This design comes from an exercise in tuning for small area and a short achievable clock period on the open sky130 flow, not from production work. RTL that was checked went through simulation tests only; none was proved equivalent to the original. The series may have gaps, and a smaller design here may also do less where the tests do not look. No functional check of the RTL was part of runs 2 to 7. Power figures rest on the tool's default switching activity, not on a simulated workload.

[config.mk]
export PLATFORM = sky130hd
export DESIGN_NAME = TPU_optimized
export DESIGN_NICKNAME = TPU_optimized
export VERILOG_FILES = /design/flow/design.v
export SDC_FILE = /design/flow/constraint.sdc
export NUM_CORES = 4
export LEC_CHECK = 0
export CAP_MARGIN = 20
export CORE_MARGIN = 2
export CORE_UTILIZATION = 40
export SLEW_MARGIN = 20
[constraint.sdc]
create_clock -name core_clock -period 7.5 [get_ports {clk}]
set_input_delay 1.5000 -clock core_clock [delete_from_list [all_inputs] [get_ports {clk}]]
set_output_delay 1.5000 -clock core_clock [all_outputs]
set_load 0.01 [all_outputs]
[design.v]
module MAC_opt #(
    parameter DATA_WIDTH = 8,
    parameter ACC_WIDTH  = 24
)
(
    input                      clk,
    input                      control,
    input                      reset,
    input  [ACC_WIDTH-1:0]     acc_in,
    input  [DATA_WIDTH-1:0]    data_in,
    input  [DATA_WIDTH-1:0]    wt_path_in,
    output reg [ACC_WIDTH-1:0] acc_out,
    output [DATA_WIDTH-1:0]    data_out,
    output [DATA_WIDTH-1:0]    wt_path_out
);
    assign data_out    = data_in;
    assign wt_path_out = wt_path_in;
    always @(posedge clk) begin
        if (reset)
            acc_out <= {ACC_WIDTH{1'b0}};
        else if (control)
            acc_out <= acc_in + (data_in * wt_path_in);
        else
            acc_out <= acc_in;
    end
endmodule
`timescale 1ns/1ps
module TPU_optimized #(
    parameter DEPTH     = 4,
    parameter BIT_WIDTH = 8,
    parameter ACC_WIDTH = 24
)
(
    input clk,
    input control, 
    input [(BIT_WIDTH*DEPTH)-1:0] data_arr,
    input [(BIT_WIDTH*DEPTH)-1:0] wt_arr,
    output reg [(ACC_WIDTH*DEPTH)-1:0] acc_out
);
    wire [BIT_WIDTH-1:0] data_out [0:DEPTH-1][0:DEPTH-1];
    wire [BIT_WIDTH-1:0] wt_out   [0:DEPTH-1][0:DEPTH-1];
    wire [ACC_WIDTH-1:0] acc_temp [0:DEPTH-1][0:DEPTH-1];
    genvar j;
    generate
        for (j = 0; j < DEPTH; j = j + 1) begin : top_row
            if(j == 0) begin : cell_0_0
                MAC_opt #(BIT_WIDTH, ACC_WIDTH) mac_inst (
                    .clk(clk),
                    .control(control),
                    .reset(1'b0),
                    .acc_in({ACC_WIDTH{1'b0}}),
                    .data_in(data_arr[0*BIT_WIDTH +: BIT_WIDTH]),
                    .wt_path_in(wt_arr[0*BIT_WIDTH +: BIT_WIDTH]),
                    .acc_out(acc_temp[0][0]),
                    .data_out(data_out[0][0]),
                    .wt_path_out(wt_out[0][0])
                );
            end else begin : cell_0_j
                MAC_opt #(BIT_WIDTH, ACC_WIDTH) mac_inst (
                    .clk(clk),
                    .control(control),
                    .reset(1'b0),
                    .acc_in({ACC_WIDTH{1'b0}}),
                    .data_in(data_out[0][j-1]),
                    .wt_path_in(wt_arr[j*BIT_WIDTH +: BIT_WIDTH]),
                    .acc_out(acc_temp[0][j]),
                    .data_out(data_out[0][j]),
                    .wt_path_out(wt_out[0][j])
                );
            end
        end
    endgenerate
    genvar i, k;
    generate
        for (i = 1; i < DEPTH; i = i + 1) begin : other_rows
            for (k = 0; k < DEPTH; k = k + 1) begin : col_gen
                if(k == 0) begin : cell_i_0
                    MAC_opt #(BIT_WIDTH, ACC_WIDTH) mac_inst (
                        .clk(clk),
                        .control(control),
                        .reset(1'b0),
                        .acc_in(acc_temp[i-1][0]),
                        .data_in(data_arr[i*BIT_WIDTH +: BIT_WIDTH]),
                        .wt_path_in(wt_out[i-1][0]),
                        .acc_out(acc_temp[i][0]),
                        .data_out(data_out[i][0]),
                        .wt_path_out(wt_out[i][0])
                    );
                end else begin : cell_i_k
                    MAC_opt #(BIT_WIDTH, ACC_WIDTH) mac_inst (
                        .clk(clk),
                        .control(control),
                        .reset(1'b0),
                        .acc_in(acc_temp[i-1][k]),
                        .data_in(data_out[i][k-1]),
                        .wt_path_in(wt_out[i-1][k]),
                        .acc_out(acc_temp[i][k]),
                        .data_out(data_out[i][k]),
                        .wt_path_out(wt_out[i][k])
                    );
                end
            end
        end
    endgenerate
    genvar col;
    generate
        for(col = 0; col < DEPTH; col = col + 1) begin : output_gen
            always @(posedge clk) begin
                acc_out[col*ACC_WIDTH +: ACC_WIDTH] <= acc_temp[DEPTH-1][col];
            end
        end
    endgenerate
endmodule 
[run.sh]
#!/bin/bash
# synth_recipe.tcl (not shown) runs the flow's synth.tcl, then flattens the netlist and writes it again
# the make line also repeats each setting of config.mk as NAME=value (left out here)
make -C /OpenROAD-flow-scripts/flow DESIGN_CONFIG=/design/flow/config.mk WORK_HOME=/design/flow/orfs CLKGATE_MAP_FILE= SYNTH_SCRIPT=/design/flow/synth_recipe.tcl finish
Fig. 1: run 1, I/O nets highlighted
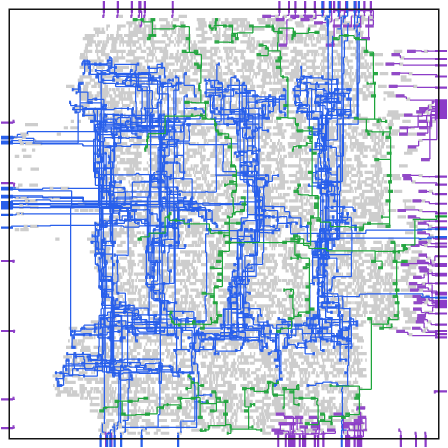
port	color	direction	edge	end cells	buffers	wire
`acc_out`	purple	output	46 right, 24 bottom, 20 top, 6 left	96	76	1,610 um
`data_arr`	blue	input	15 left, 8 bottom, 6 top, 3 right	1,024	105	22.4 mm
`control`	green	input	right	260	2	2,900 um
port buffer count: 141
io pins: 162

Fig. 2: run 1, I/O pins on the die edge
Pins as bars across the die edge, other pins in gray.
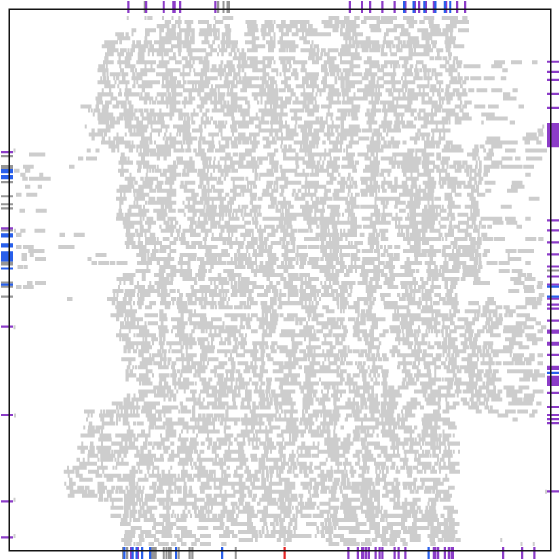
port	color	pins	direction	edge
`clk`	red	1	input	bottom
`acc_out`	purple	96	output	46 right, 24 bottom, 20 top, 6 left
`data_arr`	blue	32	input	15 left, 8 bottom, 6 top, 3 right
all pins by edge	50 right, 47 bottom, 34 left, 31 top
Die H: 366 um
width of the die: 366 um

==> impl_metrics.ini, run 1 <==
[layout]
nets = 7557
final_layout_size_suffix_gt1_share_pct = 7.70
fin_cells = 7908
finalInstanceArea_um2 = 59000
area_growth_pct = 12.5
diodes = 0

[clocking]
cts_max_path_buffers = 3
postCtsResizedCells = 0
clk_pin_slew_worst_paths_ns = 0.06
hold_buffers = 0
cts_root_buf = clkbuf_16
htreeDepth = 2
cts_setup_buffers = 0
cts_made_buffers = 45
clock_latency_ns = 0.60
clock_sinks = 356
cts_tree = done

[synth]
ys_ff_latch = 356
yosysUniqueCellTypes = 91
syn_area_um2 = 52400
synthSimpleGateAreaFrac_pct = 17.9
ys_async_sr_fraction_pct = 0
synth_top_family_by_area = adder cells
muxShareOfSynthArea_pct = 2.95
ys_dominant_reg_cell = dfxtp_1
netlist_instances = 5970
synth_compound_area_share_pct = 10.6
synth_seq_area_share_pct = 13.6
ys.warnings.count = 2
synthAdderAreaFrac_pct = 40.9
synth_edf_count = 0
synthXorXnorAreaFrac_pct = 5.20
avgSynthCellArea_um2 = 8.77

[timing]
maxClockFrequency_mhz = 144
setup_ws_ns = 0.565
finalCritPeriodShare_pct = 92.5
hold_viol_final = 0
finalCriticalPeriod_ns = 6.93
grt_setup_unrepaired = false
hold_slack_ns = 0.323
tns_ns = 0
slew_violations = 0
max_slew_margin_pct = 41.1
fin_skew_ns = 0.0175
tightest_slew_ns = 0.883
setup_viol = 0

[detailed_routing]
routed_wl_um = 126000
ant_nets = 0
viasPerCell = 5.02
wl_per_cell_um = 16.0
drt_iter0_markers = 2005
drc = 0
dr.pass1.iters = 5
vias = 39700

[run]
drv_cap = 0

[global_routing]
grt_max_degree = 180
antenna_found_initial = 8
grt_pass1_wl_um = 210000
grt_pass1_vias = 40600
grt_overflow = 0
grtUsageTotal_pct = 19.0

[run_status]
status = complete, no violations

[worst_setup_path]
cp.arrival_ns = 7.46
crit_path_cell_trace = clkdlybuf4s50_1, buf_4, nand2_1, fa_1, fa_1, inv_1, fa_1, inv_1, fa_1, inv_1, ha_1, inv_1, o21a_1, nor3_1, a21oi_1, xnor2_1, ha_1, a21oi_1, a21oi_1, o22ai_1, o21ai_1, o211ai_1, xnor2_1
path_class = in2reg
critical_path.max_fanout = 17
critPathLaunchType = input pin
crit_start = wt_arr[26]
crit_path_end_kind = flop
path_depth = 23
max_stage_delay_ns = 0.68
worst-r2r-setup-slack_ns = 4.53
critPathBufInv = 6
crit_slowest_cell = clkdlybuf4s50_1
cp_top_family = adder cells
cp.required_ns = 8.02
r2r_cells = 8

[min_path]
hold_path_end = acc_out[76]
hp-class = reg2reg
hold_depth = 0

[power]
p_leak_uw = 0.0292
p_per_area_nw_per_um2 = 406
vdd_ir_drop_max_mv = 0.243
total_power_uw = 23900

[placement]
placed_cells = 7826
post-place-ws_ns = -0.0306
finalWeightedCongestion = 0.859
placed_cell_area_um2 = 57300
hpwl_um = 99800

[floorplanning]
initial_core_util_pct = 40.4
die_area_um2 = 134000
Fig. 3: run 1, placed standard cells
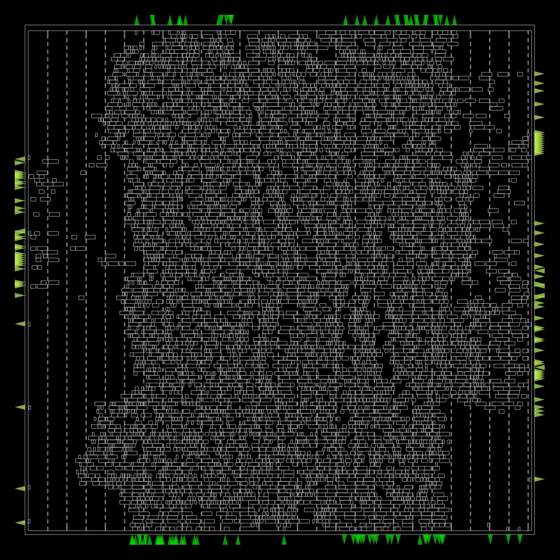
core area: 130,000 um^2
Site Rows: 132
Seq area share: 12.1%
filler instances: 12,600
fin util: 45.4%

## run 1: power breakdown
| group | total (uW) | switching [uW] | internal [uW] |
|---|---|---|---|
| logic | 18200 | 9630 | 8580 |
| registers | 3260 | 494 | 2770 |
| clock network | 2480 | 933 | 1540 |
## run 1: cells in the mapped netlist (all sizes together), types with 65 or more instances
library cell / instances / share of area, %
inv: 942 / 6.7
and2: 783 / 9.4
ha: 772 / 18
fa: 588 / 22
nand2: 411 / 2.9
dfxtp: 356 / 14
a21oi: 246 / 2.4
nor2: 239 / 1.7
clkbuf: 225 / 1.6
xnor2: 219 / 3.7
o21ai: 134 / 1.3
mux2: 132 / 2.9
nor3: 105 / 1.0
xor2: 92 / 1.5
a21o: 87 / 1.2
nand3: 65 / 0.62
## run 1: cell type report
type                    instances  area, um^2  share of cell area, %
clock buffers                  59        1310                   2.22
clock inverters                23         373                  0.632
inverters                     942        3540                   6.00
multi-input cells            4427       40700                   69.1
flip-flops and latches        356        7130                   12.1
well taps                    1742        2180                   3.70
repair buffers                359        3720                   6.30
## run 1: routing by layer
metal  up-vias  GRT usage (%)  routed length [um]  part of all wire [%]
li1      19600              -                   -                     -
met4        12           4.20                2600                   2.1
met5         -              0                  70                 0.055
met2       738           30.6               55600                    44
met1     19200           27.1               61800                    49
met3       148           2.33                6220                   4.9
## run 1: sequential cells by signal (all words and copies together) (netlist names)
register and flops:
other_rows.col_gen.cell_i_k.mac_inst.acc_out 162, acc_out 76, other_rows.col_gen.cell_i_0.mac_inst.acc_out 54, top_row.cell_0_j.mac_inst.acc_out 48, top_row.cell_0_0.mac_inst.acc_out 16
## run 1: logic make-up after synthesis
kind of cell | after synthesis
buffers and inverters | 1206
AO/OA/AOI/OAI | 819
XOR/XNOR | 311
multiplexers | 137
adder cells (fa/ha/maj) | 1360
flip-flops | 356
other | 1
AND/OR/NAND/NOR | 1780
## run 1: cell usage in the layout, fill, tap and decap left out, types with 65 or more instances in the layout
cell type	instances
nor2_1	238
a21o_1	87
dfxtp_1	356
nand3_1	65
mux2_2	130
buf_4	165
nand2_1	411
inv_1	941
xor2_1	92
o21ai_0	108
nor3_1	105
and2_1	783
fa_1	588
clkdlybuf4s50_1	140
ha_1	772
xnor2_1	219
a21oi_1	244
==> run 2, diff against run 1 <==
==> design.v (replaced) <==
module MAC_opt #(
    parameter IN_WIDTH  = 16,
    parameter OUT_WIDTH = 17
)
(
    input  [11:0]          sel,
    input  [7:0]           w1,
    input  [9:0]           w3,
    input  [IN_WIDTH-1:0]  acc_in,
    output [OUT_WIDTH-1:0] acc_out
);
    wire [9:0] m1 = {2'b00, w1};
    wire [9:0] m2 = {1'b0, w1, 1'b0};
    wire [9:0] pp [0:3];
    genvar j;
    generate
        for (j = 0; j < 4; j = j + 1) begin : digit
            assign pp[j] = ({10{sel[3*j]}}   & m1) |
                           ({10{sel[3*j+1]}} & m2) |
                           ({10{sel[3*j+2]}} & w3);
        end
    endgenerate
    assign acc_out = acc_in + pp[0] + (pp[1] << 2) + (pp[2] << 4) + (pp[3] << 6);
endmodule
`timescale 1ns/1ps
module TPU_optimized #(
    parameter DEPTH     = 4,
    parameter BIT_WIDTH = 8,
    parameter ACC_WIDTH = 24
)
(
    input clk,
    input control,
    input [(BIT_WIDTH*DEPTH)-1:0] data_arr,
    input [(BIT_WIDTH*DEPTH)-1:0] wt_arr,
    output [(ACC_WIDTH*DEPTH)-1:0] acc_out
);
    reg [11:0] sel_r [0:3];
    reg [7:0]  w1_r  [0:3];
    reg [9:0]  w3_r  [0:3];
    genvar i, j, k;
    generate
        for (i = 0; i < 4; i = i + 1) begin : row_in
            wire [7:0] d = data_arr[8*i +: 8];
            wire [11:0] sel_d;
            for (j = 0; j < 4; j = j + 1) begin : dig
                wire [1:0] b = d[2*j +: 2];
                assign sel_d[3*j]   = control &  b[0] & ~b[1];
                assign sel_d[3*j+1] = control & ~b[0] &  b[1];
                assign sel_d[3*j+2] = control &  b[0] &  b[1];
            end
            always @(posedge clk) sel_r[i] <= sel_d;
        end
        for (k = 0; k < 4; k = k + 1) begin : col_in
            wire [7:0] w = wt_arr[8*k +: 8];
            always @(posedge clk) begin
                w1_r[k] <= w;
                w3_r[k] <= {2'b00, w} + {1'b0, w, 1'b0};
            end
        end
    endgenerate
    generate
        for (k = 0; k < 4; k = k + 1) begin : col
            reg  [15:0] s1;
            reg  [16:0] s2;
            reg  [17:0] s3;
            reg  [17:0] o;
            wire [15:0] n1;
            wire [16:0] n2;
            wire [17:0] n3, no;
            MAC_opt #(1, 16)  m0 (.sel(sel_r[0]), .w1(w1_r[k]), .w3(w3_r[k]), .acc_in(1'b0), .acc_out(n1));
            MAC_opt #(16, 17) m1 (.sel(sel_r[1]), .w1(w1_r[k]), .w3(w3_r[k]), .acc_in(s1),   .acc_out(n2));
            MAC_opt #(17, 18) m2 (.sel(sel_r[2]), .w1(w1_r[k]), .w3(w3_r[k]), .acc_in(s2),   .acc_out(n3));
            MAC_opt #(18, 18) m3 (.sel(sel_r[3]), .w1(w1_r[k]), .w3(w3_r[k]), .acc_in(s3),   .acc_out(no));
            always @(posedge clk) begin
                s1 <= n1;
                s2 <= n2;
                s3 <= n3;
                o  <= no;
            end
            assign acc_out[ACC_WIDTH*k +: ACC_WIDTH] = {{(ACC_WIDTH-18){1'b0}}, o};
        end
    endgenerate
endmodule
--- a/config.mk
+++ b/config.mk
@@ -6,4 +6,5 @@
 export NUM_CORES = 4
 export LEC_CHECK = 0
+export ABC_CLOCK_PERIOD_IN_PS = 2500
 export CAP_MARGIN = 20
 export CORE_MARGIN = 2
Fig. 4: run 2, metal layers overlaid
Two of the layers only.
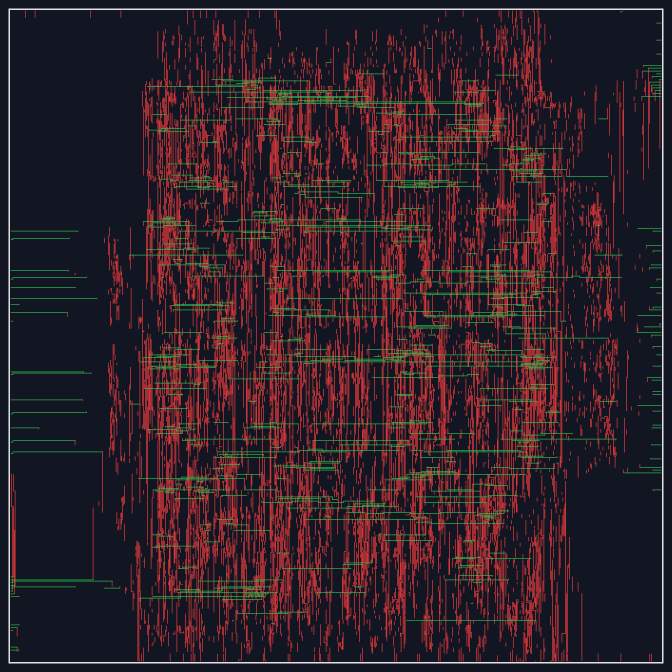
layer	color	wire length
M3	green	8,820 um
M2	red	46.9 mm
DRT Wirelength: 104,000 um
GRT Total Usage: 20.6%
wire per inst: 18.9 um
via count: 31,100

Fig. 5: run 2, I/O pins on the die edge
Pins as bars across the die edge, other pins in gray.
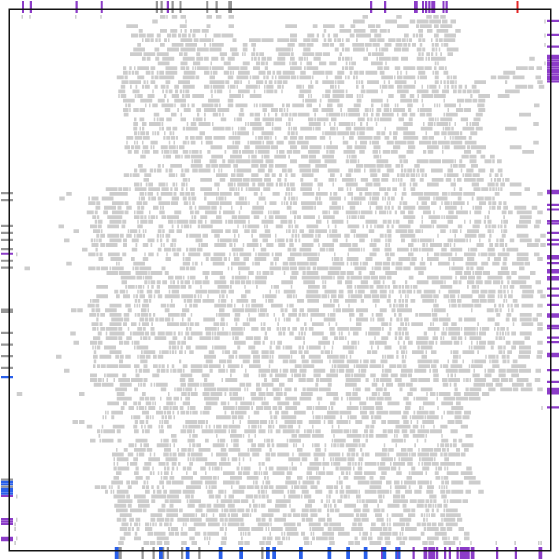
port	color	pins	direction	edge
`data_arr`	blue	32	input	26 bottom, 6 left
`clk`	red	1	input	top
`acc_out`	purple	96	output	48 right, 25 bottom, 16 top, 7 left
all pins by edge	60 bottom, 48 right, 29 left, 25 top
port buffer count: 137
Die H: 315 um
width of the die: 315 um

==> run 2 against run 1 <==
Compared with the run above:
- largest power group unchanged
- worst setup slack improved by 1.9 ns
- still clean on timing, DRC and antenna
- synthesized area fell by 26%
- final cell count fell by 30%
- clock power fell by 7%
- combinational power down about 50%
- global-route usage up 1.6 points
- sequential power about the same
- wire length down 18%
- critical path type is now reg2reg
- worst hold slack improved by 0.14 ns
==> impl_metrics.ini, run 2 <==
[floorplanning]
initial_core_util_pct = 40.2
core-area_um2 = 96400
num_rows = 114
ios = 162

[timing]
finalCriticalPeriod_ns = 5.01
hold_slack_ns = 0.466
setup_viol = 0
fin_skew_ns = 0.0267
hold_viol_final = 0
grt_setup_unrepaired = false
tns_ns = 0
setup_ws_ns = 2.49
tightest_slew_ns = 1.13
maxClockFrequency_mhz = 200
max_slew_margin_pct = 24.8

[clocking]
cts_made_buffers = 47
cts_max_path_buffers = 3
cts_root_buf = clkbuf_16
clk_pin_slew_worst_paths_ns = 0.06
clock_sinks = 392
clock_latency_ns = 0.62
hold_buffers = 0
cts_tree = done

[min_path]
hp-class = reg2reg
hold_depth = 1
hold_path_end = col[2].s2[0]

[run]
drv_cap = 0

[synth]
avgSynthCellArea_um2 = 9.22
synth_top_area_share_pct = 20.2
yosysUniqueCellTypes = 63
ys_ff_latch = 392
ys_async_sr_fraction_pct = 0
ys_dominant_reg_cell = dfxtp_1
synth_seq_area_share_pct = 20.2
synthTopCellsByCount = inv_1 (767), ha_1 (536), a222oi_1 (448)
synth.largest_area_cell = dfxtp_1
yosysMostFrequentCell = inv_1
ys.warnings.count = 11

[global_routing]
grt_pass1_vias = 31000
grt_max_degree = 49
antenna_found_initial = 1
grt_overflow = 0
grt_pass1_wl_um = 168000

[layout]
area_growth_pct = 10.4
final_common_cell = inv_1
final_layout_size_suffix_gt1_share_pct = 4.57
fin_cells = 5501
diodes = 0
reg_top3 = col.o (72), col.s3 (72), col.s2 (68)
utilization_pct = 44.4
nets = 5139
final_cell_mix = inv_1 (767), ha_1 (536), a222oi_1 (448), dfxtp_1 (392), fa_1 (348)
fillers = 9420

[detailed_routing]
drt_iter0_markers = 5090
ant_nets = 0
dr.pass1.iters = 12
drc = 0
highest_layer = met5
viasPerCell = 5.66
wl_met3_um = 8820
dr_wl_met2_um = 46900

[worst_setup_path]
critical_path.max_fanout = 17
crit_start = sel_r[0][0]
max_stage_delay_ns = 0.47
path_class = reg2reg
crit_path_end_kind = flop
critPathLaunchType = flop
cp.arrival_ns = 5.55
crit_path_cell_trace = buf_4, a222oi_1, inv_1, ha_1, fa_1, a21o_1, a21oi_1, o21ai_0, o41ai_1, xor2_1, fa_1, ha_1, o21a_1, o31a_1, or4_1, a2111o_1, o211ai_1
cp.required_ns = 8.05
worst-r2r-setup-slack_ns = 2.49
crit_slowest_cell = dfxtp_1

[run_status]
status = complete, no violations

[placement]
hpwl_um = 74900
placed_cells = 5416
post-place-ws_ns = 2.52
finalWeightedCongestion = 0.858

[power]
vdd_ir_drop_max_mv = 0.180
p_per_area_nw_per_um2 = 345
## run 2: metrics by stage
| step | cell area, um^2 | total power, uW |
|---|---|---|
| floorplan | 38900 | 10100 |
| global placement | 41300 | 12300 |
| detailed placement | 41300 | 12400 |
| CTS | 42800 | 14800 |
| global route | 42800 | 16300 |
| finish | 42800 | 14800 |
## run 2: per-layer routing
layer  vias to the layer above  GRT usage, %
met2                      1304          33.9
met1                     14800          28.3
met3                       132          3.09
met4                         2          5.51
met5                         -             0
li1                      14900             -
## run 2: power breakdown
| part | switching, uW | total, uW | internal [uW] | leakage [uW] |
|---|---|---|---|---|
| logic | 5090 | 9180 | 4090 | 0.0182 |
| clock network | 961 | 2300 | 1340 | 0.000762 |
| registers | 412 | 3280 | 2860 | 0.00328 |
## run 2: logic make-up after synthesis
| kind of cell | after synthesis | share of synthesized area [%] |
|---|---|---|
| buffers and inverters | 1096 | 10.8 |
| AND/OR/NAND/NOR | 572 | 7.04 |
| flip-flops | 392 | 20.2 |
| AO/OA/AOI/OAI | 1035 | 21.5 |
| other | 1 | 0.00966 |
| XOR/XNOR | 228 | 5.15 |
| adder cells (fa/ha/maj) | 884 | 35.2 |
## run 2: final cells by class
class | count | share of cell area [%]
flip-flops and latches | 392 | 18.3
well taps | 1276 | 3.73
clock inverters | 18 | 0.391
clock buffers | 67 | 3.20
multi-input cells | 2743 | 62.7
repair buffers | 238 | 4.97
inverters | 767 | 6.72
## run 2: how the worst max path moves through the flow
stage          slack, ns            end  cells past startpoint
6_report            2.49  col[0].s1[15]                     17
5_1_grt             2.13  col[0].s1[15]                     17
2_1_floorplan       2.99  col[0].s1[15]                     18
3_5_place_dp        2.52  col[0].s1[15]                     17
4_1_cts             2.52  col[0].s1[15]                     17
3_3_place_gp        2.55  col[0].s1[15]                     17
## run 2: critical path, delay by kind of cell, from the launching register on
family	cells	cell delay (ns)
xor gates and xnor gates	1	0.23
DFF	1	0.47
buffers and inverters	2	0.37
and+or+nand+nor	1	0.43
adders and majority gates	4	1.46
AOI/OAI and AO/OA	9	2.00
==> run 3, diff against run 2 <==
--- a/config.mk
+++ b/config.mk
@@ -6,5 +6,4 @@
 export NUM_CORES = 4
 export LEC_CHECK = 0
-export ABC_CLOCK_PERIOD_IN_PS = 2500
 export CAP_MARGIN = 20
 export CORE_MARGIN = 2
Fig. 6: run 3, I/O nets highlighted
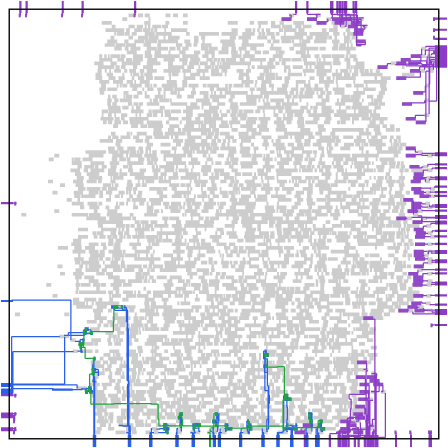
port	color	direction	edge	end cells	buffers	wire
`data_arr`	blue	input	26 bottom, 6 left	77	32	1,430 um
`control`	green	input	bottom	48	2	474 um
`acc_out`	purple	output	48 right, 25 bottom, 16 top, 7 left	96	72	1,740 um

Fig. 7: run 3, placement by cell class
The bar under the picture is 100 um long.
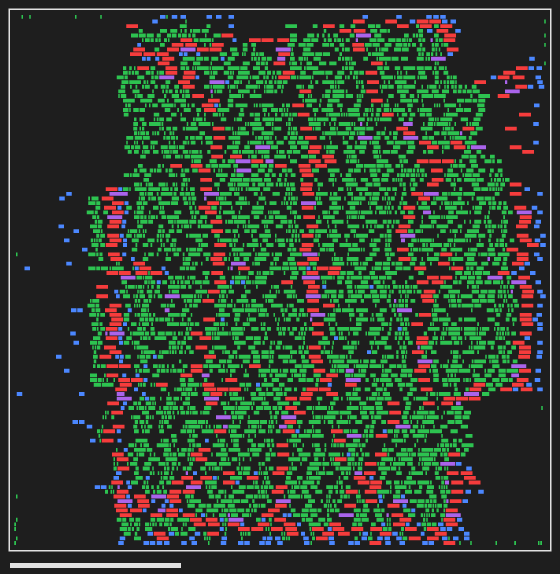
class	color	cells
remaining buffers and delay cells	blue	238
remaining logic cells	green	3,510
sequential cells	red	392
clock drivers and dummy loads	purple	85
core area: 96,400 um^2
fin util: 44.4%

==> run 3 against run 2 <==
Compared with the run above:
- still clean on timing, DRC and antenna
- sequential cell count did not move
- clock power is essentially flat
- clock skew stayed put
- sequential share of layout area unchanged
- global-route usage unchanged
- die area unchanged
- fmax is the same
- core utilization unchanged
- total power did not move
- via count is the same
- sequential power barely moved
- final area did not move
- critical path type unchanged
- critical endpoint unchanged
==> impl_metrics.ini, run 3 <==
[detailed_routing]
drc = 0
routed_wl_um = 104000
wl_per_cell_um = 18.9
drt_iter0_markers = 5090
ant_nets = 0
viasPerCell = 5.66
dr.pass1.iters = 12
vias = 31100

[synth]
synth_compound_area_share_pct = 21.5
synthTopCellsByCount = inv_1 (767), ha_1 (536), a222oi_1 (448)
ys_ff_latch = 392
ys_top_cells_by_area = dfxtp_1 (20%), fa_1 (18%), ha_1 (17%)
synthAdderAreaFrac_pct = 35.2
synth_top_family_by_area = adder cells
yosysUniqueCellTypes = 63
synth_top_area_share_pct = 20.2
yosysMostFrequentCell = inv_1
netlist_instances = 4208
muxShareOfSynthArea_pct = 0
avgSynthCellArea_um2 = 9.22
synthSimpleGateAreaFrac_pct = 7.04
synth.largest_area_cell = dfxtp_1
ys_dominant_reg_cell = dfxtp_1
synthXorXnorAreaFrac_pct = 5.15
syn_area_um2 = 38800
synth_edf_count = 0
ys.warnings.count = 11
synth_seq_area_share_pct = 20.2
ys_async_sr_fraction_pct = 0

[worst_setup_path]
crit_path_cell_trace = buf_4, a222oi_1, inv_1, ha_1, fa_1, a21o_1, a21oi_1, o21ai_0, o41ai_1, xor2_1, fa_1, ha_1, o21a_1, o31a_1, or4_1, a2111o_1, o211ai_1
r2r_end = col[0].s1[15]
path_depth = 17
crit_end = col[0].s1[15]
critPathLaunchType = flop
critPathBufInv = 2
max_stage_delay_ns = 0.47
cp_top_family = compound AO/OA/AOI/OAI gates
crit_path_end_kind = flop
r2r_start = sel_r[0][0]
path_class = reg2reg
critical_path.max_fanout = 17
crit_start = sel_r[0][0]
cp.required_ns = 8.05
r2r_cells = 17
crit_slowest_cell = dfxtp_1
cp.arrival_ns = 5.55
worst-r2r-setup-slack_ns = 2.49

[timing]
fin_skew_ns = 0.0267
maxClockFrequency_mhz = 200
tightest_slew_ns = 1.13
max_slew_margin_pct = 24.8
hold_slack_ns = 0.466
finalCritPeriodShare_pct = 66.7
tns_ns = 0
finalCriticalPeriod_ns = 5.01
setup_viol = 0
grt_setup_unrepaired = false
slew_violations = 0
hold_viol_final = 0

[clocking]
hold_buffers = 0
clock_latency_ns = 0.62
htreeDepth = 2
cts_setup_buffers = 0
cts_made_buffers = 47
cts_root_buf = clkbuf_16
clk_pin_slew_worst_paths_ns = 0.06
clock_sinks = 392
postCtsResizedCells = 0
cts_max_path_buffers = 3
cts_tree = done

[global_routing]
grt_pass1_vias = 31000
grt_pass1_wl_um = 168000
grt_max_degree = 49
grt_overflow = 0
grtUsageTotal_pct = 20.6
antenna_found_initial = 1

[placement]
hpwl_um = 74900
finalWeightedCongestion = 0.858
port_buffers = 137

[min_path]
min_from = col[2].s1[0]
hp-class = reg2reg

[floorplanning]
die_w_um = 315
num_rows = 114
ios = 162
die_h_um = 315
initial_core_util_pct = 40.2
die_area_um2 = 99500

[layout]
reg_top3 = col.o (72), col.s3 (72), col.s2 (68)
final_common_cell = inv_1
nets = 5139
area_growth_pct = 10.4
final_cell_mix = inv_1 (767), ha_1 (536), a222oi_1 (448), dfxtp_1 (392), fa_1 (348)
diodes = 0
fillers = 9420
final_layout_size_suffix_gt1_share_pct = 4.57

[run]
drv_cap = 0

[power]
vdd_ir_drop_max_mv = 0.180
p_per_area_nw_per_um2 = 345
total_power_uw = 14800
p_leak_uw = 0.0222

[run_status]
status = complete, no violations
==> run 3: cell counts in the layout (fill, tap and decap cells not counted) <==
No cell type changed its count.
==> run 3: area by class of cell <==
cell class / count / area [um^2] / area share [%]
timing repair buffer: 238 / 2130 / 4.97
clock buffer: 67 / 1370 / 3.20
clock inverter: 18 / 168 / 0.391
tap: 1276 / 1600 / 3.73
multi-input combinational: 2743 / 26800 / 62.7
sequential: 392 / 7850 / 18.3
inverter: 767 / 2880 / 6.72
==> run 3: metrics by stage <==
step                worst slack (ns)  std cells  area, um^2
floorplan                       2.99       4231       38900
global placement                2.55       5416       41300
detailed placement              2.52       5416       41300
CTS                             2.52       5501       42800
global route                    2.13       5501       42800
finish                          2.49       5501       42800
==> run 3: worst min-delay path by stage <==
stage / to / depth (start not counted)
2_1_floorplan: col[0].o[0] / 1
3_3_place_gp: col[0].s2[0] / 1
3_5_place_dp: col[3].s2[0] / 1
4_1_cts: col[2].s2[0] / 1
5_1_grt: col[2].s2[0] / 1
6_report: col[2].s2[0] / 1
==> run 3: worst register-to-register path, stage by stage (launching register included) <==
cell and delay [ns]:
dfxtp_1 0.47, buf_4 0.29, a222oi_1 0.32, inv_1 0.08
ha_1 0.22, fa_1 0.47, a21o_1 0.18, a21oi_1 0.20
o21ai_0 0.16, o41ai_1 0.44, xor2_1 0.23, fa_1 0.44
ha_1 0.33, o21a_1 0.12, o31a_1 0.11, or4_1 0.43
a2111o_1 0.38, o211ai_1 0.09
==> run 3: report_power, final <==
group | switching (uW) | internal, uW
Combinational | 5090 | 4090
Sequential | 412 | 2860
Clock | 961 | 1340
==> run 3: kinds of logic (layout without fill, tap and decap cells) <==
group | count (synthesis) | after routing
AOI/OAI and AO/OA | 1035 | 1035
other | 1 | 24
and+or+nand+nor | 572 | 572
xor gates and xnor gates | 228 | 228
adders and majority gates | 884 | 884
buffers and inverters | 1096 | 1090
DFF | 392 | 392
==> run 3: layer usage <==
metal / GRT usage [%] / wire length [um] / up-vias
met5: 0 / 13 / -
met4: 5.51 / 2040 / 2
met3: 3.09 / 8820 / 132
met2: 33.9 / 46900 / 1304
met1: 28.3 / 46200 / 14800
li1: - / - / 14900
--- run 4: outline of the changes from run 3 ---
design.v: 84 -> 2349 lines; modules unchanged: 0
  TPU_optimized: edited, 59 -> 2348 lines
  removed: MAC_opt
Fig. 8: run 4, I/O pins on the die edge
Pins as bars across the die edge, other pins in gray.
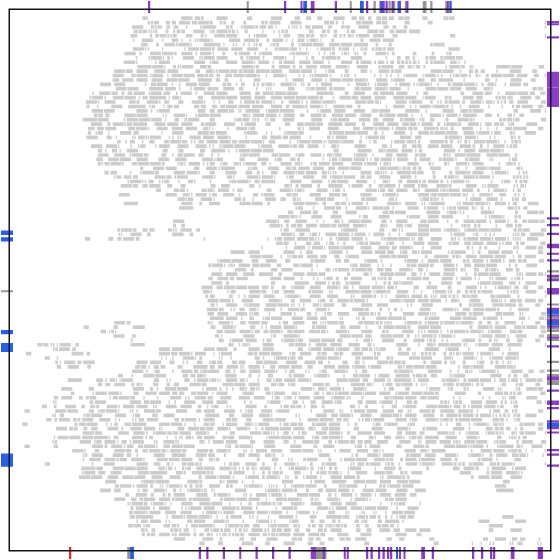
port	color	pins	direction	edge
`data_arr`	blue	32	input	16 left, 7 top, 6 right, 3 bottom
`acc_out`	purple	96	output	49 right, 33 bottom, 14 top
`clk`	red	1	input	bottom
all pins by edge	68 right, 45 bottom, 32 top, 17 left
width of the die: 333 um
Die H: 333 um

Fig. 9: run 4, I/O nets highlighted
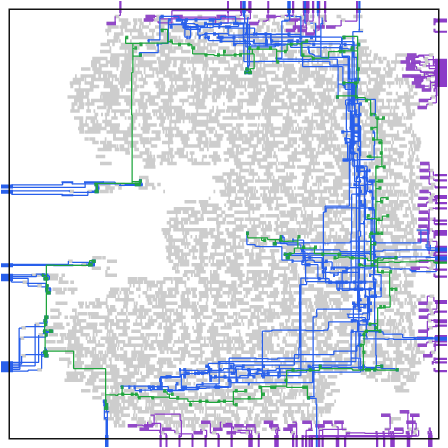
port	color	direction	edge	end cells	buffers	wire
`data_arr`	blue	input	16 left, 7 top, 6 right, 3 bottom	305	40	8,080 um
`control`	green	input	right	152	2	1,740 um
`acc_out`	purple	output	49 right, 33 bottom, 14 top	96	72	1,720 um

==> run 4 against run 3 <==
Compared with the run above:
- still clean
- fmax grew 11%
- non-clock buffer count decreased by 39
- worst hold slack worse by 0.14 ns
- synthesized area is 11% higher
- sequential power increased by 55%
- via count decreased by 3.7%
- final area increased by 13%
- critical path depth shrank 9
- register-to-register slack better by 1.1 ns
- largest cell class unchanged
- largest power group unchanged
==> impl_metrics.ini, run 4 <==
[run_status]
status = complete, no violations

[timing]
finalCriticalPeriod_ns = 4.52
setup_viol = 0
finalCritPeriodShare_pct = 60.2
max_slew_margin_pct = 20.2
grt_setup_unrepaired = false
maxClockFrequency_mhz = 221
fin_skew_ns = 0.0285
tightest_slew_ns = 1.20
slew_violations = 0
tns_ns = 0
hold_viol_final = 0

[synth]
netlist_instances = 4229
ys_ff_latch = 680
synth_top_area_share_pct = 31.5
yosysUniqueCellTypes = 62
synth.largest_area_cell = dfxtp_1
ys_async_sr_fraction_pct = 0
synth_edf_count = 0
syn_area_um2 = 43200
ys_dominant_reg_cell = dfxtp_1
avgSynthCellArea_um2 = 10.2
ys_top_cells_by_area = dfxtp_1 (31%), fa_1 (28%), inv_1 (9.8%)
synth_seq_area_share_pct = 31.5
synthTopCellsByCount = inv_1 (1,131), dfxtp_1 (680), fa_1 (600)
ys.warnings.count = 1
yosysMostFrequentCell = inv_1

[min_path]
hp-class = reg2reg
hold_path_end = s2_0_0[0]
hold_depth = 0
min_from = s1_0_0[0]

[layout]
area_growth_pct = 12.0
final_common_cell = inv_1
fillers = 10200
regArea_um2 = 13600
finalInstanceArea_um2 = 48400
nets = 5135
utilization_pct = 45.2
multi_input_area_um2 = 24300
diodes = 0
final_cell_mix = inv_1 (1,131), dfxtp_1 (674), fa_1 (600), a222oi_1 (336), ha_1 (228)
final_layout_size_suffix_gt1_share_pct = 4.91

[clocking]
clock_latency_ns = 0.65
cts_max_path_buffers = 3
clock_sinks = 680
postCtsResizedCells = 0
cts_setup_buffers = 0
clk_pin_slew_worst_paths_ns = 0.06
cts_made_buffers = 80
htreeDepth = 3
hold_buffers = 0
cts_tree = done
cts_root_buf = clkbuf_16

[power]
p_per_area_nw_per_um2 = 352
total_power_uw = 17100
comb_power_share_pct = 46.5
p_leak_uw = 0.0235
internal-power_uw = 10400
swShare_pct = 39.2
vdd_ir_drop_max_mv = 0.256
clkPwrFrac_pct = 23.6
power.switching_uw = 6680
seqPwrFrac_pct = 29.9

[run]
drv_cap = 0

[floorplanning]
num_rows = 120
ios = 162
die_area_um2 = 111000
initial_core_util_pct = 40.3
core-area_um2 = 107000

[worst_setup_path]
critPathLaunchType = input pin
worst-r2r-setup-slack_ns = 3.60
critical_path.max_fanout = 15
path_class = in2reg
r2r_start = p3_0_0[2]
r2r_end = o0[16]
crit_start = data_arr[24]
cp.required_ns = 8.03
r2r_cells = 12
crit_path_end_kind = flop
crit_end = p3_1_1[8]
cp.arrival_ns = 5.05

[placement]
port_buffers = 137
finalWeightedCongestion = 0.807
placed_cell_area_um2 = 45700
hpwl_um = 76200

[global_routing]
antenna_found_initial = 5
grt_pass1_vias = 31300
grtUsageTotal_pct = 21.2
grt_pass1_wl_um = 184000
grt_max_degree = 83
grt_overflow = 0

[detailed_routing]
ant_nets = 0
dr.pass1.iters = 17
vias = 30000
drt_iter0_markers = 4204
drc = 0
wl_per_cell_um = 20.4
viasPerCell = 5.26
routed_wl_um = 116000
-- run 4: cell count changes after synthesis, sizes merged, moves of 36 or more --
cell / before / now
inv: 767 / 1131
ha: 536 / 228
dfxtp: 392 / 680
fa: 348 / 600
and2: 35 / 210
nor2: 178 / 53
xnor2: 162 / 48
a222oi: 448 / 336
a21oi: 153 / 58
o21ai: 115 / 36
nor2b: 74 / 129
a21o: 70 / 33
clkbuf: 279 / 242
xor2: 66 / 30
-- run 4: cell families after synthesis --
| kind of cell | after synthesis | synth area share [%] |
|---|---|---|
| flip-flops | 680 | 31.5 |
| XOR/XNOR | 78 | 1.58 |
| AND/OR/NAND/NOR | 635 | 8.18 |
| buffers and inverters | 1423 | 12.6 |
| multiplexers | 2 | 0.0463 |
| AO/OA/AOI/OAI | 582 | 11.7 |
| adder cells (fa/ha/maj) | 828 | 34.4 |
| other | 1 | 0.00867 |
-- run 4: worst max-delay path, stage by stage --
cell             delay, ns
clkdlybuf4s50_1       0.99
and2_1                0.46
fa_1                  0.47
fa_1                  0.46
fa_1                  0.54
inv_1                 0.05
fa_1                  0.53
nor2b_1               0.04
-- run 4: power by group through the flow --
stage	registers [uW]	logic [uW]	clock network, uW
3_3_place_gp	5160	7860	0
6_report	5100	7930	4020
4_1_cts	5090	8020	4130
3_5_place_dp	5170	7970	0
5_1_grt	5180	9090	4270
2_1_floorplan	4970	5670	0
-- run 4: metrics by stage --
stage               setup slack [ns]  hold WS [ns]  cells
floorplan                       3.48         0.310   4252
global placement                2.36         0.311   5562
detailed placement              2.34         0.313   5562
CTS                             3.03         0.325   5700
global route                    2.88         0.331   5700
finish                          2.98         0.325   5700
-- run 4: final cells by class --
type / count / share of cell area (%)
Tap cell: 1403 / 3.63
Clock buffer: 102 / 4.64
Inverter: 1131 / 8.77
Clock inverter: 36 / 0.910
Sequential cell: 680 / 28.1
Multi-Input combinational cell: 2149 / 50.1
Timing Repair Buffer: 199 / 3.79
-- run 4: layer usage --
metal  vias to the layer above  share of wire [%]  track usage, %
met2                      1395                 45            32.8
met1                     15000                 43            29.8
met3                       178                9.5            4.03
met5                         -              0.048               0
met4                        10                2.4            6.62
li1                      13400                  -               -
==> run 5, diff against run 4 <==
--- a/config.mk
+++ b/config.mk
@@ -9,3 +9,5 @@
 export CORE_MARGIN = 2
 export CORE_UTILIZATION = 40
+export CTS_BUF_LIST = sky130_fd_sc_hd__clkbuf_4 sky130_fd_sc_hd__clkbuf_8
+export SETUP_SLACK_MARGIN = 3.9
 export SLEW_MARGIN = 20
Fig. 10: run 5, placement by cell class
The bar under the picture is 100 um long.
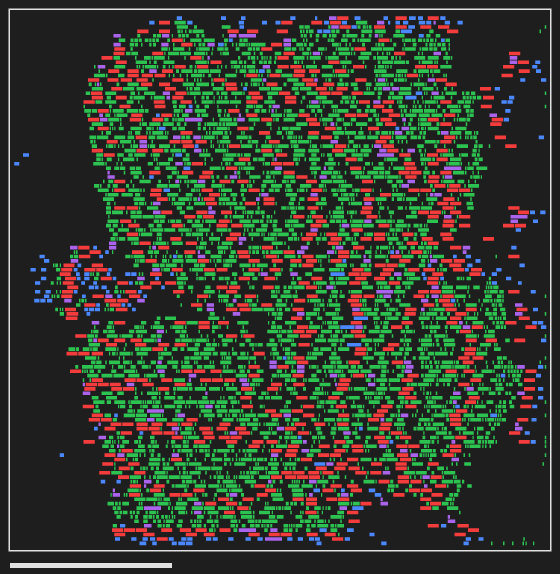
class	color	cells
remaining buffers and delay cells	blue	204
remaining logic cells	green	3,280
sequential cells	red	680
clock drivers and dummy loads	purple	218
core area: 107,000 um^2
design area: 48,900 um^2
fin util: 45.6%
Site Rows: 120

Fig. 11: run 5, I/O nets highlighted
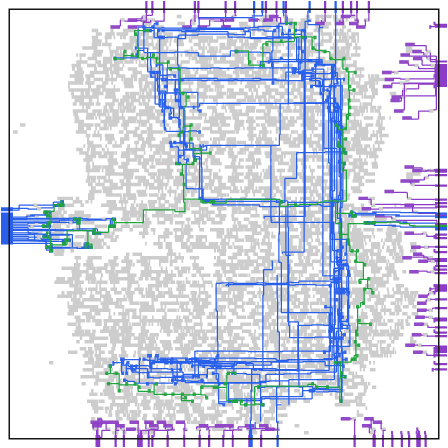
port	color	direction	edge	end cells	buffers	wire
`data_arr`	blue	input	20 left, 5 top, 4 right, 3 bottom	305	44	10,700 um
`control`	green	input	right	152	2	1,660 um
`acc_out`	purple	output	52 right, 29 bottom, 15 top	96	72	1,570 um

==> run 5 against run 4 <==
Compared with the run above:
- die area unchanged
- combinational power grew 3.4%
- critical path depth is 5 higher
- non-clock buffer count grew 5
- synthesized area unchanged
- still clean on timing, DRC and antenna
- global-route usage hardly changed
- critical path type is now reg2reg
- synthesized cell count unchanged
- sequential cell count is the same
- sequential power about the same
- clock power is 2% lower
- fmax rose by 27%
- wire length increased by 1.6%
- largest power group unchanged
==> impl_metrics.ini, run 5 <==
[timing]
finalCritPeriodShare_pct = 47.5
hold_slack_ns = 0.320
tns_ns = 0
finalCriticalPeriod_ns = 3.56
slew_violations = 0
fin_skew_ns = 0.0429
tightest_slew_ns = 1.14
setup_viol = 0
grt_setup_unrepaired = true
max_slew_margin_pct = 23.6
hold_viol_final = 0
maxClockFrequency_mhz = 281

[layout]
final_cell_mix = inv_1 (1,123), dfxtp_1 (672), fa_1 (587), a222oi_1 (336), ha_1 (226)
final_common_cell = inv_1
nets = 5179
area_growth_pct = 13.1
fillers = 10200
fin_cells = 5788
final_layout_size_suffix_gt1_share_pct = 8.31

[synth]
yosysMostFrequentCell = inv_1
netlist_instances = 4229
yosysUniqueCellTypes = 62
ys_dominant_reg_cell = dfxtp_1
ys_top_cells_by_area = dfxtp_1 (31%), fa_1 (28%), inv_1 (9.8%)
synth_top_area_share_pct = 31.5
synthTopCellsByCount = inv_1 (1,131), dfxtp_1 (680), fa_1 (600)
avgSynthCellArea_um2 = 10.2
ys.warnings.count = 1
ys_async_sr_fraction_pct = 0
ys_ff_latch = 680
synth.largest_area_cell = dfxtp_1
syn_area_um2 = 43200
synth_seq_area_share_pct = 31.5
synth_edf_count = 0

[clocking]
cts_tree = done
clock_sinks = 680
clock_latency_ns = 0.78
cts_root_buf = clkbuf_8
htreeDepth = 3
clk_pin_slew_worst_paths_ns = 0.07
hold_buffers = 0
cts_made_buffers = 119
cts_max_path_buffers = 3

[worst_setup_path]
crit_path_cell_trace = inv_1, fa_2, fa_1, inv_1, ha_2, o21ai_2, o21ai_2, a21oi_4, buf_6, a2bb2oi_4, a21oi_4, or4_1, and3_1
max_stage_delay_ns = 0.62
path_class = reg2reg
crit_slowest_cell = fa_2
critPathLaunchType = flop
cp.required_ns = 8.16
crit_path_end_kind = flop
critical_path.max_fanout = 4
cp.arrival_ns = 4.23

[detailed_routing]
drc = 0
vias = 30300
viasPerCell = 5.24
routed_wl_um = 118000
ant_nets = 0
drt_iter0_markers = 3922
dr.pass1.iters = 17
wl_per_cell_um = 20.4

[placement]
port_buffers = 137
finalWeightedCongestion = 0.810
placed_cell_area_um2 = 45800
placed_cells = 5560
hpwl_um = 74700

[floorplanning]
ios = 162
die_w_um = 333
die_area_um2 = 111000
initial_core_util_pct = 40.3
die_h_um = 333

[global_routing]
grt_pass1_vias = 32200
antenna_found_initial = 12
grtUsageTotal_pct = 21.1
grt_overflow = 0
grt_max_degree = 92
grt_pass1_wl_um = 184000

[power]
p_leak_uw = 0.0239
p_per_area_nw_per_um2 = 352
vdd_ir_drop_max_mv = 0.260

[run_status]
status = complete, no violations

[run]
drv_cap = 0

[min_path]
hp-class = reg2reg
==> run 5: kinds of logic (layout without fill, tap and decap cells) <==
logic type,after synthesis,in the layout,synth area share (%)
compound gates,582,582,11.7
mux,2,2,0.0463
simple gates,635,635,8.18
flops,680,680,31.5
xor+xnor,78,78,1.58
other cells,1,27,0.00867
fa+ha+maj,828,828,34.4
buf+inv,1423,1553,12.6
==> run 5: repair_timing <==
item / 4_1_cts / 5_1_grt
gates resized for setup: 41 / 49
buffers inserted: 1 / 2
setup endpoints to repair: 52 / 48
gates cloned: 0 / 4
endpoints found under the hold margin: 0 / 0
pin swaps: 1 / 10
==> run 5: worst max-delay path, delay by kind of cell, from the launching register on <==
kind | cells | cell delay [ns]
flops | 1 | 0.31
simple gates | 2 | 0.63
buf+inv | 3 | 0.29
fa+ha+maj | 3 | 1.36
compound gates | 5 | 0.86
==> run 5: through the flow <==
stage          total power [uW]  setup WS (ns)
2_1_floorplan             10600           3.76
3_3_place_gp              13100           2.82
3_5_place_dp              13200           2.76
4_1_cts                   17200           3.90
5_1_grt                   18800           3.88
6_report                  17200           3.94
==> run 5: layout make-up <==
cell class | instances | area [um^2] | share of cell area, %
diodes | 3 | 7.51 | 0.0153
clock buffers | 178 | 2310 | 4.71
clock inverters | 40 | 467 | 0.954
inverters | 1131 | 4250 | 8.68
multi-input cells | 2149 | 24500 | 50.0
flip-flops and latches | 680 | 13600 | 27.8
well taps | 1403 | 1760 | 3.59
repair buffers | 204 | 2030 | 4.15
==> run 5: where the power goes <==
part,internal (uW),leakage (uW),switching (uW)
sequential,4590,0.00565,482
combinational,3450,0.0168,4750
clock,2310,0.00146,1620
total,10300,0.0239,6850
==> run 5: per-layer routing <==
metal / global-route usage [%] / wire [um] / vias to the layer above
li1: - / - / 13500
met5: 0 / 99 / -
met4: 7.96 / 3920 / 16
met1: 27.8 / 48500 / 15100
met2: 34.2 / 54200 / 1444
met3: 4.44 / 11300 / 240
==> run 5: path summary, 6_finish.rpt <==
path              startpoint         to  slack [ns]  cells after the start
setup / recovery   s3_0_0[2]     o0[17]        3.94                     13
hold reg to reg    s1_0_0[0]  s2_0_0[0]        0.32                      0
hold / removal     s1_0_0[0]  s2_0_0[0]        0.32                      0
setup reg to reg   s3_0_0[2]     o0[17]        3.94                     13
==> run 6: too many edits to list; what changed since run 5 <==
design.v: 2349 -> 2312 lines; modules unchanged: 0
  TPU_optimized: edited, 2348 -> 2311 lines
Fig. 12: run 6, I/O nets highlighted
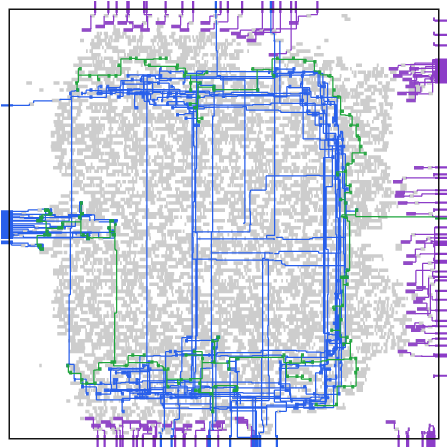
port	color	direction	edge	end cells	buffers	wire
`acc_out`	purple	output	48 right, 29 bottom, 19 top	96	72	1,510 um
`data_arr`	blue	input	19 left, 11 bottom, 2 top	306	43	10,900 um
`control`	green	input	right	152	2	1,660 um

Fig. 13: run 6, placed standard cells
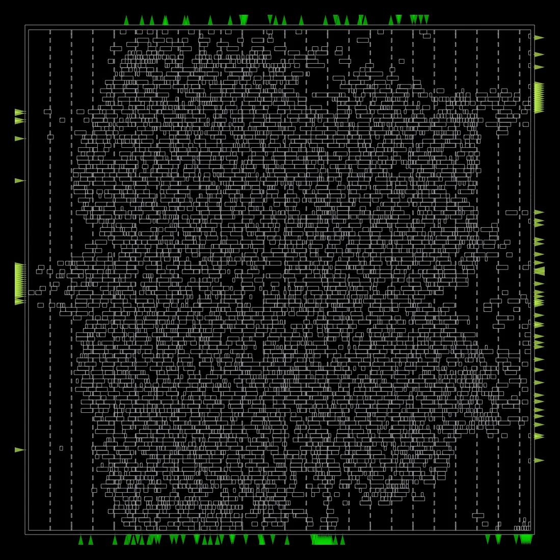
fin util: 45.5%
filler instances: 10,000

==> run 6 against run 5 <==
Compared with the run above:
- still clean on timing, DRC and antenna
- clock-buffer cell count down 11
- non-clock buffer count down 15
- die area down 2.0%
- fmax up 0.85%
- combinational power down 2%
- first-iteration DRC count up 15%
- critical path depth down 4
- register-to-register slack better by 0.06 ns
- total power down 2.5%
==> impl_metrics.ini, run 6 <==
[placement]
finalWeightedCongestion = 0.868
post-place-ws_ns = 2.66
hpwl_um = 76700
port_buffers = 137

[clocking]
clock_sinks = 644
cts_setup_buffers = 0
clock_latency_ns = 0.77
cts_tree = done
htreeDepth = 3
cts_max_path_buffers = 3
clk_pin_slew_worst_paths_ns = 0.06
cts_root_buf = clkbuf_8

[worst_setup_path]
cp_top_family = adder cells
path_depth = 9
path_class = in2reg
critical_path.max_fanout = 16
r2r_end = s2_0_1[11]
crit_path_cell_trace = dlymetal6s2s_1, buf_12, and2_1, fa_1, fa_2, fa_1, inv_1, fa_1, nor2b_1
cp.required_ns = 8.14
crit_start = data_arr[26]
r2r_cells = 8
cp.arrival_ns = 4.17
worst-r2r-setup-slack_ns = 4.00
critPathBufInv = 3

[layout]
final_cell_mix = inv_1 (1,115), dfxtp_1 (634), fa_1 (588), a222oi_1 (336), ha_1 (208)
final_layout_size_suffix_gt1_share_pct = 7.65
nets = 5115
area_growth_pct = 12.9

[floorplanning]
die_h_um = 330
die_w_um = 330
die_area_um2 = 109000
core-area_um2 = 105000
ios = 162
initial_core_util_pct = 40.3
num_rows = 119

[detailed_routing]
dr.pass1.iters = 14
routed_wl_um = 116000
wl_per_cell_um = 20.3
viasPerCell = 5.28

[min_path]
hold_depth = 0
hp-class = reg2reg

[timing]
finalCriticalPeriod_ns = 3.53
finalCritPeriodShare_pct = 47.1
tns_ns = 0
grt_setup_unrepaired = false
fin_skew_ns = 0.0449
max_slew_margin_pct = 27.5
tightest_slew_ns = 1.08
hold_viol_final = 0

[synth]
synth.largest_area_cell = dfxtp_1
avgSynthCellArea_um2 = 10.1
ys_ff_latch = 644
ys_top_cells_by_area = dfxtp_1 (30%), fa_1 (28%), inv_1 (9.9%)
yosysMostFrequentCell = inv_1
synthTopCellsByCount = inv_1 (1,123), dfxtp_1 (644), fa_1 (600)
netlist_instances = 4201
ys.warnings.count = 1
yosysUniqueCellTypes = 61
ys_async_sr_fraction_pct = 0
synth_top_area_share_pct = 30.4

[power]
swShare_pct = 39.8
p_per_area_nw_per_um2 = 351
p_leak_uw = 0.0234
power.switching_uw = 6670

[global_routing]
grt_pass1_wl_um = 181000
grt_pass1_vias = 32000
antenna_found_initial = 9

[run_status]
status = complete, no violations
[run 6: changes by cell type after synthesis, sizes merged, moves of 8 or more]
cell    delta
a211oi     +9
a21oi     +11
and2      -13
buf       +24
clkbuf    -29
dfxtp     -36
ha        -20
inv        -8
nand2     +20
nor2      +13
nor2b      +9
nor3      -12
xnor2     +15
xor2      -11
[run 6: final cells by class]
| class | count | area [um^2] | share of cell area, % |
|---|---|---|---|
| inverter | 1123 | 4220 | 8.81 |
| multi-input combinational | 2170 | 24300 | 50.8 |
| clock buffer | 167 | 2120 | 4.44 |
| tap | 1391 | 1740 | 3.64 |
| sequential | 644 | 12900 | 27.0 |
| antenna | 2 | 5.00 | 0.0105 |
| timing repair buffer | 189 | 1930 | 4.03 |
| clock inverter | 47 | 604 | 1.26 |
[run 6: routing by layer]
layer | vias up | routed length [um] | global-route usage (%)
met5 | - | 72 | 0
met4 | 10 | 4800 | 8.46
met3 | 230 | 10800 | 4.44
met1 | 15100 | 45500 | 27.3
li1 | 13400 | - | -
met2 | 1449 | 55400 | 35.8
[run 6: logic make-up after synthesis]
kind of cell    after synthesis  share of synthesized area [%]
fa+ha+maj                   808                           34.5
compound gates              614                           12.4
mux                           1                         0.0266
flops                       644                           30.4
buf+inv                    1410                           12.7
xor+xnor                     82                           1.69
other cells                   1                        0.00885
simple gates                641                           8.26
[run 6: what timing repair did]
item,in CTS,in global routing
hold buffers,0,0
cloned,1,3
pin swaps,0,1
setup endpoints to repair,65,38
gates resized for setup,39,41
[run 6: power by group through the flow]
stage               clock network (uW)  registers [uW]  logic, uW
floorplan                            0            4740       5790
global placement                     0            4910       7940
detailed placement                   0            4920       8030
CTS                               3970            4840       8110
global route                      4120            4920       9230
finish                            3860            4840       8070
[run 6: per-stage QoR]
| stage | instance area (um^2) | hold WS [ns] | power (uW) | util [%] | instances |
|---|---|---|---|---|---|
| global placement | 44900 | 0.311 | 12800 | 42.7 | 5513 |
| CTS | 47700 | 0.321 | 16900 | 45.4 | 5728 |
| finish | 47800 | 0.322 | 16800 | 45.5 | 5733 |
| global route | 47800 | 0.328 | 18300 | 45.5 | 5732 |
| floorplan | 42700 | 0.310 | 10500 | - | 4224 |
| detailed placement | 44900 | 0.312 | 13000 | 42.7 | 5513 |
==> run 7: too many edits to list; what changed since run 6 <==
design.v: 2312 -> 2552 lines; modules unchanged: 0
  TPU_optimized: edited, 2311 -> 2551 lines
==> flow/run.sh (new file) <==
#!/bin/bash
# Layout flow: the standard ORFS flow (standard.sh, unchanged synthesis), with
# the port buffers that placement inserts on every input and output made
# sky130_fd_sc_hd__buf_4 instead of the resizer's default delay-buffer choice.
# Each tool's full output stays in orfs/logs/; make's own output goes to
# flow_make.log in the work folder.
set -euo pipefail
export BUFFER_PORTS_ARGS="-buffer_cell sky130_fd_sc_hd__buf_4"
bash standard.sh > flow_make.log 2>&1
==> standard.sh (new file) <==
#!/bin/bash
# synth_recipe.tcl (not shown) runs the flow's synth.tcl, then flattens the netlist and writes it again
# the make line also repeats each setting of config.mk as NAME=value (left out here)
make -C /OpenROAD-flow-scripts/flow DESIGN_CONFIG=/design/flow/config.mk WORK_HOME=/design/flow/orfs CLKGATE_MAP_FILE= SYNTH_SCRIPT=/design/flow/synth_recipe.tcl "${@:-finish}"
--- a/config.mk
+++ b/config.mk
@@ -9,5 +9,6 @@
 export CORE_MARGIN = 2
 export CORE_UTILIZATION = 40
-export CTS_BUF_LIST = sky130_fd_sc_hd__clkbuf_4 sky130_fd_sc_hd__clkbuf_8
-export SETUP_SLACK_MARGIN = 3.9
+export CTS_CLUSTER_DIAMETER = 100
+export CTS_CLUSTER_SIZE = 30
+export SETUP_SLACK_MARGIN = 4.1
 export SLEW_MARGIN = 20
removed: run.sh
Fig. 14: run 7, I/O nets highlighted
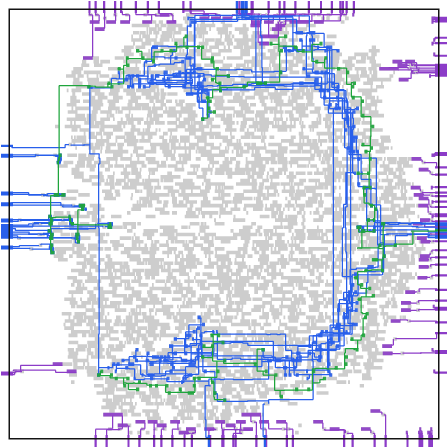
port	color	direction	edge	end cells	buffers	wire
`control`	green	input	right	152	2	1,570 um
`data_arr`	blue	input	19 left, 6 right, 5 top, 2 bottom	307	32	7,680 um
`acc_out`	purple	output	41 right, 29 bottom, 24 top, 2 left	96	72	1,550 um

Fig. 15: run 7, metal layers overlaid
Two of the layers only.
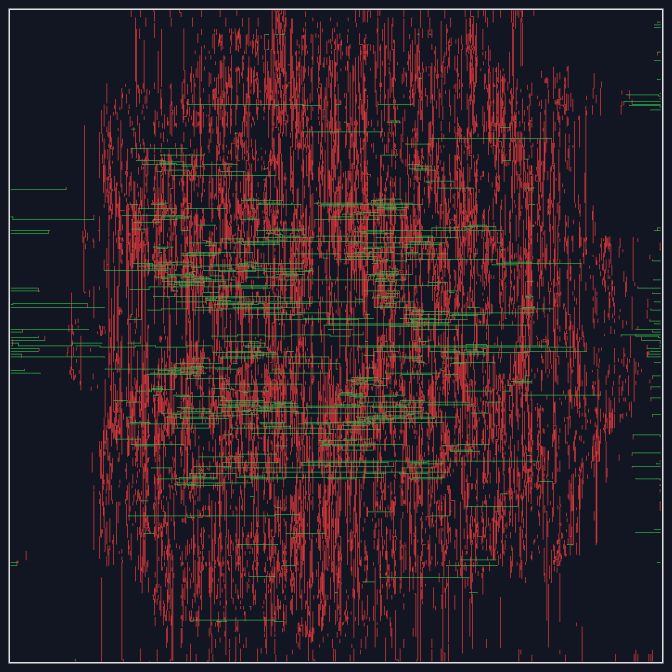
DRT Wirelength: 105,000 um
via count: 27,200
wire per inst: 20.5 um

==> run 7 against run 6 <==
Compared with the run above:
- still clean on timing, DRC and antenna
- sequential cell count did not move
- clock skew shrank 0.016 ns
- first-iteration DRC count is 12% lower
- critical path depth increased by 5
- synthesized area is 3.8% lower
- critical path type is now reg2reg
- critical endpoint is now o0[13]
- largest power group unchanged
- highest routed layer unchanged
==> impl_metrics.ini, run 7 <==
[detailed_routing]
ant_nets = 0
viasPerCell = 5.31
drt_iter0_markers = 3982
drc = 0
dr.pass1.iters = 12

[synth]
ys.warnings.count = 1
avgSynthCellArea_um2 = 10.8
synthTopCellsByCount = inv_1 (858), dfxtp_1 (644), fa_1 (632)
synth_seq_area_share_pct = 31.6
ys_ff_latch = 644
ys_async_sr_fraction_pct = 0
ys_top_cells_by_area = dfxtp_1 (32%), fa_1 (31%), a222oi_1 (8.3%)
syn_area_um2 = 40800
synth_edf_count = 0
yosysMostFrequentCell = inv_1
ys_dominant_reg_cell = dfxtp_1
synth_top_area_share_pct = 31.6
netlist_instances = 3780
synth.largest_area_cell = dfxtp_1
yosysUniqueCellTypes = 48

[placement]
port_buffers = 137
post-place-ws_ns = 3.35
finalWeightedCongestion = 0.829
hpwl_um = 70500
placed_cells = 5062
placed_cell_area_um2 = 42900

[global_routing]
grt_pass1_vias = 29300
grt_max_degree = 94
grt_overflow = 0
antenna_found_initial = 2
grt_pass1_wl_um = 168000
grtUsageTotal_pct = 20.5

[worst_setup_path]
cp.required_ns = 8.05
critical_path.max_fanout = 2
crit_path_end_kind = flop
critPathLaunchType = flop
path_class = reg2reg
cp.arrival_ns = 4.19

[layout]
utilization_pct = 43.9
regArea_um2 = 13000
finalInstanceArea_um2 = 44500
final_common_cell = inv_1
nets = 4639
fin_cells = 5131
final_layout_size_suffix_gt1_share_pct = 10.9
area_growth_pct = 9.20
multi_input_area_um2 = 24100
fillers = 9576
final_cell_mix = inv_1 (831), dfxtp_1 (602), fa_1 (601), a222oi_1 (336), ha_1 (190)

[timing]
finalCritPeriodShare_pct = 48.6
hold_slack_ns = 0.333
finalCriticalPeriod_ns = 3.65
tightest_slew_ns = 1.05
fin_skew_ns = 0.0291
tns_ns = 0
grt_setup_unrepaired = true
slew_violations = 0
setup_ws_ns = 3.85
setup_viol = 0
maxClockFrequency_mhz = 274
max_slew_margin_pct = 29.8
hold_viol_final = 0

[clocking]
clock_sinks = 644
cts_root_buf = clkbuf_16
cts_tree = done
clock_latency_ns = 0.67
clk_pin_slew_worst_paths_ns = 0.11
cts_made_buffers = 31
htreeDepth = 1
hold_buffers = 0
cts_max_path_buffers = 3

[floorplanning]
die_area_um2 = 104000
die_w_um = 323
core-area_um2 = 101000
die_h_um = 323
initial_core_util_pct = 40.2
num_rows = 117
ios = 162

[run]
drv_cap = 0

[power]
total_power_uw = 13700
p_leak_uw = 0.0211
p_per_area_nw_per_um2 = 308
vdd_ir_drop_max_mv = 0.205

[min_path]
hp-class = reg2reg

[run_status]
status = complete, no violations
-- run 7: cell count changes after synthesis, moves of 19 or more --
cell,change
a21o_1,-26
a21oi_1,-39
fa_1,+32
inv_1,-265
nand2_1,-19
xnor2_1,-27
-- run 7: area by class of cell --
class	instances	share of cell area, %
Sequential cell	644	29.1
Inverter	858	7.24
Timing Repair Buffer	183	3.21
Tap cell	1368	3.85
Antenna cell	2	0.0112
Clock inverter	19	0.582
Multi-Input combinational cell	2023	54.2
Clock buffer	34	1.81
-- run 7: report_power, final --
part	switching, uW	total (uW)	internal [uW]
Combinational	3620	6610	3000
Clock	1280	2150	872
Sequential	613	4970	4360
-- run 7: cell families (layout without fill, tap and decap cells) --
group / count (synthesis) / in the layout / synth area share (%)
buf+inv: 1136 / 1094 / 10.7
fa+ha+maj: 832 / 832 / 37.2
flops: 644 / 644 / 31.6
simple gates: 600 / 600 / 8.14
compound gates: 515 / 515 / 11.2
xor+xnor: 52 / 52 / 1.12
other cells: 1 / 26 / 0.00920
-- run 7: timing repair --
| item | in CTS | in global routing |
|---|---|---|
| endpoints found under the hold margin | 0 | 0 |
| buffers inserted | 5 | 9 |
| pin swaps | 28 | 37 |
| endpoints found under the setup margin | 65 | 60 |
| resized for setup | 49 | 68 |
-- run 7: layer usage --
| layer | GRT usage, % | wire [um] |
|---|---|---|
| met1 | 26.8 | 42400 |
| met2 | 34.7 | 51000 |
| met3 | 3.42 | 8450 |
| met4 | 6.57 | 3240 |
| met5 | 0 | 12 |
-- run 7: path summary, 6_finish.rpt --
path / cells after the start / endpoint / start / slack (ns)
worst max-delay path: 14 / o0[13] / p3_0_0[4] / 3.85
worst min register to register: 0 / sel0d[8] / sel0[8] / 0.33
worst max register to register: 14 / o0[13] / p3_0_0[4] / 3.85
worst min-delay path: 0 / sel0d[8] / sel0[8] / 0.33
-- run 7: worst max-delay path: stages (launching register included) --
cell and delay [ns]:
dfxtp_2 0.34, fa_1 0.53, inv_1 0.05, fa_2 0.56, inv_2 0.05, ha_4 0.21
a21o_1 0.16, or4_4 0.42, o21ai_4 0.23, buf_6 0.13, buf_6 0.08, a21oi_2 0.04
a211o_1 0.25, fa_2 0.34, xor2_1 0.14

==> screenshots <==
Placement by cell class.
The bar under the picture is 100 um long.
picture 1
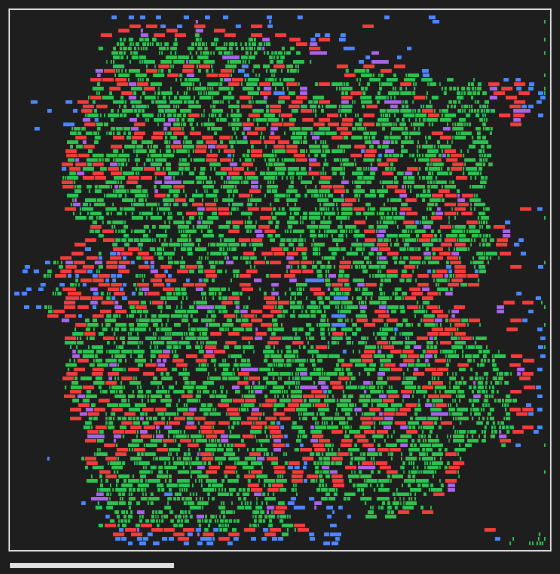
picture 2
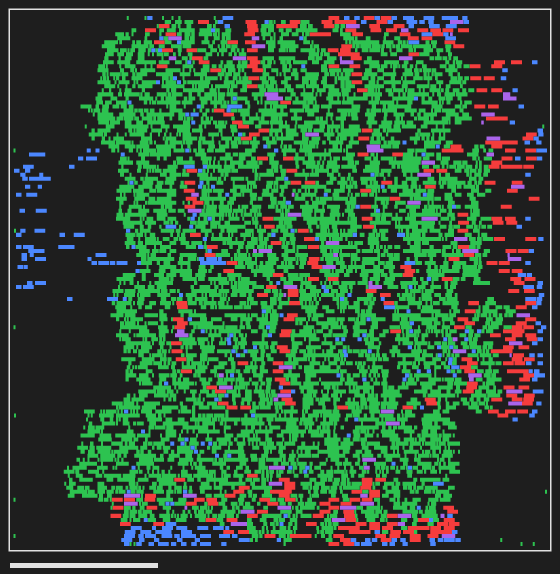
picture 3
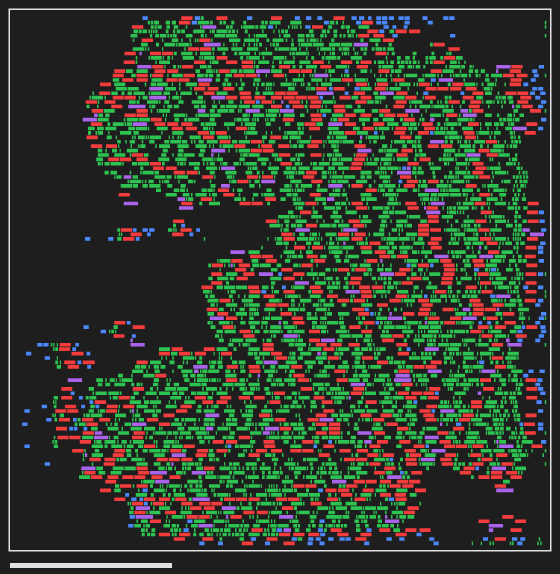
| from | picture |
|---|---|
| run 6 | picture 1 |
| run 4 | picture 3 |
| run 1 | picture 2 |
The one with the largest die is picture 2.
The one with the fewest sequential cells is picture 2.


## Gallery

Placed standard cells.
image #1
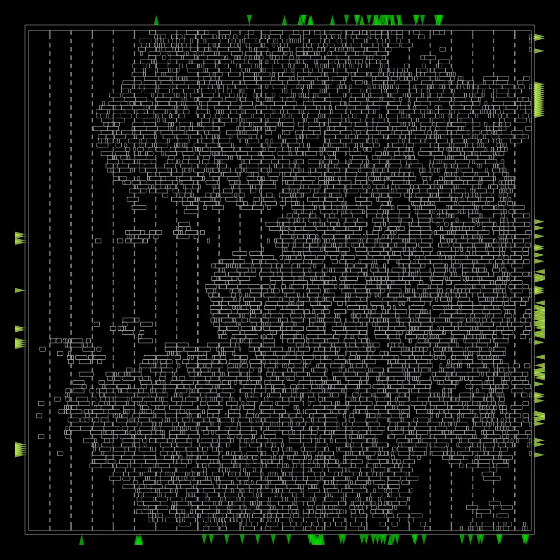
image #2
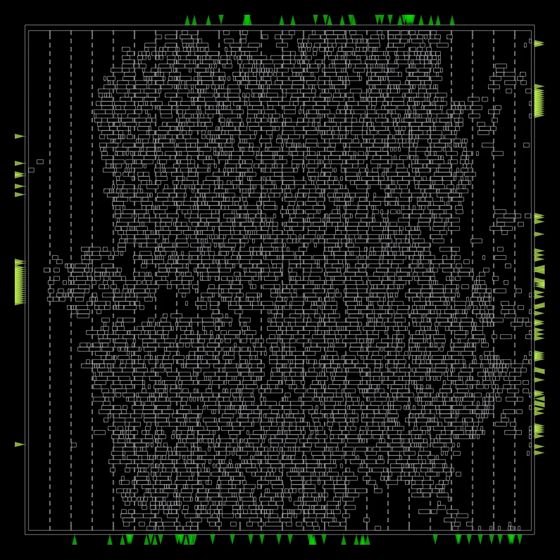
image #3
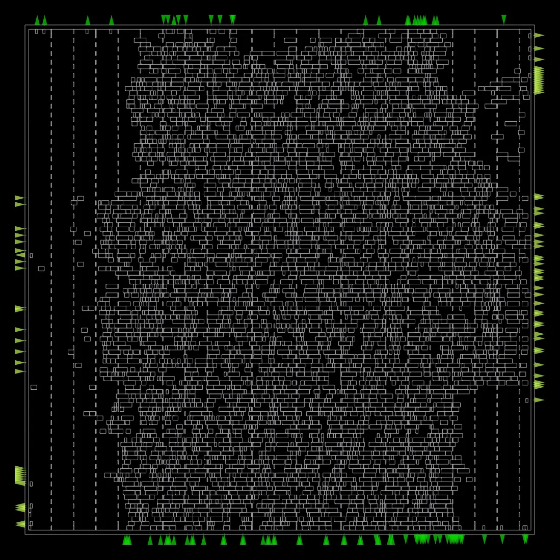
The one with the fewest sequential cells is image #3.
- run 5 = image #2
- run 3 = image #3
- run 4 = image #1

## static timing again, ports no longer ideal
No port has a modelled driver above. Below, the same layouts with a new extraction and two added sets of constraints.
Step 1, drivers: a clkbuf_16 drives clk and a buf_2 each remaining input, both assumed.
Step 2 adds t to the input delays and takes it off the output delays; t is the mean of the earliest and latest rising clock arrival at the registers after step 1. Input paths then give back, and output paths get back, about the clock's delay inside the block.
Slacks: no drivers / after step 1 / after step 2; pairs: no drivers / after step 1.
| run | shift t [ns] | setup WS [ns] | hold slack, ns | latest minus earliest clock arrival (ns) |
|---|---|---|---|---|
| run 1 | 0.648 | 0.565 / 0.507 / -0.141 | 0.323 / 0.323 / 0.323 | 0.022 / 0.022 |
| run 2 | 0.680 | 2.495 / 2.495 / 2.495 | 0.466 / 0.466 / 0.466 | 0.027 / 0.026 |
| run 3 | 0.680 | 2.495 / 2.495 / 2.495 | 0.466 / 0.466 / 0.466 | 0.027 / 0.026 |
| run 4 | 0.700 | 2.984 / 2.992 / 2.292 | 0.325 / 0.325 / 0.325 | 0.030 / 0.030 |
| run 5 | 0.824 | 3.936 / 3.936 / 3.155 | 0.320 / 0.320 / 0.320 | 0.044 / 0.043 |
| run 6 | 0.818 | 3.967 / 4.005 / 3.195 | 0.322 / 0.322 / 0.322 | 0.046 / 0.046 |
| run 7 | 0.724 | 3.853 / 3.853 / 3.441 | 0.333 / 0.333 / 0.333 | 0.032 / 0.032 |
Met with ideal ports but missed after step 2: setup timing in run 1. The setup slack of run 5, which loses most, moves by 0.000 ns with the drivers and by -0.781 ns with both steps.
